Source: an optimization exercise on an open RTL-to-GDS flow (aim: small area, a short achievable clock period and few clock cycles). Production flows keep margins and buffers that such runs may drop. Where RTL was checked, it was by simulation tests only, not by an equivalence proof against the original. The series may have gaps, and a smaller design here may also do less where the tests do not look. Function not checked in runs 2 to 10 and 13: the RTL went through the layout flow alone.

--- run.sh ---
#!/bin/bash
# synth_recipe.tcl (not shown) runs the flow's synth.tcl, then flattens the netlist and writes it again
# the make line also repeats each setting of config.mk as NAME=value (left out here)
make -C /OpenROAD-flow-scripts/flow DESIGN_CONFIG=/design/flow/config.mk WORK_HOME=/design/flow/orfs CLKGATE_MAP_FILE= SYNTH_SCRIPT=/design/flow/synth_recipe.tcl finish
--- config.mk ---
export PLATFORM = sky130hd
export DESIGN_NAME = EUCLIDs_GCD
export DESIGN_NICKNAME = EUCLIDs_GCD
export VERILOG_FILES = /design/flow/design.v
export SDC_FILE = /design/flow/constraint.sdc
export NUM_CORES = 4
export LEC_CHECK = 0
export CAP_MARGIN = 20
export CORE_MARGIN = 2
export CORE_UTILIZATION = 40
export SLEW_MARGIN = 20
--- constraint.sdc ---
create_clock -name core_clock -period 6.0 [get_ports {clk}]
set_input_delay 1.2000 -clock core_clock [delete_from_list [all_inputs] [get_ports {clk}]]
set_output_delay 1.2000 -clock core_clock [all_outputs]
set_load 0.01 [all_outputs]
--- design.v ---
`timescale 1ns / 1ps
module EUCLIDs_GCD #(parameter N = 32)(
    input [N-1:0] a,
    input [N-1:0] b,
    input clk, 
    input rst,
    input start,
    output reg [N-1:0] out,
    output reg done
);
    reg [N-1:0] temp_a, temp_b;
    reg [1:0] ps, ns;
    parameter idle = 2'b00,
              compare = 2'b01,
              finish = 2'b10;
    always @(posedge clk or posedge rst) begin
        if (rst) begin
            ps <= idle;
            temp_a <= 0;
            temp_b <= 0;
            out <= 0;
            done <= 1'b0;
        end else begin
            ps <= ns;
            done <= 1'b0;
            if (ps == idle) begin
                temp_a <= a;
                temp_b <= b;
            end else if (ps == compare) begin
                if (temp_a > temp_b) begin
                    temp_a <= temp_a - temp_b;
                end else if (temp_a < temp_b) begin
                    temp_b <= temp_b - temp_a;
                end
            end else if (ps == finish) begin
                out <= (temp_a == 0) ? temp_b : temp_a;
                done <= 1'b1;
            end
        end
    end
    always @(*) begin
        case (ps)
            idle: ns = start ? compare : idle;
            compare: ns = ((temp_a == temp_b) || (temp_a == 0) || (temp_b == 0)) ? finish : compare;
            finish: ns = idle;
            default: ns = idle;
        endcase
    end
endmodule
==> run_1/clocks.png <==
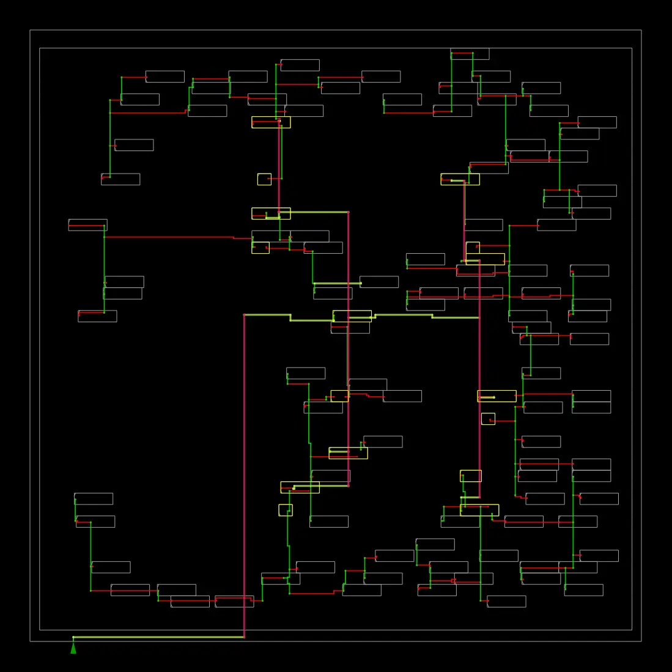
Seq Cell Count: 99
# clk buffers: 10
CTS Buf Count: 9

==> run_1/flops_by_reg.png <==
Drawn at 4 px/um.
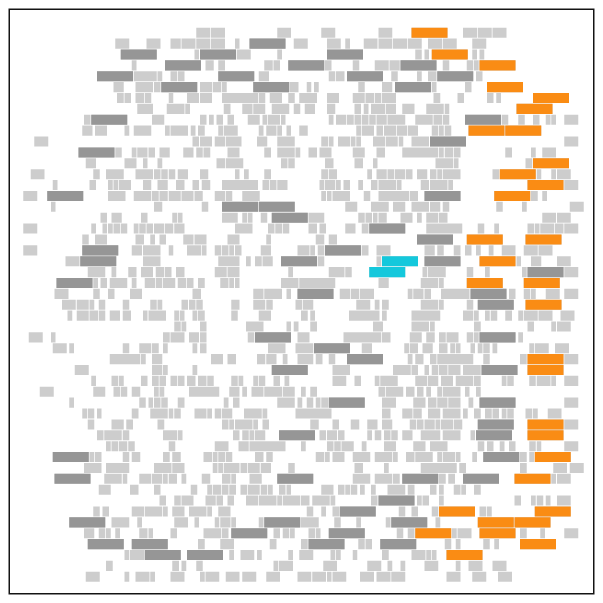
[cyan] ps | sequential cells: 2
[orange] out | sequential cells: 32 | where: a vertical strip on the right
not coloured: 65
sequential standard cell area: 0.00248 sq mm
Seq/total area: 26.4%
share of the core filled with cells in the final layout: 47.9%

==> flow_summary.yaml, run 1 <==
run_status:
  status: "complete, no violations"
yosys:
  async_flop_share_pct: 100
  synth.largest_area_cell: "dfrtp_1"
  netlist_top_cells_area: "dfrtp_1 (31%), ha_1 (9.8%), a21oi_1 (8.3%), nand2_1 (5.6%), o21ai_0 (5.6%)"
  yosysUniqueCellTypes: 73
  ys_seq_area_share_pct: 30.8
  synth-edff-count: 0
  synth-compound-area-share_pct: 28.5
  fraction_of_synthesized_cell_area_in_xor_and_xnor_cells_pct: 5.99
placed_design:
  io_buffer_count: 99
timing:
  maxClockFrequency_mhz: 257
  hold_viol_final: 0
  finalSetupTns_ns: 0
  setup_repair_after_global_routing_missed_its_margin: "no"
floorplanning:
  chipWidth_um: 146
finish:
  mostFrequentLayoutCell: "a21oi_1"
  flow.area_growth_from_synthesis_pct: 16.8
  antenna-diode-count: 0
global_route:
  grt_max_degree: 66
  busiest_layer: "met1"
  gr_usage_total_pct: 26.0
clock_tree:
  cts_max_level: 3
  post_cts_buffers: 0
  cts_repair_resize_count: 0
  root_buffer_master: "clkbuf_16"
drt:
  routed-via-count: 7667
  post_detailed_route_wirelength_per_cell_um: 20.7
worst_setup_path:
  cp_data_required_time_ns: 6.20
  critical_path_arrival_ns: 4.10
  cp-endpoint: "temp_a[16]"
hold_path:
  hold_path_depth: 2
Testbench counts for the RTL of run 1, summed over its fixed seeds: cycles 265,731.
==> run_1/placement_by_type.png <==
Drawn at 3 px/um.
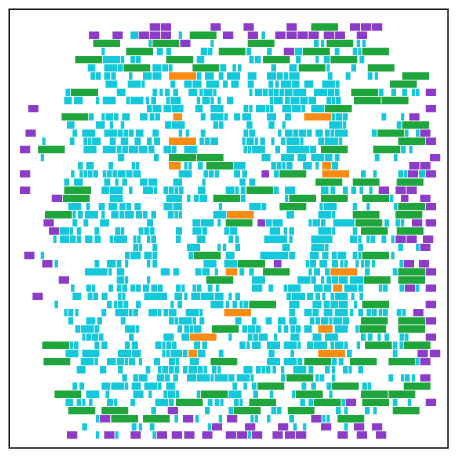
[cyan] combinational and other logic | cells: 849 | share of their area: 58%
[purple] other buffers and delay cells | cells: 103 | share of their area: 11%
[green] flops | cells: 99 | share of their area: 27%
[orange] clock drivers and dummy loads | cells: 16 | share of their area: 3.3%
core area: 0.0196 sq mm
area of all placed cells without fillers: 0.00939 sq mm
Cell Rows: 51

==> run 1: critical path: stages, from the launching register on <==
cell and delay [ns]:
dfrtp_1 0.47, inv_1 0.07, ha_1 0.59, nand4_2 0.29, nor4_4 0.43, and3_1 0.27
nor3b_1 0.10, a22oi_4 0.55, buf_4 0.47, nor3_1 0.08, mux2i_1 0.26, o311ai_1 0.14
==> run 1: through the flow <==
stage | instance area, sq um | utilization (%) | instances
floorplan | 8040 | - | 1011
global placement | 9090 | 46.4 | 1316
detailed placement | 9090 | 46.4 | 1316
finish | 9390 | 47.9 | 1332
CTS | 9390 | 47.9 | 1332
global route | 9390 | 47.9 | 1332
==> run 1: final cells by class <==
type                    instances  area, sq um
flip-flops and latches         99         2480
clock inverters                 6         57.6
inverters                      75          284
multi-input cells             774         4980
fillers                      1968        10200
clock buffers                  10          239
repair buffers                103         1020
well taps                     265          332
==> run_1/sizes.png <==
Drawn at 3 px/um.
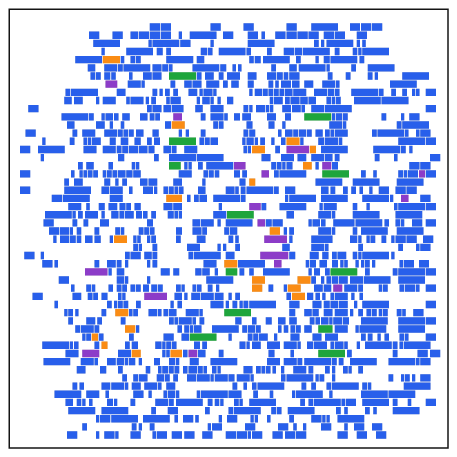

==> run 1 -> run 2 <==
==> design.v (replaced) <==
`timescale 1ns / 1ps
module EUCLIDs_GCD #(parameter N = 32)(
    input [N-1:0] a,
    input [N-1:0] b,
    input clk,
    input rst,
    input start,
    output [N-1:0] out,
    output reg done
);
    reg [N-1:0] u, v;
    reg [4:0] k;
    reg run, fin;
    assign out = u;
    wire term  = (v == 0) || (u == v);
    wire ue    = ~u[0];
    wire ve    = ~v[0];
    wire strip = ue & ve;
    wire swp0  = ue & ~ve;           
    wire [N-1:0] x = swp0 ? {N{1'b0}} : v;
    wire [N-1:0] y = ve   ? {N{1'b0}} : u;
    wire [N:0]   d1 = {1'b0, x} - {1'b0, y};
    wire         neg = d1[N];
    wire [N-1:0] d2 = y - x;
    wire [N-1:0] m  = neg ? d2 : d1[N-1:0];
    wire [2:0]   z  = x[3:1] ^ y[3:1];
    wire [N-1:0] vn = (strip | z[0]) ? {1'b0, m[N-1:1]} :
                      z[1]           ? {2'b0, m[N-1:2]} :
                                       {3'b0, m[N-1:3]};
    wire fin_now = (run & term) | fin;
    wire k_low = (k[4:1] == 4'd0);
    always @(posedge clk or posedge rst) begin
        if (rst) begin
            run  <= 1'b0;
            fin  <= 1'b0;
            done <= 1'b0;
        end else begin
            done <= 1'b0;
            if (fin_now) begin
                run <= 1'b0;
                fin <= ~k_low;
                done <= k_low;
            end else if (!run) begin
                run <= start;
            end
        end
    end
    always @(posedge clk) begin
        if (fin_now) begin
            if (k != 5'd0) begin
                u <= {u[N-2:0], 1'b0};
                k <= k - 5'd1;
            end
        end else if (run) begin
            v <= vn;
            if (neg | swp0)
                u <= v;
            else if (strip)
                u <= {1'b0, u[N-1:1]};
            if (strip)
                k <= k + 5'd1;
        end else begin
            u <= a;
            v <= b;
            k <= 5'd0;
        end
    end
endmodule
==> run_2/sizes.png <==
Drawn at 3 px/um.
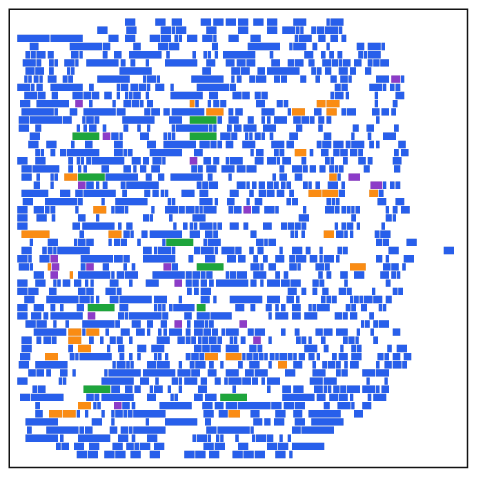
[orange] _2 cells | cells: 31
[green] _6 and larger | cells: 10
[purple] _3 and _4 cells | cells: 19
[blue] _0 and _1 cells | cells: 1101
post-route setup slack: 1.08 ns
number of buffers outside the clock class in the layout: 113

==> run_2/clocks.png <==
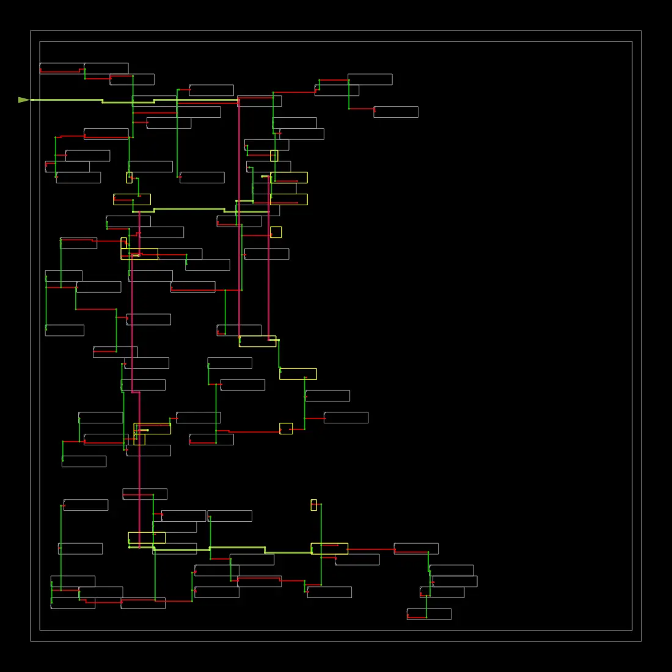
Seq Cell Count: 72
# clk buffers: 11
number of sinks on the clock net: 72
later-pin clock latency in the skew report: 0.35 ns

==> flow_summary.yaml, run 2 <==
run_status:
  status: "complete, no violations"
drt:
  post_detailed_route_wirelength_per_cell_um: 22.2
yosys:
  yosysUniqueCellTypes: 84
  netlist_top_cells_area: "edfxtp_1 (24%), ha_1 (9.4%), nand2_1 (5.4%), inv_1 (4.8%), xnor2_1 (4.8%)"
  synth-edff-count: 69
  async_flop_share_pct: 4.17
  ys_seq_area_share_pct: 24.4
  fraction_of_synthesized_cell_area_in_xor_and_xnor_cells_pct: 6.28
placed_design:
  io_buffer_count: 99
  dp.cells: 1425
worst_setup_path:
  critical_path_arrival_ns: 5.00
  cpLargestDelayFamily: "simple AND/OR/NAND/NOR gates"
  crit_slowest_cell: "or3_2"
  worst-path-buf-inv: 3
floorplanning:
  fp-row-count: 54
  tapcell.inserted: 280
global_route:
  grt_max_degree: 54
  busiest_layer: "met2"
  gr_usage_total_pct: 26.8
finish:
  flow.area_growth_from_synthesis_pct: 15.2
  proportion_of_cell_area_occupied_by_multi_input_gates_pct: 57.6
  comb.multi_input.count: 845
  antenna-diode-count: 0
  seq_area_share_pct: 21.2
  fin_cells: 1441
  clock_cell_area_share_pct: 2.62
  final.signal_inverter_count: 115
timing:
  maxClockFrequency_mhz: 203
clock_tree:
  root_buffer_master: "clkbuf_16"
  cts_max_level: 3
  post_cts_buffers: 0
  numCtsBuffers: 9
==> run_2/clk_routes.png <==
Drawn at 3 px/um.
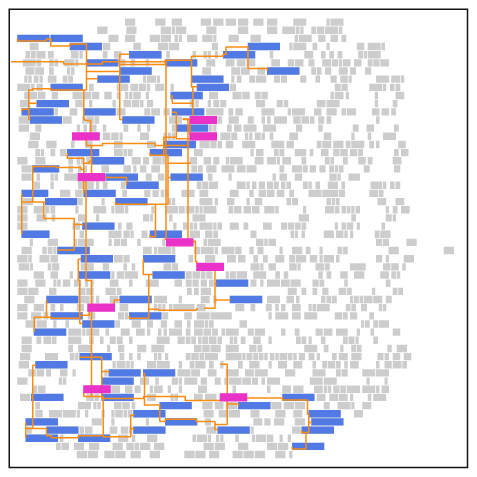
[orange] clock wires | length: 1200 um
[blue] flip-flops | count: 72
[magenta] clock drivers | count: 9
routed clock nets: 10
Max Clock Skew: 0.00990 ns

-- run 2: cell families after synthesis --
kind of cell | Yosys count
other | 2
XOR/XNOR | 63
AND/OR/NAND/NOR | 309
AO/OA/AOI/OAI | 367
adder cells (fa/ha/maj) | 68
buffers and inverters | 187
flip-flops | 72
multiplexers | 36
-- run 2: through the flow --
| step | area, sq um | setup WS (ns) | util (%) |
|---|---|---|---|
| after floorplan | 8790 | 1.94 | - |
| after global placement | 9860 | 1.31 | 45.5 |
| after detailed placement | 9860 | 1.19 | 45.5 |
| after CTS | 10100 | 1.16 | 46.7 |
| after global routing | 10100 | 0.821 | 46.7 |
| final | 10100 | 1.08 | 46.7 |
-- run 2: path summary, 6_finish.rpt --
kind | startpoint | end | slack, ns | cells after the start
min in group asynchronous | rst | run | 1.02 | 2
min | fin | k[0] | 0.61 | 2
max in group asynchronous | rst | run | 4.83 | 2
min reg2reg | fin | k[0] | 0.61 | 2
max reg2reg | u[0] | u[14] | 1.08 | 15
max | u[0] | u[14] | 1.08 | 15
==> run_2/placement_by_type.png <==
Drawn at 3 px/um.
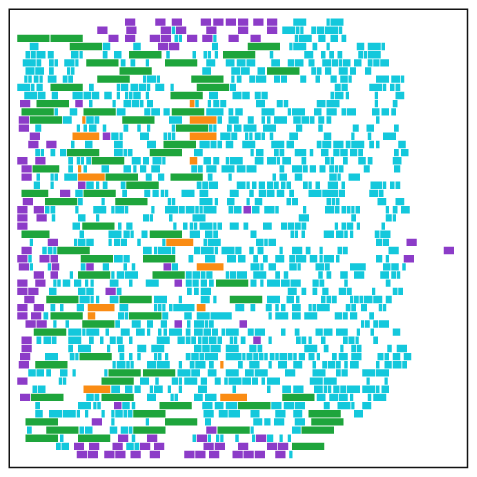

==> run 2 -> run 3 <==
--- a/design.v
+++ b/design.v
@@ -21,6 +21,28 @@
     wire [N-1:0] y = ve   ? {N{1'b0}} : u;
-    wire [N:0]   d1 = {1'b0, x} - {1'b0, y};
-    wire         neg = d1[N];
-    wire [N-1:0] d2 = y - x;
-    wire [N-1:0] m  = neg ? d2 : d1[N-1:0];
+    wire [N-1:0] p = x ^ ~y;
+    wire [N-1:0] g = x & ~y;
+    wire [N-1:0] G, P;
+    localparam L = $clog2(N);
+    wire [N-1:0] gl [0:L];
+    wire [N-1:0] pl [0:L];
+    assign gl[0] = g;
+    assign pl[0] = p;
+    genvar lv, i;
+    generate for (lv = 0; lv < L; lv = lv + 1) begin : lvl
+        for (i = 0; i < N; i = i + 1) begin : bit_
+            if ((i >> lv) & 1) begin : op
+                assign gl[lv+1][i] = gl[lv][i] | (pl[lv][i] & gl[lv][((i >> lv) << lv) - 1]);
+                assign pl[lv+1][i] = pl[lv][i] & pl[lv][((i >> lv) << lv) - 1];
+            end else begin : pass
+                assign gl[lv+1][i] = gl[lv][i];
+                assign pl[lv+1][i] = pl[lv][i];
+            end
+        end
+    end endgenerate
+    assign G = gl[L];
+    assign P = pl[L];
+    wire [N:0] c1 = {G | P, 1'b1};
+    wire [N:0] c0 = {G, 1'b0};
+    wire neg = ~c1[N];
+    wire [N-1:0] m = neg ? ~(p ^ c0[N-1:0]) : (p ^ c1[N-1:0]);
     wire [2:0]   z  = x[3:1] ^ y[3:1];
--- a/config.mk
+++ b/config.mk
@@ -10,2 +10,3 @@
 export CORE_UTILIZATION = 40
+export SETUP_SLACK_MARGIN = 2.5
 export SLEW_MARGIN = 20
==> run_3/placement_by_type.png <==
Drawn at 3 px/um.
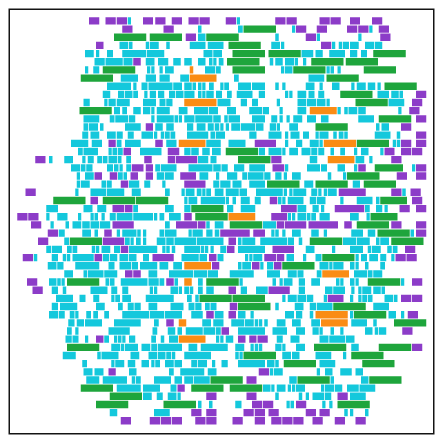
Cell Rows: 50
share of the core filled with cells in the final layout: 56.9%
Seq/total area: 20.3%

==> run_3/clocks.png <==
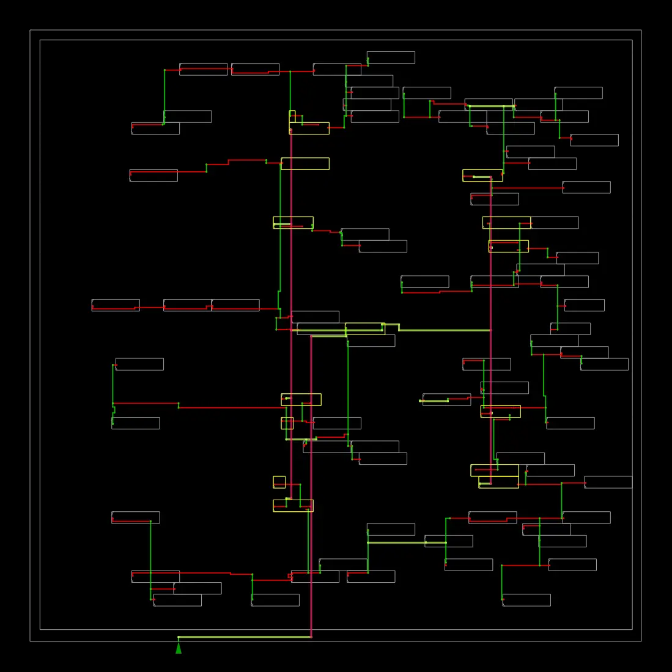
Max Clock Skew: 0.00991 ns
# clk buffers: 9

==> flow_summary.yaml, run 3 <==
worst_setup_path:
  worst-path-buf-inv: 4
  regToRegStartpoint: "v[0]"
  cp_data_required_time_ns: 6.10
  worstPathCellList: "buf_6, ha_4, buf_8, nor2b_4, inv_2, fa_2, nand2b_4, a311oi_4, o21bai_4, a211oi_4, o21a_4, buf_6, mux2_4, xnor2_2, a22o_1, a221o_1"
  path_depth: 16
  r2r_setup_slack_ns: 2.04
  cp-endpoint: "v[18]"
  reg2reg_to: "v[18]"
  slowest_delay_ns: 0.43
  timing.reg2reg.worst_path_depth: 16
  cpLargestDelayFamily: "compound AO/OA/AOI/OAI gates"
  critical_path_arrival_ns: 4.06
  crit_path_start: "v[0]"
  crit_path_frequent_cell: "buf_6"
finish:
  mostFrequentLayoutCell: "nand2_1"
  multi_input_comb_area_sq_mm: 0.00587
  layout.cells.largest_class: "multi-input gates"
  comb.multi_input.count: 753
  final.signal_inverter_count: 36
  fillers: 1701
  fin_cells: 1279
  antenna-diode-count: 0
  sequential_standard_cell_area_sq_mm: 0.00215
  numSequentialCells: 72
  clock_cell_area_share_pct: 3.16
global_route:
  grt_max_degree: 71
  gr_usage_total_pct: 28.8
  first_pass_grt_wire_length_mm: 43.8
floorplanning:
  chipWidth_um: 141
  tapcell.inserted: 234
  fp.coreArea_sq_mm: 0.0186
clock_tree:
  root_buffer_master: "clkbuf_16"
  numCtsBuffers: 9
  cts.sinks: 72
  clkLatencyLatePin_ns: 0.35
  cts_max_level: 3
yosys:
  yosysUniqueCellTypes: 67
  synth-edff-count: 69
  netlist_top_cells_area: "edfxtp_1 (28%), nand2_1 (7.0%), ha_1 (6.7%), xnor2_1 (6.1%), nor2_1 (4.6%)"
  fraction_of_synthesized_cell_area_in_xor_and_xnor_cells_pct: 8.40
  async_flop_share_pct: 4.17
  synth-compound-area-share_pct: 24.4
  ys_seq_area_share_pct: 28.6
timing:
  hold_slack_ns: 0.640
  finalSetupTns_ns: 0
  hold_viol_final: 0
  maxClockFrequency_mhz: 253
drt:
  post_detailed_route_wirelength_per_cell_um: 23.3
  dr.pass1.iters: 5
  routed-via-count: 7993
placed_design:
  placedInstanceArea_sq_mm: 0.00874
  dpl_worst_slack_ns: 0.930
  dp.cells: 1202
  io_buffer_count: 99
hold_path:
  timing.hold.worst_endpoint: "fin"
run_status:
  status: "complete, no violations"
==> run_3/sizes.png <==
Drawn at 3 px/um.
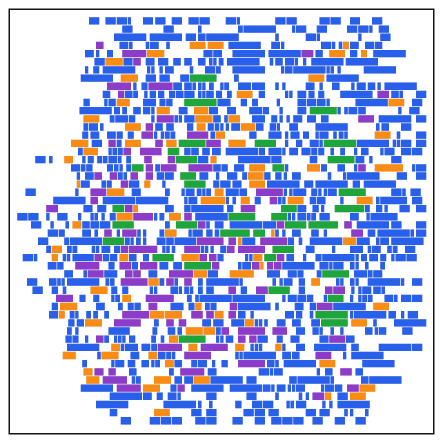
[orange] _2 cells | cells: 93
[green] _6 and larger | cells: 36
[purple] _3 and _4 cells | cells: 107
[blue] _0 and _1 cells | cells: 809
post-route setup slack: 2.04 ns
area of all placed cells without fillers: 0.0106 sq mm
Layout Area Growth over Synthesis: 40.7%
number of buffers outside the clock class in the layout: 169

==> run 3: logic make-up after synthesis <==
| kind of cell | Yosys count |
|---|---|
| buffers and inverters | 94 |
| AOI/OAI and AO/OA | 253 |
| adders and majority gates | 45 |
| muxes | 29 |
| and+or+nand+nor | 351 |
| DFF | 72 |
| xor gates and xnor gates | 72 |
==> run 3: per-layer routing <==
metal | share of wire (%) | global-route usage (%) | routed length, um | up-vias
met3 | 9.2 | 4.31 | 2750 | 66
met1 | 42 | 41.4 | 12500 | 3846
li1 | - | - | - | 3615
met5 | 0 | 0 | 0 | -
met2 | 45 | 43.6 | 13500 | 466
met4 | 3.3 | 11.5 | 968 | 0
==> run 3: what timing repair did <==
action / CTS / global route
resized for setup: 86 / 107
gates cloned: 7 / 2
endpoints found under the setup margin: 131 / 97
buffers inserted: 38 / 15
pin swaps: 26 / 37
==> run_3/clk_routes.png <==
Drawn at 3 px/um.
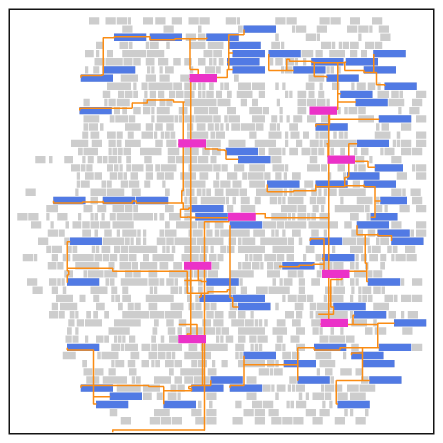

==> run 3 -> run 4 <==
--- a/design.v
+++ b/design.v
@@ -14,3 +14,3 @@
     assign out = u;
-    wire term  = (v == 0) || (u == v);
+    wire term  = (v == 0);
     wire ue    = ~u[0];
==> run_4/clk_routes.png <==
Drawn at 3 px/um.
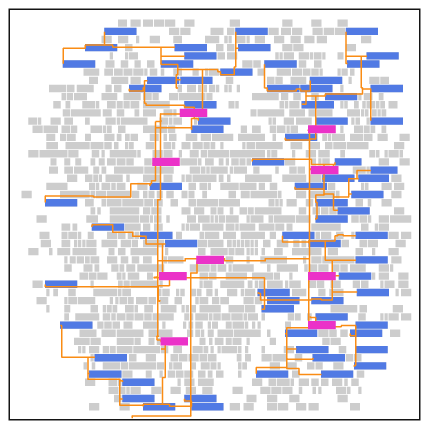
[orange] clock wires | length: 1210 um
[magenta] clock drivers | count: 9
[blue] flip-flops | count: 72
routed clock nets: 10
flops lie: all over the die
Max Clock Skew: 0.00716 ns

==> run_4/sizes.png <==
Drawn at 3 px/um.
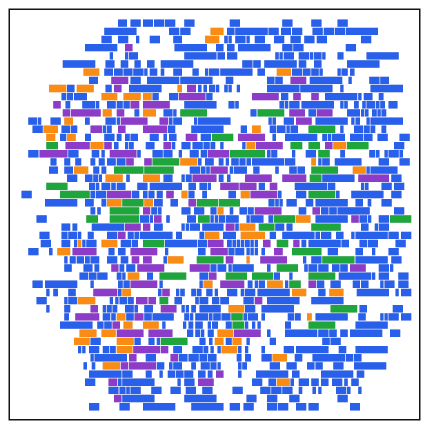
area of all placed cells without fillers: 0.0101 sq mm
Layout Area Growth over Synthesis: 43.8%

==> flow_summary.yaml, run 4 <==
placed_design:
  dp.cells: 1077
  placedInstanceArea_sq_mm: 0.00816
hold_path:
  timing.hold.worst_endpoint: "k[0]"
floorplanning:
  fp-row-count: 48
  fp.coreArea_sq_mm: 0.0172
worst_setup_path:
  slowest_delay_ns: 0.45
  cp_data_required_time_ns: 6.10
  worst-path-buf-inv: 5
  timing.reg2reg.worst_path_depth: 17
  crit_path_frequent_cell: "buf_12"
  r2r_setup_slack_ns: 2.12
  cp-endpoint: "v[17]"
  crit_path_start: "u[0]"
  path_depth: 17
finish:
  antenna-diode-count: 0
  mostFrequentLayoutCell: "clkdlybuf4s50_1"
  fin_cells: 1158
  post-route-util_pct: 58.6
timing:
  hold_slack_ns: 0.630
  post-route-worst-setup-slack_ns: 2.12
  setup_repair_after_global_routing_missed_its_margin: "yes"
run_status:
  status: "complete, no violations"
clock_tree:
  clkLatencyLatePin_ns: 0.35
global_route:
  gr_usage_total_pct: 28.3
  grt_max_degree: 51
yosys:
  synth.largest_area_cell: "edfxtp_1"
==> run_4/clocks.png <==
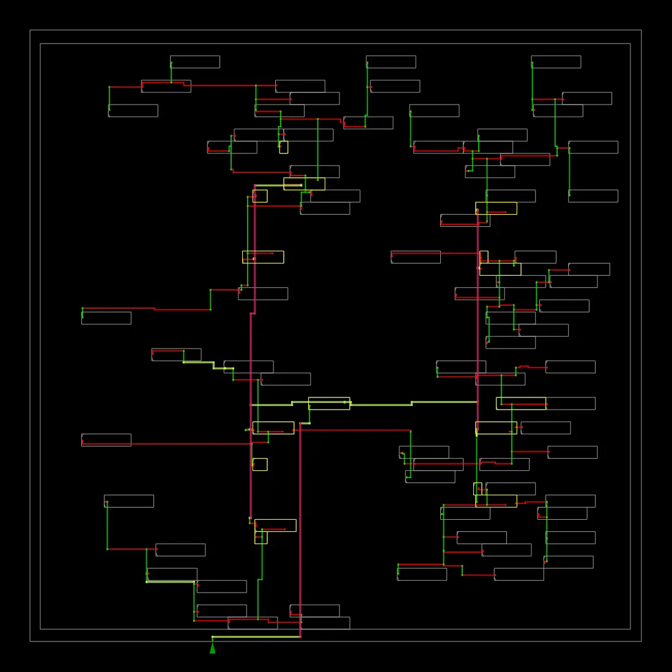

## run 4: cell type report
type	count	area (sq um)	share of cell area [%]
flip-flops and latches	72	2150	21.4
multi-input cells	644	5330	52.9
inverters	32	123	1.22
repair buffers	169	1900	18.8
well taps	225	282	2.80
clock inverters	7	70.1	0.696
clock buffers	9	225	2.24
## run 4: layer usage
metal / global-route usage (%) / share of wire [%]
met5: 0 / 0
met3: 3.54 / 9.2
met2: 45.1 / 46
met1: 41.0 / 43
met4: 6.42 / 1.9
## run 4: what timing repair did
| item | CTS | global route |
|---|---|---|
| setup buffers | 38 | 11 |
| pin swaps | 41 | 24 |
| setup endpoints to repair | 95 | 133 |
| cloned | 12 | 4 |
| resized for setup | 126 | 47 |
| hold buffers | 0 | 0 |
## run 4: logic make-up after synthesis
group / after synthesis / share of synthesized area, %
DFF: 72 / 30.7
muxes: 65 / 9.33
xor gates and xnor gates: 37 / 4.84
AOI/OAI and AO/OA: 248 / 25.4
adders and majority gates: 41 / 7.86
buffers and inverters: 85 / 5.45
and+or+nand+nor: 248 / 16.4
==> run_4/placement_by_type.png <==
Drawn at 3 px/um.
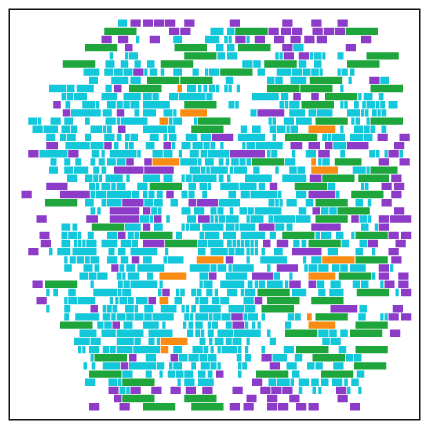

==> run 4 -> run 5 <==
--- a/design.v
+++ b/design.v
@@ -14,3 +14,2 @@
     assign out = u;
-    wire term  = (v == 0);
     wire ue    = ~u[0];
@@ -46,2 +45,3 @@
     wire neg = ~c1[N];
+    wire term = P[N-1] & ~swp0;
     wire [N-1:0] m = neg ? ~(p ^ c0[N-1:0]) : (p ^ c1[N-1:0]);
--- a/config.mk
+++ b/config.mk
@@ -10,3 +10,3 @@
 export CORE_UTILIZATION = 40
-export SETUP_SLACK_MARGIN = 2.5
+export SETUP_SLACK_MARGIN = 2.0
 export SLEW_MARGIN = 20
==> run_5/placement_by_type.png <==
Drawn at 3 px/um.
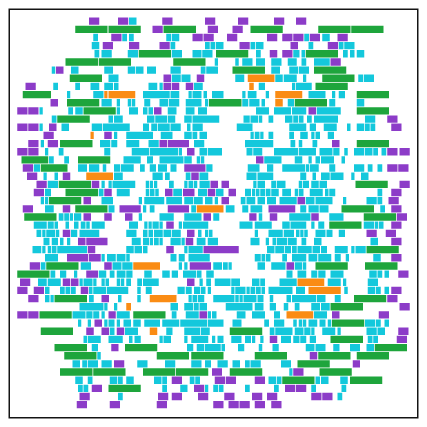
[orange] clock drivers and dummy loads | cells: 16 | share of their area: 3.1%
[cyan] combinational and other logic | cells: 674 | share of their area: 55%
[green] flops | cells: 72 | share of their area: 23%
[purple] other buffers and delay cells | cells: 173 | share of their area: 18%
Cell Rows: 48
Seq/total area: 22.5%

==> run_5/flops_by_reg.png <==
Drawn at 4 px/um.
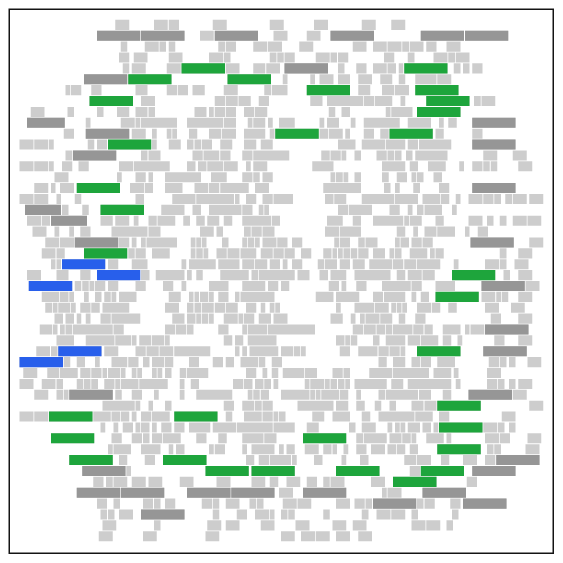
[blue] k | sequential cells: 5 | where: left middle
[green] v | sequential cells: 32 | where: all over the die
not coloured: 35
sequential standard cell area: 0.00215 sq mm
share of the core filled with cells in the final layout: 55.8%

==> flow_summary.yaml, run 5 <==
finish:
  antenna-diode-count: 0
  nClkBuffers: 9
  proportion_of_cell_area_occupied_by_multi_input_gates_pct: 52.7
  mostFrequentLayoutCell: "clkdlybuf4s50_1"
  nonClockBufferCount: 173
  fin_cells: 1160
global_route:
  grt_max_degree: 55
  first_pass_grt_wire_length_mm: 36.6
floorplanning:
  fp.coreArea_sq_mm: 0.0171
timing:
  hold_slack_ns: 0.616
  hold_viol_final: 0
placed_design:
  dpl_worst_slack_ns: 0.876
  dp.cells: 1075
  io_buffer_count: 99
run_status:
  status: "complete, no violations"
worst_setup_path:
  cpLargestDelayFamily: "compound AO/OA/AOI/OAI gates"
  worstPathCellList: "buf_6, buf_6, nand2b_4, and2_4, ha_4, and3_4, a2111o_1, o31a_1, o21a_2, a21o_4, buf_12, mux2_4, a21oi_2, nor2_1, o32a_1"
  crit_path_start: "u[0]"
  cp-endpoint: "v[3]"
  regToRegStartpoint: "u[0]"
yosys:
  synth-compound-area-share_pct: 27.1
  area_fraction_in_and_or_nand_and_nor_cells_after_synthesis_pct: 15.9
hold_path:
  hold_start: "k[4]"
  hold_path_depth: 2
drt:
  routed-via-count: 6935
clock_tree:
  numCtsBuffers: 9
  cts_repair_resize_count: 44
  cts.sinks: 72
==> run_5/clk_routes.png <==
Drawn at 3 px/um.
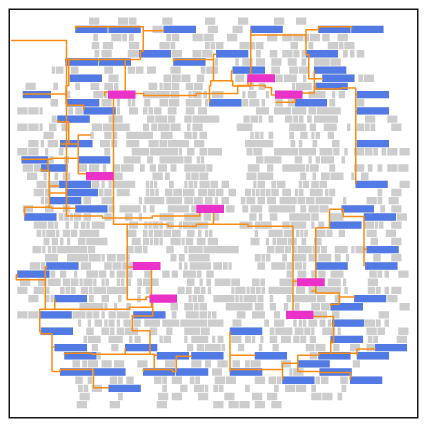
[magenta] clock drivers | count: 9
[blue] flip-flops | count: 72
[orange] clock wires | length: 1280 um
routed clock nets: 10
Max Clock Skew: 0.0104 ns

-- run 5: cell types whose count changed after synthesis, moves of 5 or more --
cell | before | now
nor2_1 | 85 | 46
o21ai_0 | 17 | 55
a21oi_1 | 40 | 67
a211oi_1 | 30 | 5
mux2i_1 | 63 | 52
nand2_1 | 74 | 85
and2_1 | 35 | 43
a211o_1 | 9 | 2
nand3_1 | 7 | 14
o21a_1 | 2 | 8
buf_1 | 0 | 5
clkbuf_1 | 40 | 45
-- run 5: per-layer routing --
metal	track usage, %	share of wire, %
met1	35.4	45
met2	40.0	46
met3	4.26	6.5
met4	10.5	3.3
met5	0	0
==> run_5/sizes.png <==
Drawn at 3 px/um.
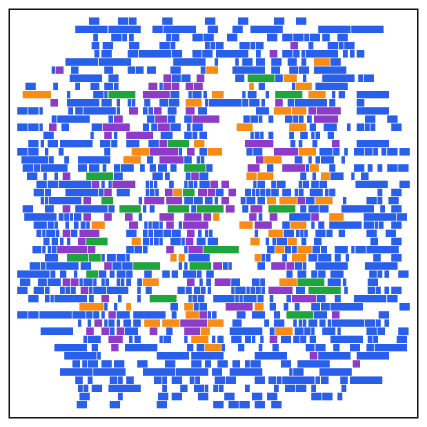

==> run 5 -> run 6 <==
--- a/config.mk
+++ b/config.mk
@@ -10,3 +10,3 @@
 export CORE_UTILIZATION = 40
-export SETUP_SLACK_MARGIN = 2.0
+export SETUP_SLACK_MARGIN = 3.0
 export SLEW_MARGIN = 20
==> run_6/sizes.png <==
Drawn at 3 px/um.
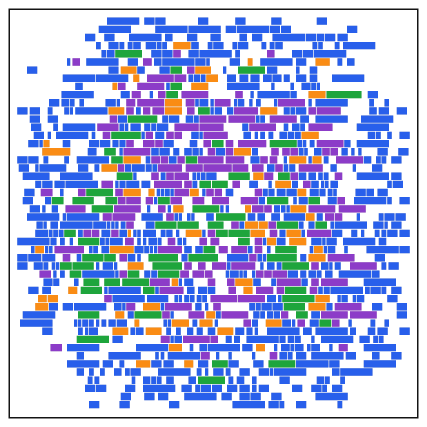
[orange] _2 cells | cells: 68
[blue] _0 and _1 cells | cells: 689
[green] _6 and larger | cells: 69
[purple] _3 and _4 cells | cells: 179
post-route setup slack: 2.08 ns
area of all placed cells without fillers: 0.0110 sq mm

==> run_6/clk_routes.png <==
Drawn at 3 px/um.
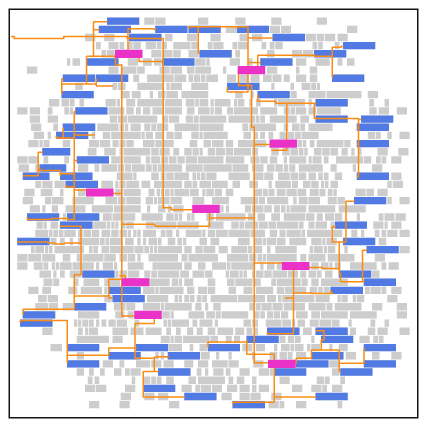
[blue] flip-flops | count: 72
[orange] clock wires | length: 1320 um
[magenta] clock drivers | count: 9
routed clock nets: 10
flops lie: all over the die
Max Clock Skew: 0.00631 ns
later-pin clock latency in the skew report: 0.36 ns

==> run_6/clocks.png <==
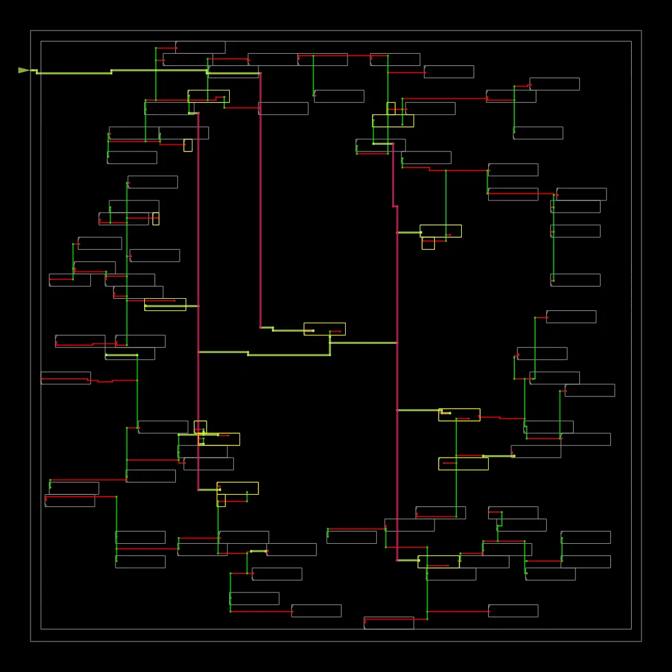
# clk buffers: 10

==> flow_summary.yaml, run 6 <==
global_route:
  first_pass_grt_wire_length_mm: 42.6
hold_path:
  timing.hold.worst_endpoint: "u[5]"
timing:
  hold_viol_final: 0
  setup_repair_after_global_routing_missed_its_margin: "yes"
  maxClockFrequency_mhz: 255
finish:
  seq_area_share_pct: 19.5
  antenna-diode-count: 0
  layout.nonclk_buf_share_pct: 23.7
  multi_input_comb_area_sq_mm: 0.00556
  proportion_of_cell_area_occupied_by_multi_input_gates_pct: 50.5
  comb.multi_input.count: 647
worst_setup_path:
  reg2reg_to: "v[14]"
  regToRegStartpoint: "u[0]"
  worst-path-buf-inv: 3
  crit_path_start: "u[0]"
  crit_path_frequent_cell: "buf_6"
  r2r_setup_slack_ns: 2.08
  crit_slowest_cell: "edfxtp_1"
  timing.reg2reg.worst_path_depth: 15
  cp_data_required_time_ns: 6.11
  cp-endpoint: "v[14]"
  path_depth: 15
yosys:
  netlist_top_cells_area: "edfxtp_1 (30%), mux2i_1 (7.5%), ha_1 (6.5%), a21oi_1 (4.8%), a21o_1 (4.7%)"
  ys_seq_area_share_pct: 31.0
  synth-edff-count: 69
  synth.largest_area_cell: "edfxtp_1"
  synthMuxAreaShare_pct: 8.05
floorplanning:
  fp-row-count: 48
  fp.coreArea_sq_mm: 0.0171
  chipWidth_um: 136
clock_tree:
  postCtsHoldBufs: 0
  root_buffer_master: "clkbuf_16"
  numCtsBuffers: 9
  cts.sinks: 72
drt:
  post_detailed_route_wirelength_per_cell_um: 23.7
  routed-via-count: 7722
run_status:
  status: "complete, no violations"
-- run 6: per-stage QoR --
step | instance area, sq um | setup WS [ns] | hold slack, ns | std cells
floorplan | 7180 | 1.86 | 0.524 | 802
global placement | 8160 | 1.00 | 0.581 | 1075
detailed placement | 8160 | 0.826 | 0.609 | 1075
CTS | 10200 | 2.22 | 0.624 | 1197
global route | 11000 | 1.99 | 0.640 | 1230
finish | 11000 | 2.08 | 0.620 | 1230
-- run 6: what timing repair did --
action	in CTS	in global routing
endpoints found under the setup margin	139	139
pin swaps	58	45
setup buffers	92	32
gates resized for setup	153	100
cloned	14	1
-- run 6: layer usage --
metal | vias to the layer above | wire length [um] | GRT usage, %
met1 | 3742 | 11600 | 40.0
li1 | 3397 | - | -
met4 | 0 | 1360 | 13.8
met5 | - | 0 | 0
met2 | 489 | 13600 | 49.5
met3 | 94 | 2550 | 4.64
==> run_6/flops_by_reg.png <==
Drawn at 4 px/um.
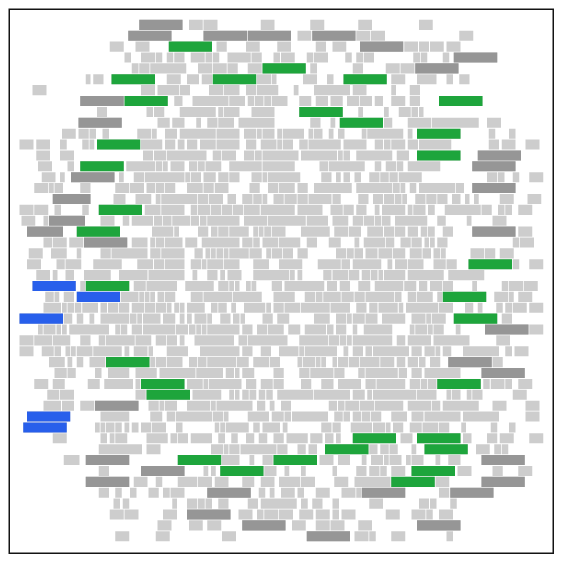

==> run 6 -> run 7 <==
--- a/design.v
+++ b/design.v
@@ -16,3 +16,3 @@
     wire ve    = ~v[0];
-    wire strip = ue & ve;
+    wire strip = ue & ve;            
     wire swp0  = ue & ~ve;           
@@ -22,3 +22,2 @@
     wire [N-1:0] g = x & ~y;
-    wire [N-1:0] G, P;
     localparam L = $clog2(N);
@@ -30,3 +29,3 @@
     generate for (lv = 0; lv < L; lv = lv + 1) begin : lvl
-        for (i = 0; i < N; i = i + 1) begin : bit_
+        for (i = 0; i < N; i = i + 1) begin : bt
             if ((i >> lv) & 1) begin : op
@@ -40,4 +39,4 @@
     end endgenerate
-    assign G = gl[L];
-    assign P = pl[L];
+    wire [N-1:0] G = gl[L];
+    wire [N-1:0] P = pl[L];
     wire [N:0] c1 = {G | P, 1'b1};
@@ -46,7 +45,17 @@
     wire term = P[N-1] & ~swp0;
-    wire [N-1:0] m = neg ? ~(p ^ c0[N-1:0]) : (p ^ c1[N-1:0]);
-    wire [2:0]   z  = x[3:1] ^ y[3:1];
-    wire [N-1:0] vn = (strip | z[0]) ? {1'b0, m[N-1:1]} :
-                      z[1]           ? {2'b0, m[N-1:2]} :
-                                       {3'b0, m[N-1:3]};
+    wire [N-1:0] dp = p ^ c1[N-1:0];         
+    wire [N-1:0] dn = ~(p ^ c0[N-1:0]);      
+    wire [3:0] z = x[4:1] ^ y[4:1];
+    wire s1 = strip | z[0];
+    wire s2 = ~s1 & z[1];
+    wire s3 = ~s1 & ~z[1] & z[2];
+    wire s4 = ~s1 & ~z[1] & ~z[2];
+    function [N-1:0] shr;
+        input [N-1:0] m;
+        input t1, t2, t3, t4;
+        shr = ({N{t1}} & {1'b0, m[N-1:1]}) | ({N{t2}} & {2'b0, m[N-1:2]}) |
+              ({N{t3}} & {3'b0, m[N-1:3]}) | ({N{t4}} & {4'b0, m[N-1:4]});
+    endfunction
+    wire [N-1:0] m  = neg ? dn : dp;
+    wire [N-1:0] vn = shr(m, s1, s2, s3, s4);
     wire fin_now = (run & term) | fin;
@@ -70,2 +79,3 @@
     always @(posedge clk) begin
+        v <= (run | fin) ? vn : b;
         if (fin_now) begin
@@ -76,3 +86,2 @@
         end else if (run) begin
-            v <= vn;
             if (neg | swp0)
@@ -85,3 +94,2 @@
             u <= a;
-            v <= b;
             k <= 5'd0;
--- a/config.mk
+++ b/config.mk
@@ -10,3 +10,3 @@
 export CORE_UTILIZATION = 40
-export SETUP_SLACK_MARGIN = 3.0
+export SETUP_SLACK_MARGIN = 2.0
 export SLEW_MARGIN = 20
==> run_7/flops_by_reg.png <==
Drawn at 4 px/um.
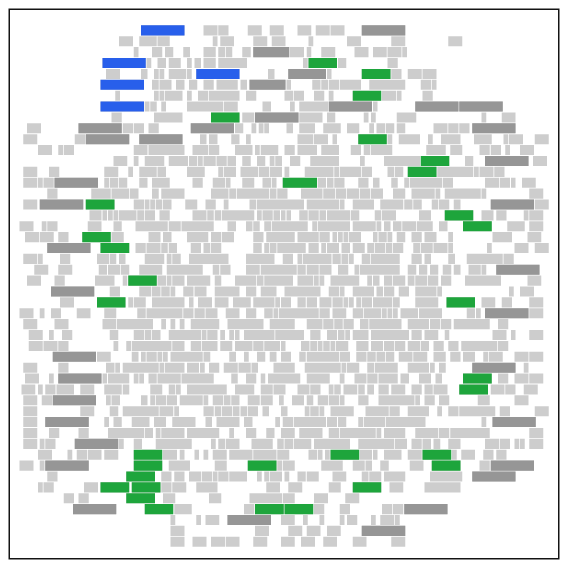
[blue] k | sequential cells: 5 | where: top left
[green] v | sequential cells: 32 | where: all over the die
sequential standard cell area: 0.00183 sq mm

==> run_7/sizes.png <==
Drawn at 3 px/um.
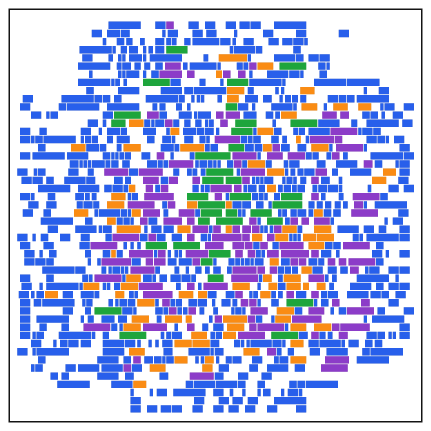
post-route setup slack: 1.87 ns
area of all placed cells without fillers: 0.0104 sq mm
number of buffers outside the clock class in the layout: 187

==> run_7/placement_by_type.png <==
Drawn at 3 px/um.
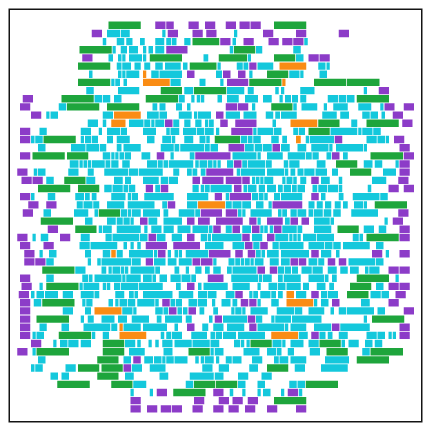
[green] flops | cells: 72 | share of their area: 18%
[cyan] combinational and other logic | cells: 731 | share of their area: 60%
[orange] clock drivers and dummy loads | cells: 16 | share of their area: 2.6%
[purple] other buffers and delay cells | cells: 187 | share of their area: 19%
core area: 0.0173 sq mm
Seq/total area: 17.6%
share of the core filled with cells in the final layout: 60.1%

==> flow_summary.yaml, run 7 <==
run_status:
  status: "complete, no violations"
global_route:
  grt_max_degree: 69
  gr_usage_total_pct: 27.6
  first_pass_grt_wire_length_mm: 39.7
finish:
  multi_input_comb_area_sq_mm: 0.00599
  layout.cells.largest_class: "multi-input gates"
  comb.multi_input.count: 703
  mostFrequentLayoutCell: "clkdlybuf4s50_1"
  layout.nonclk_buf_share_pct: 18.4
  numSequentialCells: 72
  final.signal_inverter_count: 28
yosys:
  synth-compound-area-share_pct: 28.8
  yosysUniqueCellTypes: 70
  synthMuxAreaShare_pct: 8.94
  area_fraction_in_and_or_nand_and_nor_cells_after_synthesis_pct: 18.2
  async_flop_share_pct: 4.17
  synth_top_family_by_area: "compound AO/OA/AOI/OAI gates"
  synth_fa_ha_area_share_pct: 7.67
  fraction_of_synthesized_cell_area_in_xor_and_xnor_cells_pct: 4.93
placed_design:
  placedInstanceArea_sq_mm: 0.00836
  io_buffer_count: 99
worst_setup_path:
  critical_path_arrival_ns: 4.37
  worst-path-buf-inv: 3
  worstPathCellList: "nand2b_4, buf_12, buf_8, and2_4, ha_4, nand4_1, nor3_2, nand4_1, or3_4, o41ai_4, a211o_4, buf_12, mux2i_4, xor2_4, a221o_1, o22a_1"
drt:
  routed-via-count: 7661
  dr.pass1.iters: 6
timing:
  finalSetupTns_ns: 0
floorplanning:
  fp-row-count: 48
  chipWidth_um: 137
  tapcell.inserted: 225
clock_tree:
  clkLatencyLatePin_ns: 0.35
[run 7: changes by cell type after synthesis, sizes merged, moves of 7 or more]
cell and delta:
nor2 +43, a211oi +36, dfxtp +32, edfxtp -32, a21oi -27, o21ai -19
nand2 -10, o22a +9, or3 +7
[run 7: metal layers]
| metal | vias up | wire length, um | GRT usage, % |
|---|---|---|---|
| met5 | - | 0 | 0 |
| met4 | 0 | 1460 | 13.6 |
| met3 | 109 | 2300 | 5.44 |
| met2 | 393 | 13100 | 44.0 |
| met1 | 3653 | 11800 | 35.5 |
| li1 | 3506 | - | - |
[run 7: path summary, 6_finish.rpt]
| check | end | cells after the start | startpoint | slack (ns) |
|---|---|---|---|---|
| max in group asynchronous | run | 2 | rst | 4.83 |
| min in group asynchronous | done | 2 | rst | 1.02 |
| min | u[31] | 2 | v[31] | 0.62 |
| min reg2reg | u[31] | 2 | v[31] | 0.62 |
| max reg2reg | v[5] | 16 | u[0] | 1.87 |
| max | v[5] | 16 | u[0] | 1.87 |
[run 7: what timing repair did]
item                       in CTS  in global routing
hold buffers                    0                  0
buffers inserted               30                 38
cloned                          5                  5
pin swaps                      19                 73
setup endpoints to repair     101                 94
gates resized for setup        52                138
==> run_7/clocks.png <==
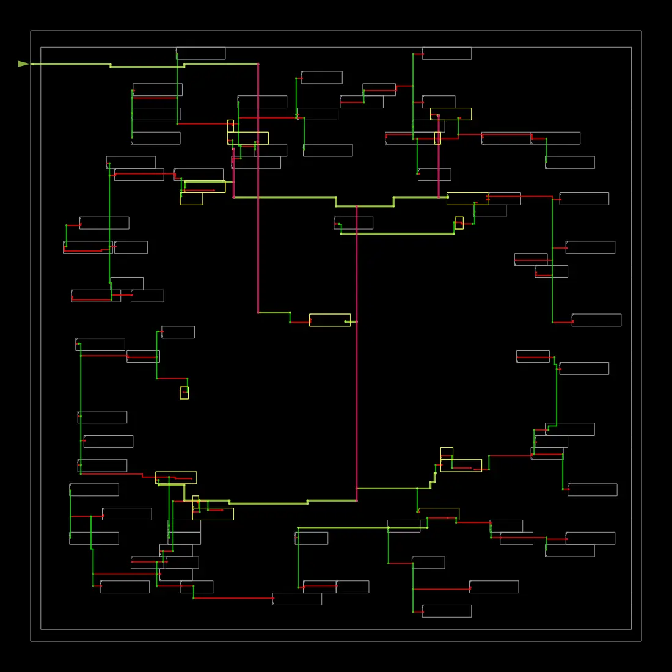

==> run 7 -> run 8 <==
--- a/design.v
+++ b/design.v
@@ -58,4 +58,5 @@
     endfunction
-    wire [N-1:0] m  = neg ? dn : dp;
-    wire [N-1:0] vn = shr(m, s1, s2, s3, s4);
+    wire [N-1:0] vp = shr(dp, s1, s2, s3, s4);
+    wire [N-1:0] vq = shr(dn, s1, s2, s3, s4);
+    wire [N-1:0] vn = neg ? vq : vp;
     wire fin_now = (run & term) | fin;
==> run_8/clocks.png <==
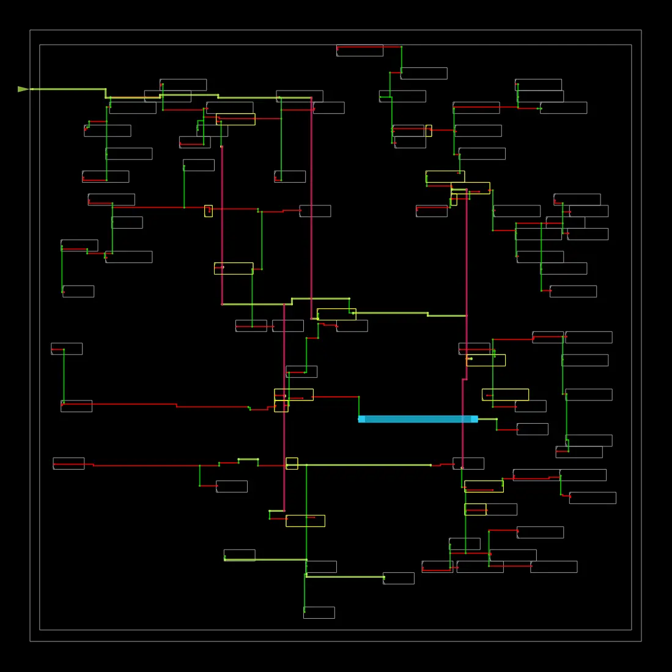
# clk buffers: 11

==> run_8/placement_by_type.png <==
Drawn at 3 px/um.
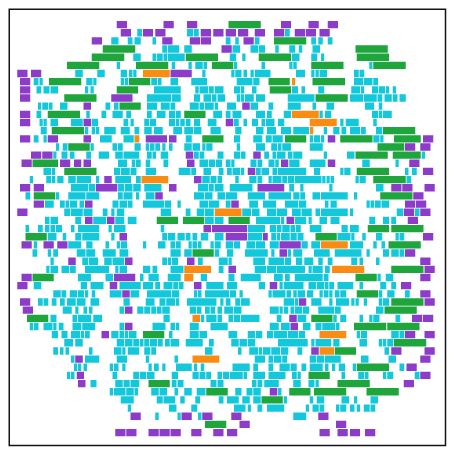
share of the core filled with cells in the final layout: 52.8%
area of all placed cells without fillers: 0.0103 sq mm
Cell Rows: 51
Seq/total area: 17.8%

==> flow_summary.yaml, run 8 <==
placed_design:
  io_buffer_count: 99
  placedInstanceArea_sq_mm: 0.00919
  dpl_worst_slack_ns: 1.25
worst_setup_path:
  cpLargestDelayFamily: "compound AO/OA/AOI/OAI gates"
  crit_path_frequent_cell: "buf_4"
  critical_path_arrival_ns: 4.16
  cp-endpoint: "v[20]"
  crit_slowest_cell: "edfxtp_1"
  worst-path-buf-inv: 2
clock_tree:
  cts_repair_resize_count: 23
  cts.sinks: 72
  postCtsHoldBufs: 0
  numCtsBuffers: 9
  root_buffer_master: "clkbuf_16"
  cts_max_level: 3
global_route:
  first_pass_grt_wire_length_mm: 49.0
  grt_max_degree: 61
  busiest_layer: "met2"
  grtUsageMet3_pct: 5.94
yosys:
  yosysUniqueCellTypes: 96
  netlist_top_cells_area: "edfxtp_1 (14%), dfxtp_1 (8.1%), nand2_1 (7.4%), ha_1 (5.8%), o21ai_0 (5.0%)"
  synth.largest_area_cell: "edfxtp_1"
  async_flop_share_pct: 4.17
  ys_seq_area_share_pct: 23.0
run_status:
  status: "complete, no violations"
timing:
  finalSetupTns_ns: 0
  setup_repair_after_global_routing_missed_its_margin: "yes"
  hold_viol_final: 0
  hold_slack_ns: 0.590
finish:
  mostFrequentLayoutCell: "nand2_1"
  sequential_standard_cell_area_sq_mm: 0.00183
  antenna-diode-count: 0
  fillers: 1889
drt:
  post_detailed_route_wirelength_per_cell_um: 23.4
  routed-via-count: 9113
hold_path:
  hold_start: "k[1]"
  hold_path_depth: 2
==> run_8/sizes.png <==
Drawn at 3 px/um.
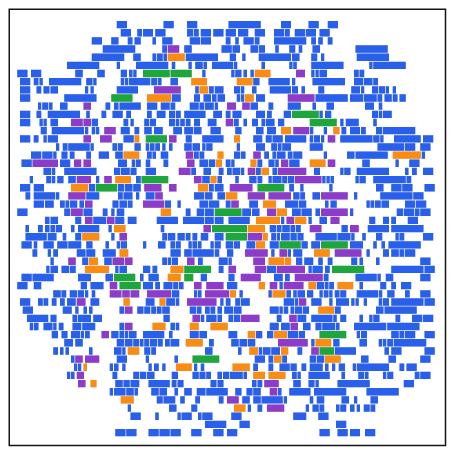
[green] _6 and larger | cells: 22
[blue] _0 and _1 cells | cells: 950
[orange] _2 cells | cells: 69
[purple] _3 and _4 cells | cells: 97
post-route setup slack: 2.04 ns
Layout Area Growth over Synthesis: 29.3%
number of buffers outside the clock class in the layout: 155

run 8: cells by family (layout without fill, tap and decap cells):
group	after synthesis	count (layout)	share of synthesized area (%)
flip-flops	72	72	23.0
multiplexers	11	11	1.40
AND/OR/NAND/NOR	360	364	21.7
AO/OA/AOI/OAI	410	412	36.0
buffers and inverters	92	188	5.20
XOR/XNOR	50	50	5.80
adder cells (fa/ha/maj)	41	41	6.83
run 8: area by class of cell:
type	count	area share, %
Multi-Input combinational cell	878	60.4
Sequential cell	72	17.8
Timing Repair Buffer	155	15.0
Tap cell	265	3.23
Clock buffer	11	2.36
Inverter	17	0.621
Clock inverter	5	0.536
run 8: worst min path at each step:
stage / to / slack, ns
2_1_floorplan: fin / 0.53
3_3_place_gp: fin / 0.58
3_5_place_dp: fin / 0.58
4_1_cts: fin / 0.59
5_1_grt: fin / 0.63
6_report: fin / 0.59
run 8: layer usage:
| metal | vias to the layer above | wire length (um) |
|---|---|---|
| li1 | 4081 | - |
| met1 | 4355 | 13700 |
| met2 | 561 | 14500 |
| met3 | 112 | 3370 |
| met4 | 4 | 1230 |
| met5 | - | 39 |
==> run_8/clk_routes.png <==
Drawn at 3 px/um.
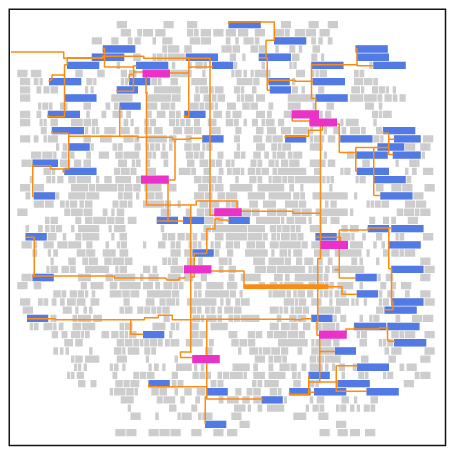

==> run 8 -> run 9 <==
--- a/design.v
+++ b/design.v
@@ -10,3 +10,5 @@
 );
-    reg [N-1:0] u, v;
+    localparam W = N + 1;
+    reg [N-1:0] u;
+    reg [W-1:0] v;
     reg [4:0] k;
@@ -14,2 +16,3 @@
     assign out = u;
+    wire sv    = v[W-1];
     wire ue    = ~u[0];
@@ -18,6 +21,6 @@
     wire swp0  = ue & ~ve;           
-    wire [N-1:0] x = swp0 ? {N{1'b0}} : v;
-    wire [N-1:0] y = ve   ? {N{1'b0}} : u;
-    wire [N-1:0] p = x ^ ~y;
-    wire [N-1:0] g = x & ~y;
+    wire [W-1:0] x  = swp0 ? {W{1'b0}} : v;
+    wire [W-1:0] ye = ve ? {W{1'b1}} : sv ? {1'b0, u[N-1:1], 1'b0} : ~{1'b0, u};
+    wire [W-1:0] p = x ^ ye;
+    wire [W-1:0] g = x & ye;
     localparam L = $clog2(N);
@@ -25,4 +28,4 @@
     wire [N-1:0] pl [0:L];
-    assign gl[0] = g;
-    assign pl[0] = p;
+    assign gl[0] = g[N-1:0];
+    assign pl[0] = p[N-1:0];
     genvar lv, i;
@@ -41,22 +44,13 @@
     wire [N-1:0] P = pl[L];
-    wire [N:0] c1 = {G | P, 1'b1};
-    wire [N:0] c0 = {G, 1'b0};
-    wire neg = ~c1[N];
-    wire term = P[N-1] & ~swp0;
-    wire [N-1:0] dp = p ^ c1[N-1:0];         
-    wire [N-1:0] dn = ~(p ^ c0[N-1:0]);      
-    wire [3:0] z = x[4:1] ^ y[4:1];
-    wire s1 = strip | z[0];
-    wire s2 = ~s1 & z[1];
-    wire s3 = ~s1 & ~z[1] & z[2];
-    wire s4 = ~s1 & ~z[1] & ~z[2];
-    function [N-1:0] shr;
-        input [N-1:0] m;
-        input t1, t2, t3, t4;
-        shr = ({N{t1}} & {1'b0, m[N-1:1]}) | ({N{t2}} & {2'b0, m[N-1:2]}) |
-              ({N{t3}} & {3'b0, m[N-1:3]}) | ({N{t4}} & {4'b0, m[N-1:4]});
-    endfunction
-    wire [N-1:0] vp = shr(dp, s1, s2, s3, s4);
-    wire [N-1:0] vq = shr(dn, s1, s2, s3, s4);
-    wire [N-1:0] vn = neg ? vq : vp;
+    wire [W-1:0] c = {G | P, 1'b1};      
+    wire [W-1:0] w = p ^ c;
+    wire term = P[N-1] & p[N] & ~swp0;
+    wire swap = (w[W-1] ^ sv) | swp0;
+    wire s1 = strip | ~p[1];
+    wire s2 = ~s1 & ~p[2];
+    wire s3 = ~s1 & p[2] & ~p[3];
+    wire s4 = ~s1 & p[2] & p[3];
+    wire [W-1:0] vn = ({W{s1}} & {{1{w[W-1]}}, w[W-1:1]}) | ({W{s2}} & {{2{w[W-1]}}, w[W-1:2]}) |
+                      ({W{s3}} & {{3{w[W-1]}}, w[W-1:3]}) | ({W{s4}} & {{4{w[W-1]}}, w[W-1:4]});
+    wire [N-1:0] va = {v[N-1:1] ^ {(N-1){sv}}, 1'b1};
     wire fin_now = (run & term) | fin;
@@ -80,3 +74,3 @@
     always @(posedge clk) begin
-        v <= (run | fin) ? vn : b;
+        v <= (run | fin) ? vn : {1'b0, b};
         if (fin_now) begin
@@ -87,4 +81,4 @@
         end else if (run) begin
-            if (neg | swp0)
-                u <= v;
+            if (swap)
+                u <= va;
             else if (strip)
==> run_9/clk_routes.png <==
Drawn at 3 px/um.
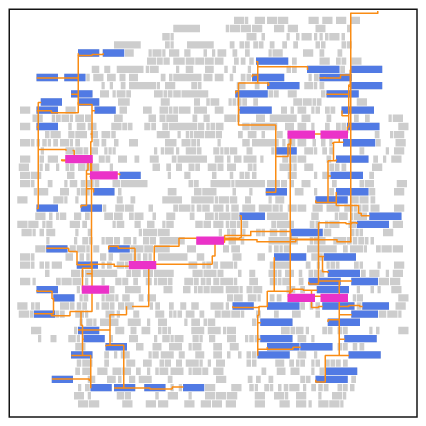
Max Clock Skew: 0.0140 ns
later-pin clock latency in the skew report: 0.35 ns

==> run_9/sizes.png <==
Drawn at 3 px/um.
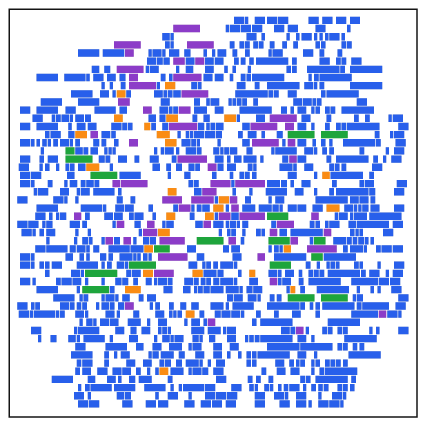
[purple] _3 and _4 cells | cells: 60
[green] _6 and larger | cells: 17
[blue] _0 and _1 cells | cells: 900
[orange] _2 cells | cells: 27
number of buffers outside the clock class in the layout: 125
Layout Area Growth over Synthesis: 28.1%
post-route setup slack: 2.12 ns
area of all placed cells without fillers: 0.00884 sq mm

==> flow_summary.yaml, run 9 <==
run_status:
  status: "complete, no violations"
worst_setup_path:
  cpLargestDelayFamily: "compound AO/OA/AOI/OAI gates"
  critical_path_arrival_ns: 4.12
  crit_slowest_cell: "a2111oi_4"
  regToRegStartpoint: "u[0]"
  worstPathCellList: "buf_4, nand2b_4, and2_1, ha_1, nand4_1, nor3b_4, a32o_2, nor2_1, a221o_1, a2111oi_4, a22oi_1, a31oi_2"
placed_design:
  dp.cells: 1198
finish:
  mostFrequentLayoutCell: "o21ai_0"
  nClkBuffers: 10
  antenna-diode-count: 0
  multi_input_comb_area_sq_mm: 0.00500
  comb.multi_input.count: 742
  clock_cell_area_share_pct: 3.35
  layout.cells.largest_class: "multi-input gates"
  final.signal_inverter_count: 48
  fin_cells: 1229
  fillers: 1749
yosys:
  ys_seq_area_share_pct: 26.7
  fraction_of_synthesized_cell_area_in_xor_and_xnor_cells_pct: 10.8
  area_fraction_in_and_or_nand_and_nor_cells_after_synthesis_pct: 19.2
  synth.largest_area_cell: "edfxtp_1"
  synth_fa_ha_area_share_pct: 6.52
  synth-edff-count: 37
  synthMuxAreaShare_pct: 0.761
  yosysUniqueCellTypes: 66
clock_tree:
  cts_max_level: 3
floorplanning:
  tapcell.inserted: 225
  chipWidth_um: 135
global_route:
  met1_usage_pct: 40.2
  grt.met2_usage_pct: 37.5
  grt_max_degree: 45
timing:
  hold_viol_final: 0
  maxClockFrequency_mhz: 258
drt:
  dr.pass1.iters: 5
==> run_9/placement_by_type.png <==
Drawn at 3 px/um.
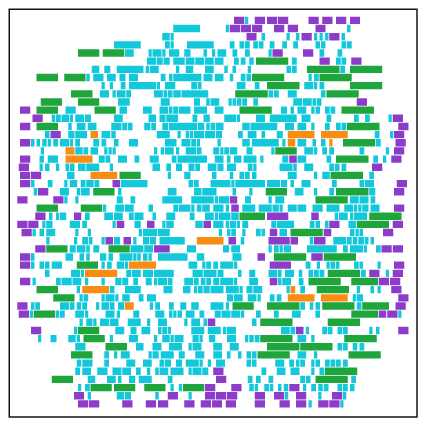
[orange] clock drivers and dummy loads | cells: 16 | share of their area: 3.5%
[green] flops | cells: 73 | share of their area: 22%
[purple] other buffers and delay cells | cells: 125 | share of their area: 14%
[cyan] combinational and other logic | cells: 790 | share of their area: 60%
Seq/total area: 20.9%
share of the core filled with cells in the final layout: 51.9%
core area: 0.0171 sq mm
Cell Rows: 48

run 9: cell types whose count changed after synthesis, moves of 14 or more:
| cell | delta |
|---|---|
| a211oi_1 | -14 |
| a21o_1 | -34 |
| a31oi_1 | -31 |
| inv_1 | +33 |
| nand2_1 | -73 |
| nor2_1 | +41 |
| o21ai_0 | +38 |
| o21ai_1 | +22 |
| o22ai_1 | -27 |
| xor2_1 | +43 |
run 9: kinds of logic after synthesis:
logic type,Yosys count
AO/OA/AOI/OAI,324
AND/OR/NAND/NOR,290
buffers and inverters,109
XOR/XNOR,85
flip-flops,73
adder cells (fa/ha/maj),36
multiplexers,5
run 9: path summary, 6_finish.rpt:
check / endpoint / slack [ns] / cells after the start
hold reg to reg: fin / 0.60 / 2
max in group asynchronous: done / 4.86 / 2
setup reg to reg: v[25] / 2.12 / 12
min in group asynchronous: fin / 1.02 / 2
hold / removal: fin / 0.60 / 2
setup / recovery: v[25] / 2.12 / 12
run 9: what timing repair did:
item | in CTS | in global routing
resized for setup | 9 | 15
setup buffers | 4 | 9
gates cloned | 1 | 1
pin swaps | 0 | 1
setup endpoints to repair | 84 | 54
==> run_9/flops_by_reg.png <==
Drawn at 4 px/um.
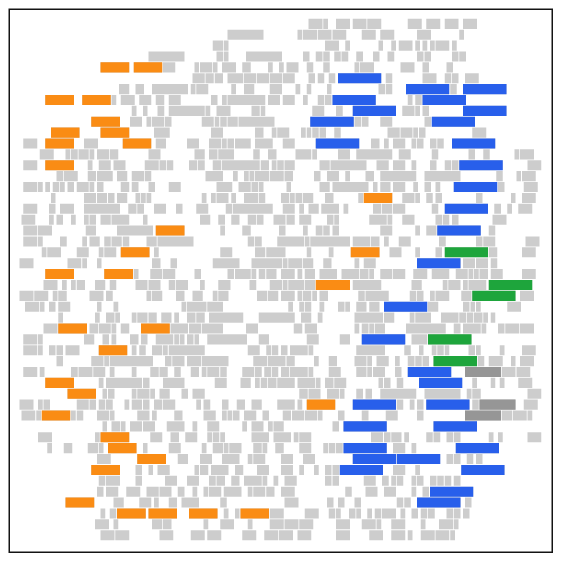

==> run 9 -> run 10 <==
--- a/design.v
+++ b/design.v
@@ -50,6 +50,5 @@
     wire s2 = ~s1 & ~p[2];
-    wire s3 = ~s1 & p[2] & ~p[3];
-    wire s4 = ~s1 & p[2] & p[3];
+    wire s3 = ~s1 & p[2];
     wire [W-1:0] vn = ({W{s1}} & {{1{w[W-1]}}, w[W-1:1]}) | ({W{s2}} & {{2{w[W-1]}}, w[W-1:2]}) |
-                      ({W{s3}} & {{3{w[W-1]}}, w[W-1:3]}) | ({W{s4}} & {{4{w[W-1]}}, w[W-1:4]});
+                      ({W{s3}} & {{3{w[W-1]}}, w[W-1:3]});
     wire [N-1:0] va = {v[N-1:1] ^ {(N-1){sv}}, 1'b1};
==> run_10/flops_by_reg.png <==
Drawn at 4 px/um.
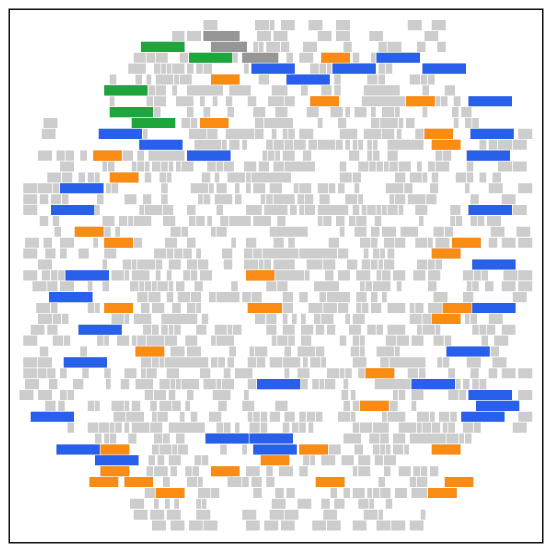
[blue] u | sequential cells: 32 | where: all over the die
[orange] v | sequential cells: 33 | where: all over the die
[green] k | sequential cells: 5 | where: top left
Seq/total area: 22.0%
sequential standard cell area: 0.00185 sq mm

==> run_10/clk_routes.png <==
Drawn at 4 px/um.
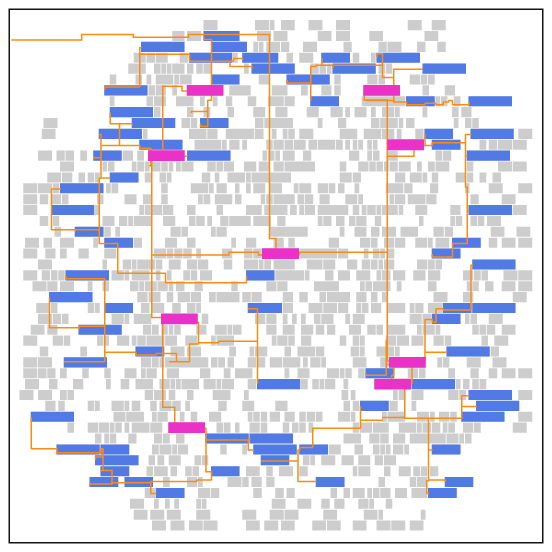
[magenta] clock drivers | count: 9
[orange] clock wires | length: 1200 um
[blue] flip-flops | count: 73
flops lie: all over the die
Max Clock Skew: 0.0140 ns

==> run_10/clocks.png <==
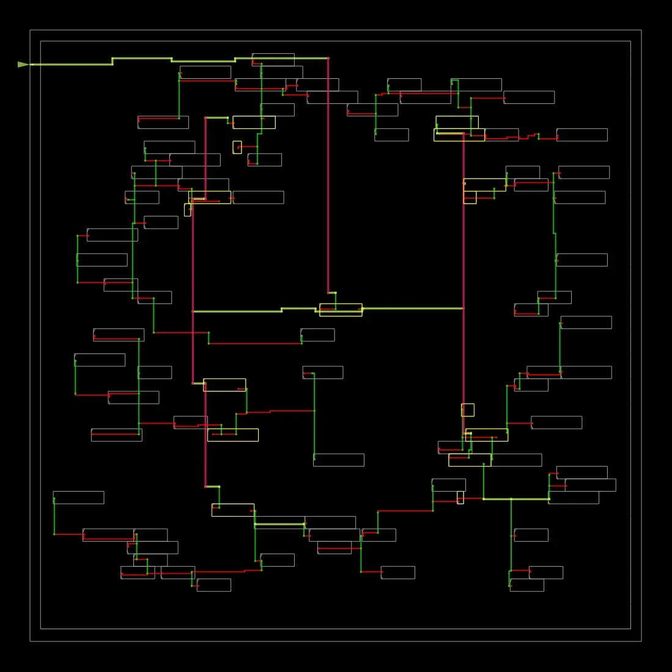
# clk buffers: 10
Seq Cell Count: 73
number of sinks on the clock net: 73

==> flow_summary.yaml, run 10 <==
drt:
  dr.pass1.iters: 5
  top_layer_used: "met4"
  routedLengthMet1_mm: 10.3
  met2WireLength_mm: 10.4
  post_detailed_route_wirelength_per_cell_um: 19.0
timing:
  finalSetupTns_ns: 0
  hold_viol_final: 0
  post-route-worst-setup-slack_ns: 2.19
  maxClockFrequency_mhz: 262
  hold_slack_ns: 0.628
finish:
  post-route-util_pct: 51.3
  comb.multi_input.count: 707
  proportion_of_cell_area_occupied_by_multi_input_gates_pct: 55.2
  antenna-diode-count: 0
  layout.cells.largest_class: "multi-input gates"
  fin_cells: 1167
  multi_input_comb_area_sq_mm: 0.00464
  clock_cell_area_share_pct: 3.72
global_route:
  grt.met2_usage_pct: 41.1
  gr_usage_total_pct: 24.7
  busiest_layer: "met2"
  grt_max_degree: 46
  met1_usage_pct: 33.7
yosys:
  synth.largest_area_cell: "edfxtp_1"
  yosysUniqueCellTypes: 68
  area_fraction_in_and_or_nand_and_nor_cells_after_synthesis_pct: 21.2
worst_setup_path:
  worst-path-buf-inv: 2
  worstPathCellList: "buf_8, nand2_1, ha_1, and2_1, a311o_2, a21oi_4, o211ai_4, o21a_4, a211oi_4, buf_4, o31ai_1, o21ai_0"
  critical_path_arrival_ns: 4.00
run_status:
  status: "complete, no violations"
placed_design:
  io_buffer_count: 99
  dpl_worst_slack_ns: 0.969
clock_tree:
  cts_max_level: 3
  clkLatencyLatePin_ns: 0.35
  root_buffer_master: "clkbuf_16"
  numCtsBuffers: 9
run 10: changes by cell type in the layout (fill, tap and decap cells not counted), moves of 9 or more:
cell,change
nor2_1,-35
inv_1,-27
a221oi_1,-14
and3_1,+32
a21oi_1,+47
xor2_1,-30
o21ai_0,-49
ha_1,+10
ha_4,-9
o31ai_1,+37
o21ai_1,-21
run 10: final timing paths:
kind	from	to	slack (ns)	cells past startpoint
min	v[27]	u[27]	0.63	2
max	v[0]	u[8]	2.19	12
min in group asynchronous	rst	run	1.04	2
max in group asynchronous	rst	fin	4.83	2
min reg2reg	v[27]	u[27]	0.63	2
max reg2reg	v[0]	u[8]	2.19	12
==> run 10 -> run 11 <==
--- a/design.v
+++ b/design.v
@@ -25,3 +25,3 @@
     wire [W-1:0] g = x & ye;
-    localparam L = $clog2(N);
+    localparam L = 5;                    
     wire [N-1:0] gl [0:L];
==> run_11/placement_by_type.png <==
Drawn at 4 px/um.
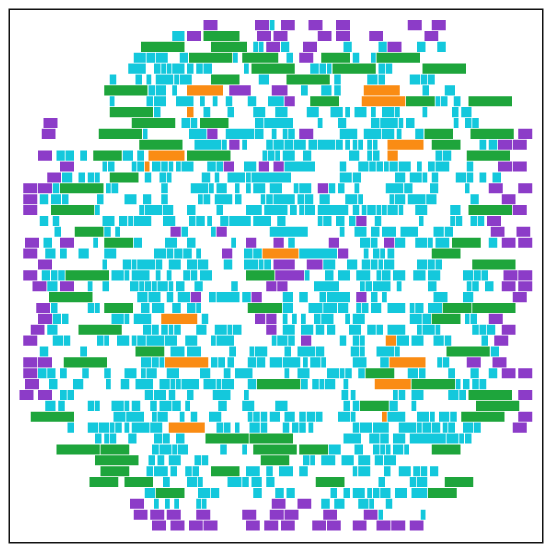
area of all placed cells without fillers: 0.00842 sq mm
Cell Rows: 47
share of the core filled with cells in the final layout: 51.3%

==> flow_summary.yaml, run 11 <==
run_status:
  status: "complete, no violations"
drt:
  met2WireLength_mm: 10.4
  routedLengthMet1_mm: 10.3
yosys:
  synth_top_family_by_area: "compound AO/OA/AOI/OAI gates"
  synth_fa_ha_area_share_pct: 6.77
  synth-compound-area-share_pct: 30.1
  ys_seq_area_share_pct: 27.8
  area_fraction_in_and_or_nand_and_nor_cells_after_synthesis_pct: 21.2
  synth.largest_area_cell: "edfxtp_1"
worst_setup_path:
  r2r_setup_slack_ns: 2.19
  timing.reg2reg.worst_path_depth: 12
  cp_data_required_time_ns: 6.19
floorplanning:
  chipWidth_um: 133
finish:
  comb.multi_input.count: 707
  final.signal_inverter_count: 22
  multi_input_comb_area_sq_mm: 0.00464
  nClkBuffers: 10
  seq_area_share_pct: 22.0
  clock_cell_area_share_pct: 3.72
  fin_cells: 1167
  layout.cells.largest_class: "multi-input gates"
  mostFrequentLayoutCell: "a21oi_1"
placed_design:
  dp.cells: 1137
  io_buffer_count: 99
  dpl_worst_slack_ns: 0.969
hold_path:
  hold_path_depth: 2
  timing.hold.worst_endpoint: "u[27]"
clock_tree:
  cts.sinks: 73
  numCtsBuffers: 9
global_route:
  first_pass_grt_wire_length_mm: 34.8
timing:
  finalSetupTns_ns: 0
  setup_repair_after_global_routing_missed_its_margin: "no"
  maxClockFrequency_mhz: 262
Testbench counts for the RTL of run 11, summed over its fixed seeds: cycles 43,190.
==> run_11/sizes.png <==
Drawn at 4 px/um.
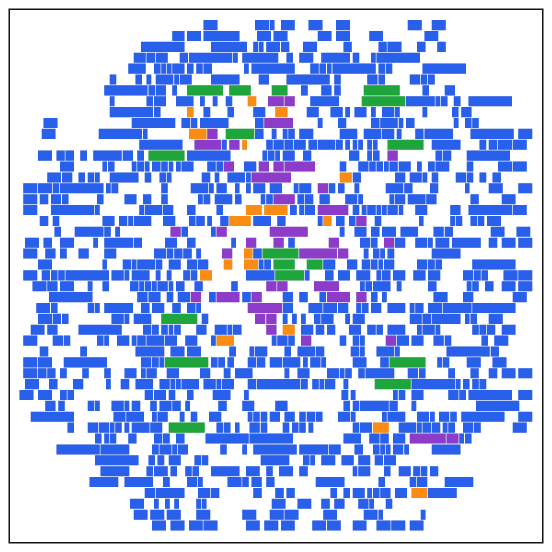
[green] _6 and larger | cells: 17
[purple] _3 and _4 cells | cells: 42
[blue] _0 and _1 cells | cells: 870
[orange] _2 cells | cells: 18
post-route setup slack: 2.19 ns
Layout Area Growth over Synthesis: 26.5%
number of buffers outside the clock class in the layout: 129

[run 11: cells by family after synthesis]
group,count (synthesis)
flip-flops,73
XOR/XNOR,56
multiplexers,11
AND/OR/NAND/NOR,289
adder cells (fa/ha/maj),36
AO/OA/AOI/OAI,315
buffers and inverters,81
[run 11: worst max-delay path, stage by stage (launching register included)]
cell and delay, ns:
dfxtp_1 0.47, buf_8 0.32, nand2_1 0.10, ha_1 0.38, and2_1 0.20, a311o_2 0.45, a21oi_4 0.27, o211ai_4 0.15
o21a_4 0.26, a211oi_4 0.27, buf_4 0.43, o31ai_1 0.12, o21ai_0 0.21
[run 11: worst max path at each step]
stage / end / cells after the start / slack (ns)
floorplan: u[0] / 16 / 2.01
global placement: u[16] / 13 / 1.13
detailed placement: u[17] / 13 / 0.97
CTS: u[19] / 12 / 2.03
global route: u[19] / 10 / 1.99
finish: u[8] / 12 / 2.19
[run 11: repair_timing]
action | 4_1_cts | 5_1_grt
hold buffers | 0 | 0
buffers inserted | 3 | 11
endpoints found under the setup margin | 86 | 66
cloned | 0 | 0
resized for setup | 9 | 12
pin swaps | 1 | 6
==> run 11 -> run 12 <==
==> flow/run.sh (new file) <==
#!/bin/bash
set -euo pipefail
export BUFFER_PORTS_ARGS="-buffer_cell sky130_fd_sc_hd__buf_1"
bash standard.sh finish > standard.log 2>&1
==> standard.sh (new file) <==
#!/bin/bash
# synth_recipe.tcl (not shown) runs the flow's synth.tcl, then flattens the netlist and writes it again
# the make line also repeats each setting of config.mk as NAME=value (left out here)
make -C /OpenROAD-flow-scripts/flow DESIGN_CONFIG=/design/flow/config.mk WORK_HOME=/design/flow/orfs CLKGATE_MAP_FILE= SYNTH_SCRIPT=/design/flow/synth_recipe.tcl "${@:-finish}"
removed: run.sh
==> run_12/clocks.png <==
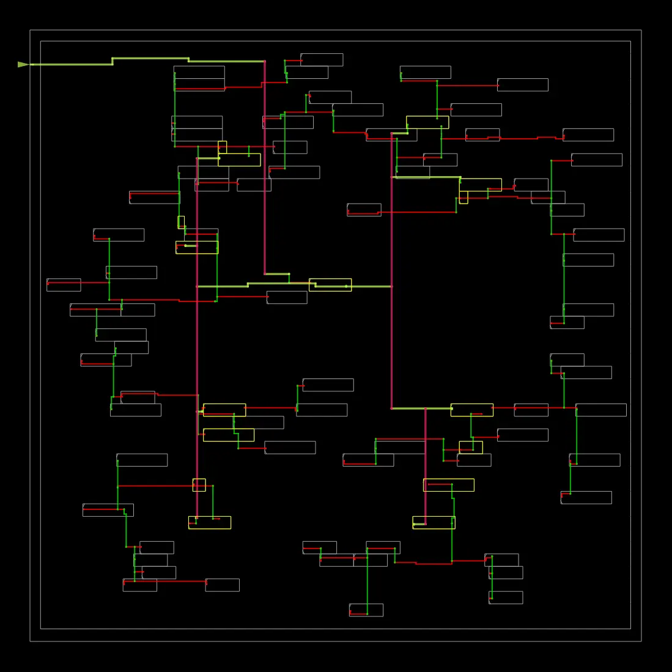
Max Clock Skew: 0.00957 ns

==> run_12/flops_by_reg.png <==
Drawn at 4 px/um.
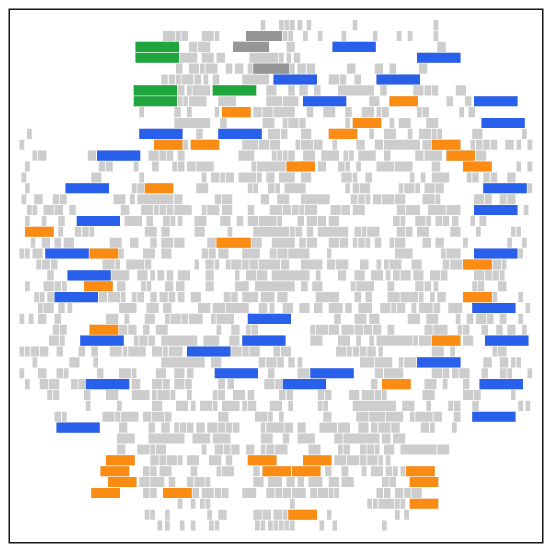
[orange] v | sequential cells: 33 | where: all over the die
[green] k | sequential cells: 5 | where: top left
[blue] u | sequential cells: 32
not coloured: 3
share of the core filled with cells in the final layout: 47.5%
Seq/total area: 23.7%

==> run_12/sizes.png <==
Drawn at 4 px/um.
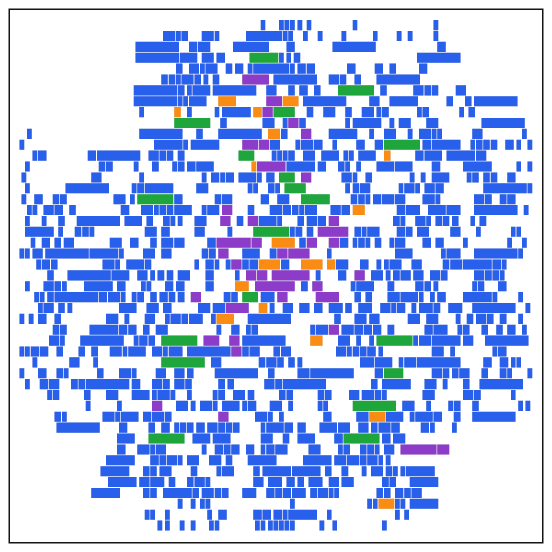
number of buffers outside the clock class in the layout: 131
area of all placed cells without fillers: 0.00779 sq mm
post-route setup slack: 2.21 ns
Layout Area Growth over Synthesis: 17.1%

==> flow_summary.yaml, run 12 <==
placed_design:
  dp.cells: 1139
clock_tree:
  postCtsHoldBufs: 0
  cts.sinks: 73
  cts_max_level: 3
  cts_repair_resize_count: 11
yosys:
  synth-edff-count: 37
  synth.largest_area_cell: "edfxtp_1"
  yosysUniqueCellTypes: 68
  netlist_top_cells_area: "edfxtp_1 (17%), dfxtp_1 (9.9%), a21oi_1 (7.7%), ha_1 (6.8%), xor2_1 (5.3%)"
  ys_seq_area_share_pct: 27.8
  async_flop_share_pct: 4.11
finish:
  fin_cells: 1169
  antenna-diode-count: 0
drt:
  routedLengthMet1_mm: 9.94
  dr.pass1.iters: 5
  post_detailed_route_wirelength_per_cell_um: 18.9
  routed-via-count: 6881
timing:
  hold_slack_ns: 0.620
  finalSetupTns_ns: 0
worst_setup_path:
  cpLargestDelayFamily: "compound AO/OA/AOI/OAI gates"
  worst-path-buf-inv: 2
  crit_path_frequent_cell: "and2_1"
  critical_path_arrival_ns: 3.88
  crit_slowest_cell: "a311o_2"
floorplanning:
  fp.coreArea_sq_mm: 0.0164
global_route:
  busiest_layer: "met2"
  grt_max_degree: 46
run_status:
  status: "complete, no violations"
==> run 12: cell counts after synthesis <==
No cell type changed its count.
==> run 12: path summary, 6_finish.rpt <==
kind	startpoint	to	slack (ns)	depth (start not counted)
setup / recovery	u[0]	u[7]	2.21	13
hold / removal	v[28]	u[28]	0.62	2
setup reg to reg	u[0]	u[7]	2.21	13
hold reg to reg	v[28]	u[28]	0.62	2
max in group asynchronous	rst	fin	5.19	2
min in group asynchronous	rst	run	0.67	2
==> run 12: cell type report <==
cell class	instances	area [sq um]	area share, %
multi-input cells	707	4600	59.0
repair buffers	131	663	8.51
flip-flops and latches	73	1850	23.7
clock buffers	10	239	3.07
clock inverters	6	81.3	1.04
well taps	220	275	3.53
inverters	22	82.6	1.06
==> run 12: logic make-up after synthesis <==
family / after synthesis / share of synthesized area, %
flip-flops: 73 / 27.8
AND/OR/NAND/NOR: 289 / 21.2
multiplexers: 11 / 1.65
XOR/XNOR: 56 / 7.37
AO/OA/AOI/OAI: 315 / 30.1
buffers and inverters: 81 / 5.08
adder cells (fa/ha/maj): 36 / 6.77
==> run_12/clk_routes.png <==
Drawn at 4 px/um.
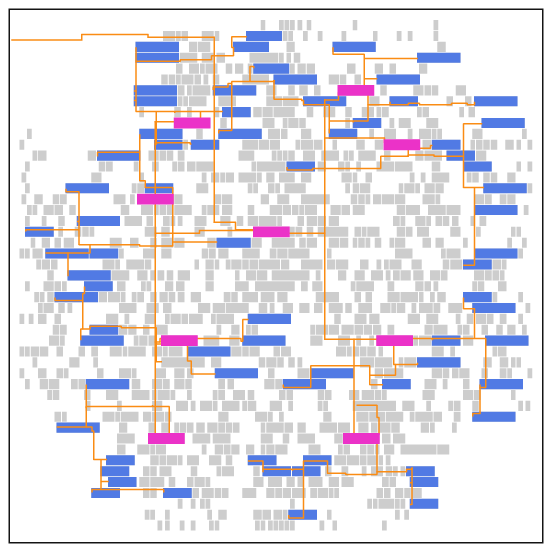

==> run 12 -> run 13 <==
--- a/design.v
+++ b/design.v
@@ -16,16 +16,15 @@
     assign out = u;
+    reg ue, ve;
     wire sv    = v[W-1];
-    wire ue    = ~u[0];
-    wire ve    = ~v[0];
     wire strip = ue & ve;            
     wire swp0  = ue & ~ve;           
-    wire [W-1:0] x  = swp0 ? {W{1'b0}} : v;
-    wire [W-1:0] ye = ve ? {W{1'b1}} : sv ? {1'b0, u[N-1:1], 1'b0} : ~{1'b0, u};
-    wire [W-1:0] p = x ^ ye;
-    wire [W-1:0] g = x & ye;
-    localparam L = 5;                    
+    wire [W-1:1] x  = swp0 ? {N{1'b0}} : v[W-1:1];
+    wire [W-1:1] ye = ve ? {N{1'b1}} : sv ? {1'b0, u[N-1:1]} : ~{1'b0, u[N-1:1]};
+    wire [N-1:0] p = x ^ ye;         
+    wire [N-1:0] g = x & ye;
+    localparam L = 5;                
     wire [N-1:0] gl [0:L];
     wire [N-1:0] pl [0:L];
-    assign gl[0] = g[N-1:0];
-    assign pl[0] = p[N-1:0];
+    assign gl[0] = g;
+    assign pl[0] = p;
     genvar lv, i;
@@ -44,11 +43,13 @@
     wire [N-1:0] P = pl[L];
-    wire [W-1:0] c = {G | P, 1'b1};      
-    wire [W-1:0] w = p ^ c;
-    wire term = P[N-1] & p[N] & ~swp0;
+    wire [N-1:0] c = {G[N-2:0] | P[N-2:0], 1'b1};    
+    wire [W-1:1] w = p ^ c;                          
+    wire term = P[N-1] & ~swp0;
     wire swap = (w[W-1] ^ sv) | swp0;
-    wire s1 = strip | ~p[1];
-    wire s2 = ~s1 & ~p[2];
-    wire s3 = ~s1 & p[2];
+    wire s1 = strip | ~p[0];
+    wire s2 = ~s1 & ~p[1];
+    wire s3 = ~s1 & p[1] & ~p[2];
+    wire s4 = ~s1 & p[1] & p[2];
     wire [W-1:0] vn = ({W{s1}} & {{1{w[W-1]}}, w[W-1:1]}) | ({W{s2}} & {{2{w[W-1]}}, w[W-1:2]}) |
-                      ({W{s3}} & {{3{w[W-1]}}, w[W-1:3]});
+                      ({W{s3}} & {{3{w[W-1]}}, w[W-1:3]}) | ({W{s4}} & {{4{w[W-1]}}, w[W-1:4]});
+    wire vn0 = strip ? ~p[0] : ~(p[0] & p[1] & p[2] & p[3]);
     wire [N-1:0] va = {v[N-1:1] ^ {(N-1){sv}}, 1'b1};
@@ -74,2 +75,3 @@
         v <= (run | fin) ? vn : {1'b0, b};
+        ve <= (run | fin) ? ~vn0 : ~b[0];
         if (fin_now) begin
@@ -80,6 +82,9 @@
         end else if (run) begin
-            if (swap)
+            if (swap) begin
                 u <= va;
-            else if (strip)
+                ue <= 1'b0;
+            end else if (strip) begin
                 u <= {1'b0, u[N-1:1]};
+                ue <= ~u[1];
+            end
             if (strip)
@@ -88,2 +93,3 @@
             u <= a;
+            ue <= ~a[0];
             k <= 5'd0;
==> run.sh (new file) <==
#!/bin/bash
# synth_recipe.tcl (not shown) runs the flow's synth.tcl, then flattens the netlist and writes it again
# the make line also repeats each setting of config.mk as NAME=value (left out here)
make -C /OpenROAD-flow-scripts/flow DESIGN_CONFIG=/design/flow/config.mk WORK_HOME=/design/flow/orfs CLKGATE_MAP_FILE= SYNTH_SCRIPT=/design/flow/synth_recipe.tcl finish
removed: flow/run.sh
removed: standard.sh
==> run_13/clk_routes.png <==
Drawn at 3 px/um.
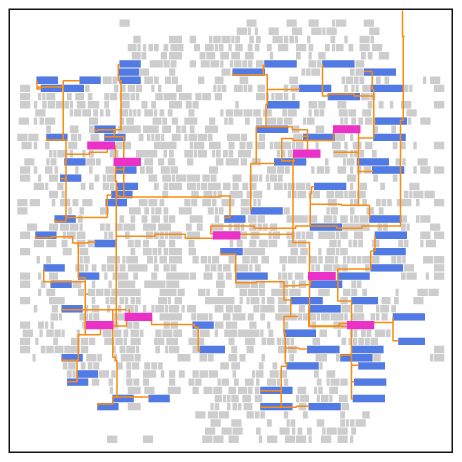
[blue] flip-flops | count: 74
[magenta] clock drivers | count: 9
[orange] clock wires | length: 1370 um
routed clock nets: 10
later-pin clock latency in the skew report: 0.36 ns
Max Clock Skew: 0.00563 ns

==> run_13/clocks.png <==
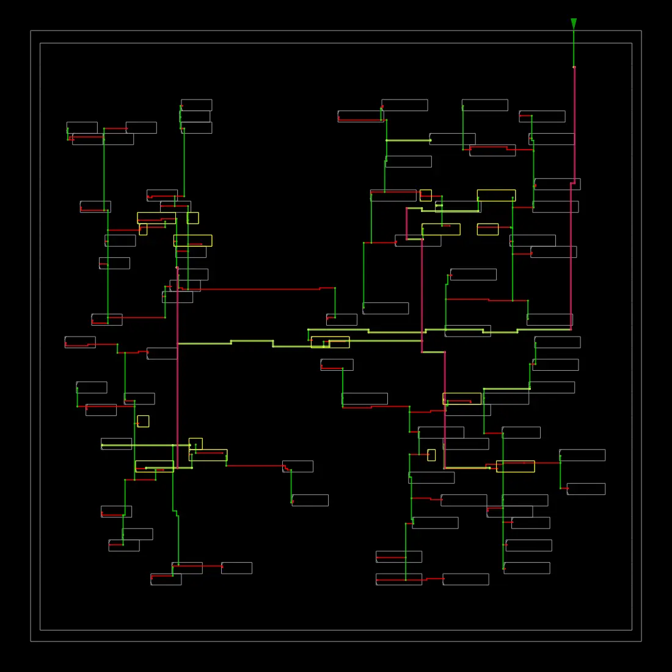
Seq Cell Count: 74
number of sinks on the clock net: 74

==> run_13/sizes.png <==
Drawn at 3 px/um.
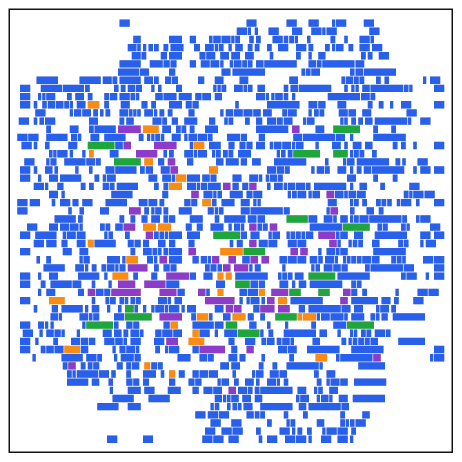
[blue] _0 and _1 cells | cells: 1052
[purple] _3 and _4 cells | cells: 54
[green] _6 and larger | cells: 20
[orange] _2 cells | cells: 32
number of buffers outside the clock class in the layout: 139
post-route setup slack: 2.13 ns
area of all placed cells without fillers: 0.00997 sq mm
Layout Area Growth over Synthesis: 21.6%

==> flow_summary.yaml, run 13 <==
finish:
  layout.nonclk_buf_share_pct: 13.8
  comb.multi_input.count: 851
  multi_input_comb_area_sq_mm: 0.00580
  seq_area_share_pct: 18.9
  layout.cells.largest_class: "multi-input gates"
  proportion_of_cell_area_occupied_by_multi_input_gates_pct: 58.2
global_route:
  met1_usage_pct: 40.1
  grt_max_degree: 76
  grtUsageMet3_pct: 3.70
clock_tree:
  postCtsHoldBufs: 0
  root_buffer_master: "clkbuf_16"
yosys:
  yosysUniqueCellTypes: 86
  synth-edff-count: 38
  synth.largest_area_cell: "edfxtp_1"
worst_setup_path:
  crit_slowest_cell: "dfxtp_4"
  crit_path_frequent_cell: "buf_4"
  critical_path_arrival_ns: 3.97
  worst-path-buf-inv: 2
drt:
  met2WireLength_mm: 11.7
  met3_wirelength_mm: 2.05
  dr.pass1.iters: 5
  top_layer_used: "met4"
  routed-via-count: 8499
  post_detailed_route_wirelength_per_cell_um: 19.7
run_status:
  status: "complete, no violations"
timing:
  hold_viol_final: 0
  maxClockFrequency_mhz: 259
floorplanning:
  fp.coreArea_sq_mm: 0.0202
placed_design:
  io_buffer_count: 99
## run 13: cells by family after synthesis
group                    after synthesis  synth area share [%]
AO/OA/AOI/OAI                        423                  35.9
AND/OR/NAND/NOR                      321                  20.2
buffers and inverters                164                  7.93
flip-flops                            74                  22.9
XOR/XNOR                              59                  6.30
adder cells (fa/ha/maj)               35                  5.34
multiplexers                          11                  1.39
## run 13: stage by stage
step	cell area, sq um	cells	worst slack, ns	hold WS [ns]
2_1_floorplan	8220	1087	2.01	0.505
3_3_place_gp	9370	1388	1.22	0.571
3_5_place_dp	9370	1388	1.17	0.571
4_1_cts	9840	1419	2.02	0.584
5_1_grt	9970	1428	1.96	0.612
6_report	9970	1428	2.13	0.592
## run 13: path summary, 6_finish.rpt
check | from | end | slack, ns | cells after the start
worst max-delay path | v[32] | u[31] | 2.13 | 12
worst max register to register | v[32] | u[31] | 2.13 | 12
worst min-delay path | k[1] | done | 0.59 | 1
worst min register to register | k[1] | done | 0.59 | 1
min in group asynchronous | rst | run | 1.02 | 2
max in group asynchronous | rst | done | 4.84 | 2
==> run_13/placement_by_type.png <==
Drawn at 3 px/um.
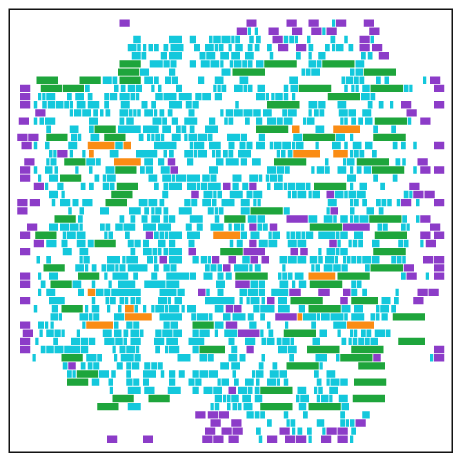

==> run 13 -> run 14 <==
--- a/design.v
+++ b/design.v
@@ -16,3 +16,4 @@
     assign out = u;
-    reg ue, ve;
+    wire ue    = ~u[0];
+    wire ve    = ~v[0];
     wire sv    = v[W-1];
@@ -75,3 +76,2 @@
         v <= (run | fin) ? vn : {1'b0, b};
-        ve <= (run | fin) ? ~vn0 : ~b[0];
         if (fin_now) begin
@@ -84,6 +84,4 @@
                 u <= va;
-                ue <= 1'b0;
             end else if (strip) begin
                 u <= {1'b0, u[N-1:1]};
-                ue <= ~u[1];
             end
@@ -93,3 +91,2 @@
             u <= a;
-            ue <= ~a[0];
             k <= 5'd0;
==> run_14/placement_by_type.png <==
Drawn at 4 px/um.
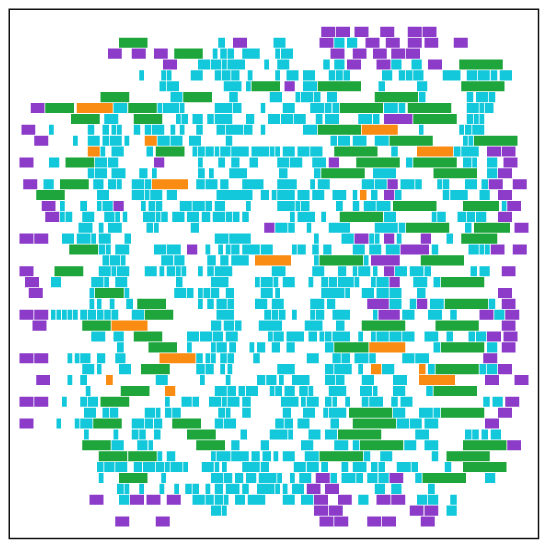
[purple] other buffers and delay cells | cells: 117 | share of their area: 15%
[cyan] combinational and other logic | cells: 680 | share of their area: 58%
[orange] clock drivers and dummy loads | cells: 16 | share of their area: 3.5%
[green] flops | cells: 73 | share of their area: 23%
core area: 0.0159 sq mm
Seq/total area: 22.7%

==> run_14/clk_routes.png <==
Drawn at 4 px/um.
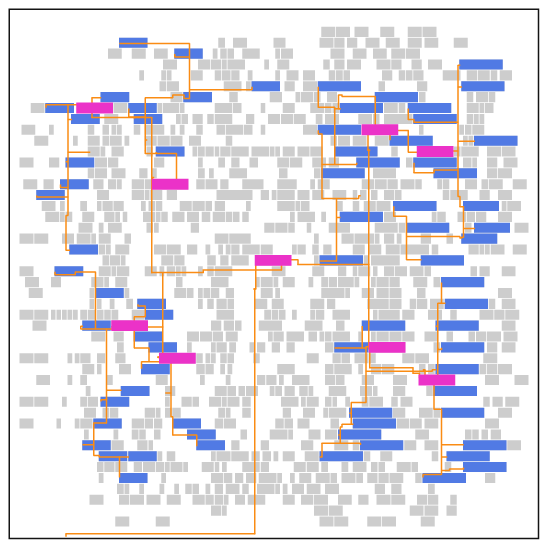
[magenta] clock drivers | count: 9
[blue] flip-flops | count: 73
[orange] clock wires | length: 1100 um
flops lie: all over the die
routed clock nets: 10
later-pin clock latency in the skew report: 0.35 ns
Max Clock Skew: 0.00812 ns

==> flow_summary.yaml, run 14 <==
drt:
  top_layer_used: "met4"
  met2WireLength_mm: 8.74
  post_detailed_route_wirelength_per_cell_um: 18.8
  routed-via-count: 6335
  routedLengthMet1_mm: 10.2
  dr.pass1.iters: 5
worst_setup_path:
  timing.reg2reg.worst_path_depth: 11
  regToRegStartpoint: "u[0]"
  r2r_setup_slack_ns: 2.15
  path_depth: 11
  worst-path-buf-inv: 1
  cp_data_required_time_ns: 5.98
  cp-endpoint: "u[26]"
  critical_path_arrival_ns: 3.83
  crit_slowest_cell: "edfxtp_1"
  crit_path_start: "u[0]"
  slowest_delay_ns: 0.50
  cpLargestDelayFamily: "compound AO/OA/AOI/OAI gates"
clock_tree:
  cts_max_level: 3
  cts_repair_resize_count: 12
  cts.sinks: 73
  numCtsBuffers: 9
  post_cts_buffers: 1
  root_buffer_master: "clkbuf_16"
timing:
  post-route-worst-setup-slack_ns: 2.15
  maxClockFrequency_mhz: 260
  setup_repair_after_global_routing_missed_its_margin: "yes"
  hold_viol_final: 0
yosys:
  synth-edff-count: 37
  netlist_top_cells_area: "edfxtp_1 (17%), dfxtp_1 (10%), xor2_1 (9.4%), ha_1 (6.7%), a21oi_1 (5.7%)"
  synth.largest_area_cell: "edfxtp_1"
  async_flop_share_pct: 4.11
global_route:
  met1_usage_pct: 36.0
  busiest_layer: "met1"
  grt_max_degree: 68
  grtUsageMet3_pct: 3.61
  grt.met2_usage_pct: 34.3
placed_design:
  dpl_worst_slack_ns: 1.18
  io_buffer_count: 99
  placedInstanceArea_sq_mm: 0.00768
hold_path:
  hold_path_depth: 1
  timing.hold.worst_endpoint: "k[0]"
  hold_start: "k[0]"
finish:
  fin_cells: 1102
  final_area_sq_mm: 0.00815
  flow.area_growth_from_synthesis_pct: 24.4
  antenna-diode-count: 0
  mostFrequentLayoutCell: "clkdlybuf4s50_1"
floorplanning:
  chipWidth_um: 132
run_status:
  status: "complete, no violations"
Testbench counts for the RTL of run 14, summed over its fixed seeds: cycles 40,805.
==> run_14/flops_by_reg.png <==
Drawn at 4 px/um.
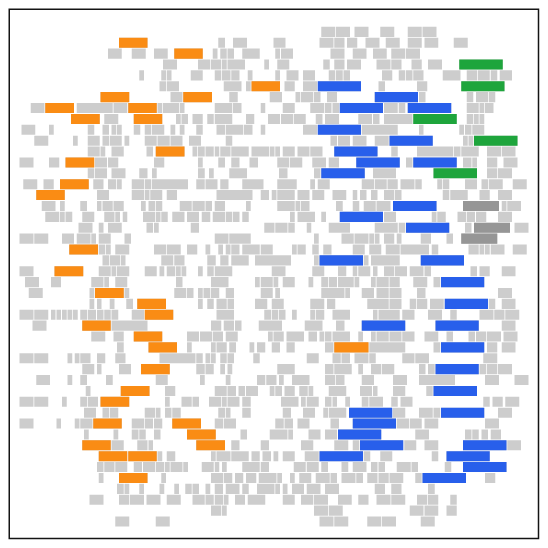
[orange] v | sequential cells: 33 | where: a vertical strip on the left
[blue] u | sequential cells: 32 | where: a vertical strip on the right
[green] k | sequential cells: 5 | where: top right
share of the core filled with cells in the final layout: 51.1%

[run 14: cells by family (layout without fill, tap and decap cells)]
| logic type | count (synthesis) | in the layout | synth area share, % |
|---|---|---|---|
| AOI/OAI and AO/OA | 239 | 240 | 23.3 |
| muxes | 37 | 37 | 5.66 |
| xor gates and xnor gates | 86 | 86 | 11.5 |
| adders and majority gates | 35 | 35 | 6.69 |
| buffers and inverters | 71 | 152 | 4.49 |
| DFF | 73 | 73 | 28.2 |
| and+or+nand+nor | 263 | 263 | 20.1 |
[run 14: cell type report]
type,instances,area (sq um),share of cell area (%)
clock buffers,9,225,2.76
clock inverters,7,47.5,0.584
inverters,19,71.3,0.875
multi-input cells,661,4500,55.3
flip-flops and latches,73,1850,22.7
well taps,216,270,3.32
repair buffers,117,1180,14.5
==> run_14/clocks.png <==
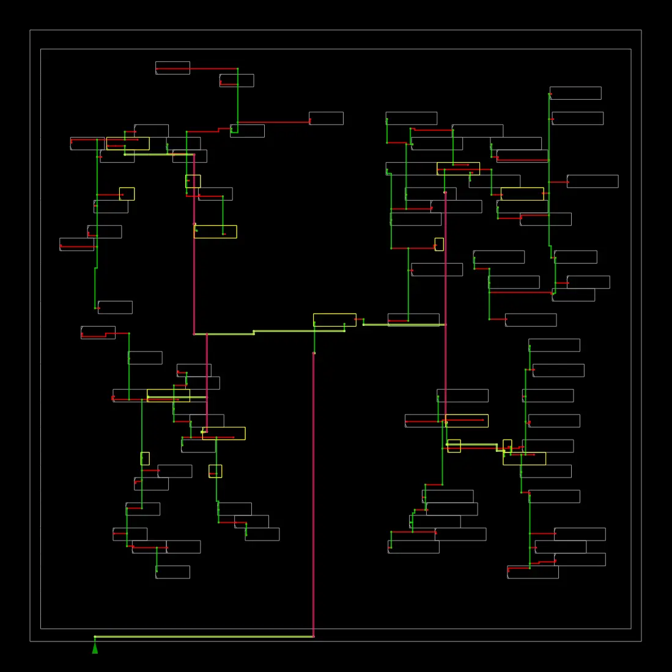

==> run 14 -> run 15 <==
==> flow/run.sh (new file) <==
#!/bin/bash
set -euo pipefail
export BUFFER_PORTS_ARGS="-buffer_cell sky130_fd_sc_hd__buf_1"
bash standard.sh finish > standard.log 2>&1
==> standard.sh (new file) <==
#!/bin/bash
# synth_recipe.tcl (not shown) runs the flow's synth.tcl, then flattens the netlist and writes it again
# the make line also repeats each setting of config.mk as NAME=value (left out here)
make -C /OpenROAD-flow-scripts/flow DESIGN_CONFIG=/design/flow/config.mk WORK_HOME=/design/flow/orfs CLKGATE_MAP_FILE= SYNTH_SCRIPT=/design/flow/synth_recipe.tcl "${@:-finish}"
--- a/config.mk
+++ b/config.mk
@@ -10,3 +10,3 @@
 export CORE_UTILIZATION = 40
-export SETUP_SLACK_MARGIN = 2.0
+export SETUP_SLACK_MARGIN = 1.5
 export SLEW_MARGIN = 20
removed: run.sh
==> run_15/clocks.png <==
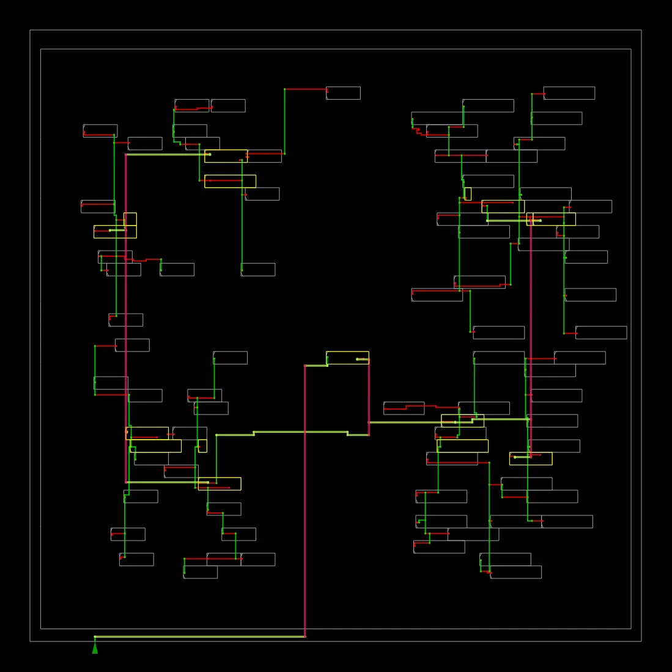
number of sinks on the clock net: 73
Seq Cell Count: 73
Max Clock Skew: 0.00598 ns

==> run_15/placement_by_type.png <==
Drawn at 4 px/um.
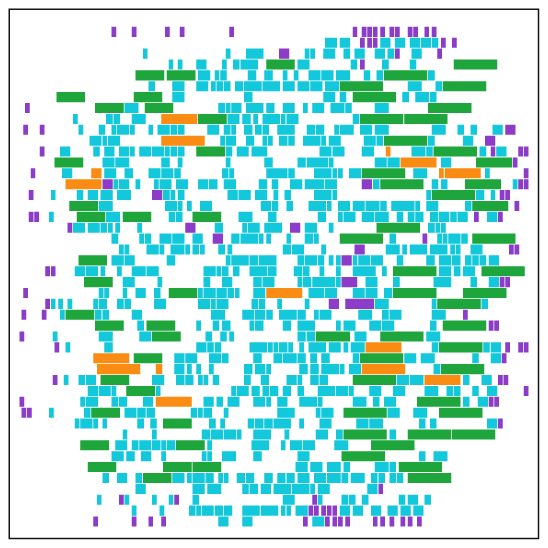
[cyan] combinational and other logic | cells: 680 | share of their area: 63%
[purple] other buffers and delay cells | cells: 113 | share of their area: 6.8%
[orange] clock drivers and dummy loads | cells: 16 | share of their area: 4.7%
[green] flops | cells: 73 | share of their area: 26%
area of all placed cells without fillers: 0.00748 sq mm
Cell Rows: 46

==> run_15/sizes.png <==
Drawn at 4 px/um.
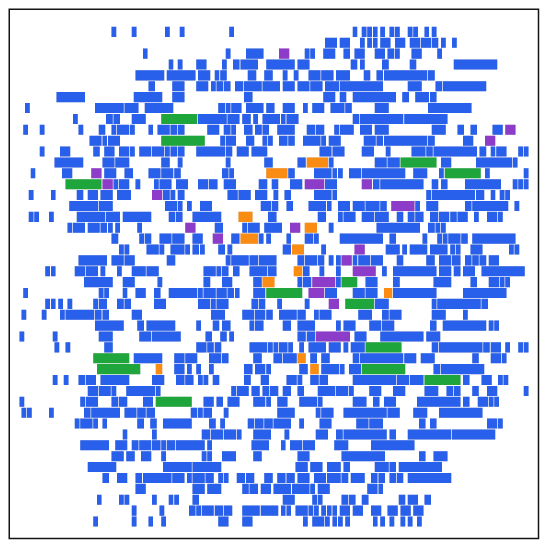
[purple] _3 and _4 cells | cells: 19
[green] _6 and larger | cells: 14
[orange] _2 cells | cells: 12
[blue] _0 and _1 cells | cells: 837
number of buffers outside the clock class in the layout: 113
post-route setup slack: 1.91 ns
Layout Area Growth over Synthesis: 14.2%

==> flow_summary.yaml, run 15 <==
worst_setup_path:
  worstPathCellList: "buf_4, xor2_1, nand2_1, ha_1, nand4_1, nor3_2, and3_1, a21oi_1, nand2_1, buf_4, nor2_1, a21oi_4"
  crit_path_start: "v[32]"
  critical_path_arrival_ns: 4.09
  cp-endpoint: "u[5]"
  r2r_setup_slack_ns: 1.91
  worst-path-buf-inv: 2
  regToRegStartpoint: "v[32]"
  slowest_delay_ns: 0.63
  path_depth: 12
  cp_data_required_time_ns: 5.99
  crit_slowest_cell: "dfxtp_4"
yosys:
  netlist_top_cells_area: "edfxtp_1 (17%), dfxtp_1 (10%), xor2_1 (9.4%), ha_1 (6.7%), a21oi_1 (5.7%)"
  ys_seq_area_share_pct: 28.2
  synth-edff-count: 37
  synth.largest_area_cell: "edfxtp_1"
  async_flop_share_pct: 4.11
run_status:
  status: "complete, no violations"
placed_design:
  io_buffer_count: 99
clock_tree:
  root_buffer_master: "clkbuf_16"
  postCtsHoldBufs: 0
finish:
  comb.multi_input.count: 661
  nClkBuffers: 10
  final.signal_inverter_count: 19
  fin_cells: 1098
  fillers: 1625
  proportion_of_cell_area_occupied_by_multi_input_gates_pct: 59.6
  sequential_standard_cell_area_sq_mm: 0.00185
  mostFrequentLayoutCell: "buf_1"
  clock_cell_area_share_pct: 4.49
  post-route-util_pct: 46.9
  layout.nonclk_buf_share_pct: 6.59
hold_path:
  hold_start: "k[0]"
  timing.hold.worst_endpoint: "k[0]"
drt:
  dr.pass1.iters: 4
  routed-via-count: 6140
global_route:
  first_pass_grt_wire_length_mm: 31.1
  grt_max_degree: 53
  gr_usage_total_pct: 22.2
floorplanning:
  fp.coreArea_sq_mm: 0.0159
-- run 15: cell counts after synthesis --
No cell type changed its count.
-- run 15: worst register-to-register path: stages, from the launching register on --
cell	delay (ns)
dfxtp_4	0.63
buf_4	0.26
xor2_1	0.17
nand2_1	0.08
ha_1	0.37
nand4_1	0.22
nor3_2	0.31
and3_1	0.21
a21oi_1	0.22
nand2_1	0.14
buf_4	0.35
nor2_1	0.22
a21oi_4	0.54
-- run 15: cell families after synthesis --
family	after synthesis	synth area share, %
DFF	73	28.2
xor gates and xnor gates	86	11.5
AOI/OAI and AO/OA	239	23.3
buffers and inverters	71	4.49
and+or+nand+nor	263	20.1
muxes	37	5.66
adders and majority gates	35	6.69
-- run 15: routing by layer --
| metal | share of wire (%) | GRT usage [%] |
|---|---|---|
| met1 | 53 | 35.3 |
| met5 | 0 | 0 |
| met2 | 41 | 30.8 |
| met3 | 5.4 | 3.42 |
| met4 | 1.1 | 5.62 |
-- run 15: timing repair --
action,CTS,global route
buffers inserted,0,1
gates resized for setup,1,5
setup endpoints to repair,64,78
cloned,1,0

==> layout pictures side by side <==
Where the registers sit.
Drawn at 4 px/um.
(a)
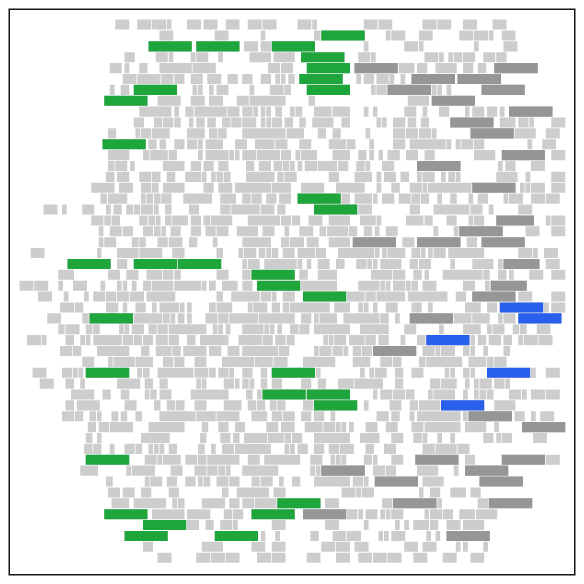
(b)
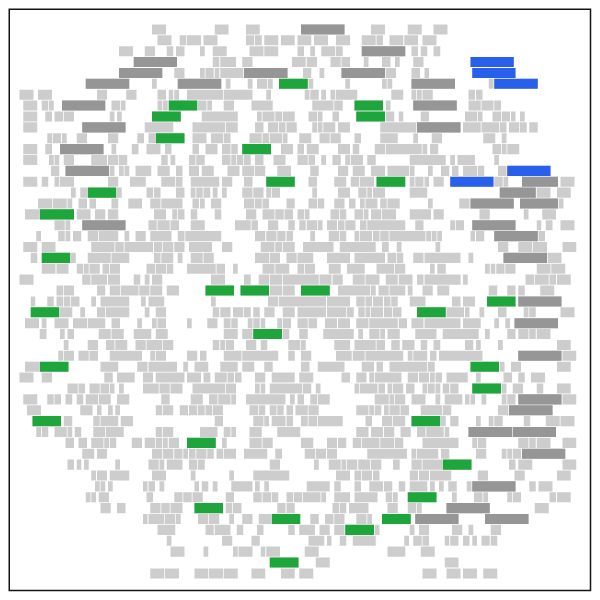
(c)
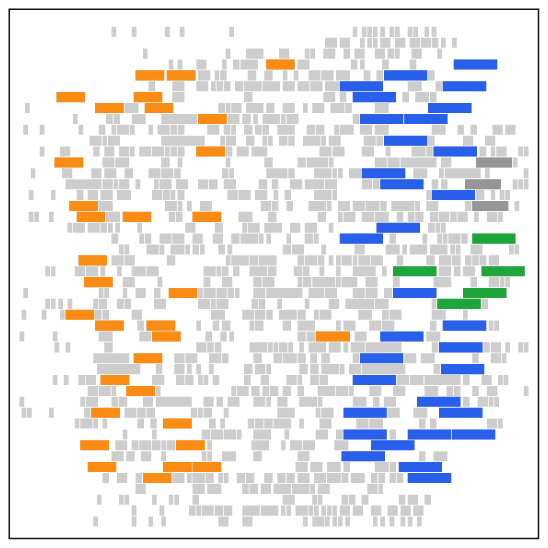
(d)
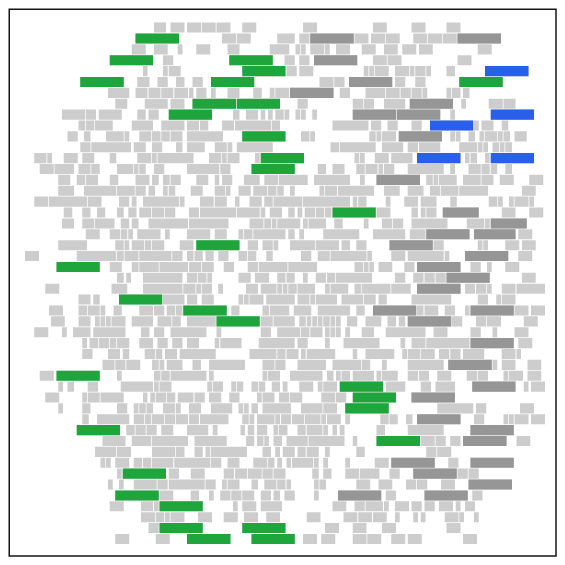
(e)
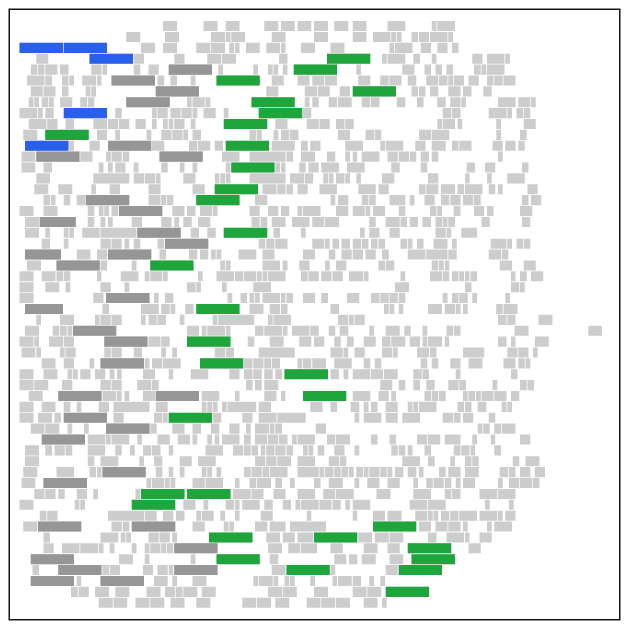
(f)
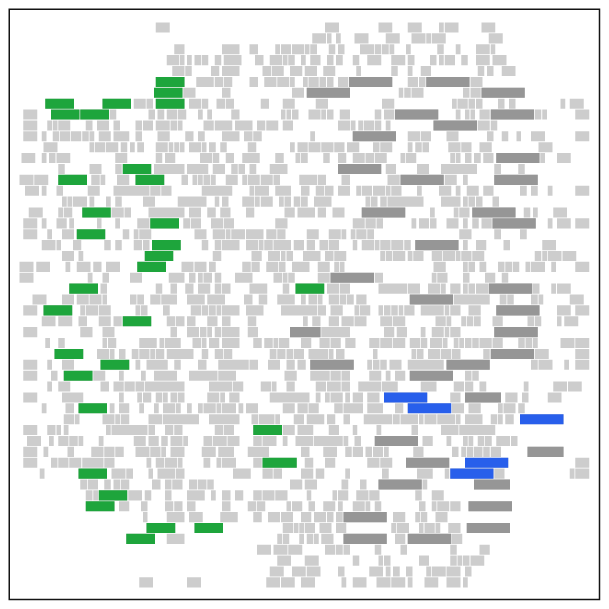
(e) comes from run 2.
(c) comes from run 15.
(f) comes from run 13.
(b) comes from run 8.
(d) comes from run 4.
(a) comes from run 3.


==> notes/layouts.md <==
Pictures saved along the way, in no particular order.

Clock distribution.
panel A
Drawn at 4 px/um.
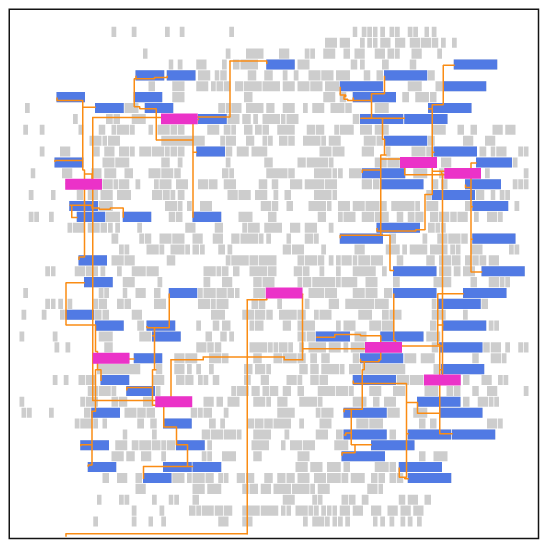
panel B
Drawn at 3 px/um.
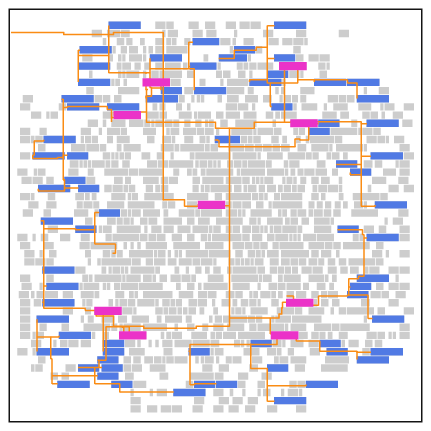
panel C
Drawn at 3 px/um.
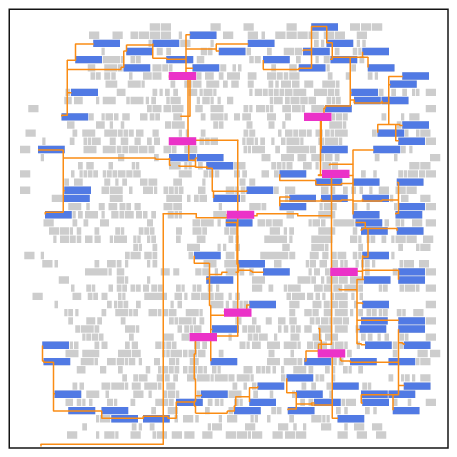
Run 1 is panel C.
Run 7 is panel B.
Run 15 is panel A.
The one with the most sequential cells is panel C.

port drivers added, routing unchanged:
The results above use ideal ports. As a check the final layouts listed here were re-extracted and re-timed, cells and wires unchanged. Step 1 sets driving cells, clkbuf_16 on the clock port and buf_2 on the other inputs (assumed; they add their load-dependent delay and slew). Step 2 times the ports against the registers' clock, not the clock port: input delays grow and output delays shrink by t, the midpoint of the rising clock arrivals with the driver on. Slacks: ideal ports / drivers / drivers and shift; pairs: ideal ports / drivers.
| run | shift t [ns] | setup WS [ns] | hold WS [ns] |
|---|---|---|---|
| run 1 | 0.407 | 2.104 / 2.104 / 2.104 | 0.480 / 0.480 / 0.480 |
| run 2 | 0.387 | 1.078 / 1.078 / 1.078 | 0.608 / 0.608 / 0.608 |
| run 3 | 0.389 | 2.044 / 2.044 / 2.044 | 0.640 / 0.640 / 0.640 |
| run 4 | 0.380 | 2.118 / 2.118 / 2.118 | 0.630 / 0.630 / 0.630 |
| run 5 | 0.394 | 1.930 / 1.930 / 1.930 | 0.616 / 0.616 / 0.616 |
| run 6 | 0.401 | 2.075 / 2.075 / 2.075 | 0.620 / 0.620 / 0.620 |
| run 7 | 0.390 | 1.869 / 1.869 / 1.869 | 0.619 / 0.619 / 0.619 |
| run 8 | 0.400 | 2.041 / 2.041 / 2.041 | 0.590 / 0.590 / 0.590 |
| run 9 | 0.393 | 2.123 / 2.123 / 2.123 | 0.604 / 0.604 / 0.604 |
| run 10 | 0.390 | 2.189 / 2.189 / 2.189 | 0.628 / 0.628 / 0.628 |
| run 11 | 0.390 | 2.189 / 2.189 / 2.189 | 0.628 / 0.628 / 0.628 |
| run 12 | 0.390 | 2.207 / 2.207 / 2.207 | 0.620 / 0.620 / 0.620 |
| run 13 | 0.401 | 2.132 / 2.132 / 2.132 | 0.592 / 0.592 / 0.592 |
| run 14 | 0.382 | 2.148 / 2.148 / 2.148 | 0.626 / 0.626 / 0.626 |
| run 15 | 0.391 | 1.907 / 1.907 / 1.907 | 0.643 / 0.643 / 0.643 |
After both steps every run listed still meets setup and hold.
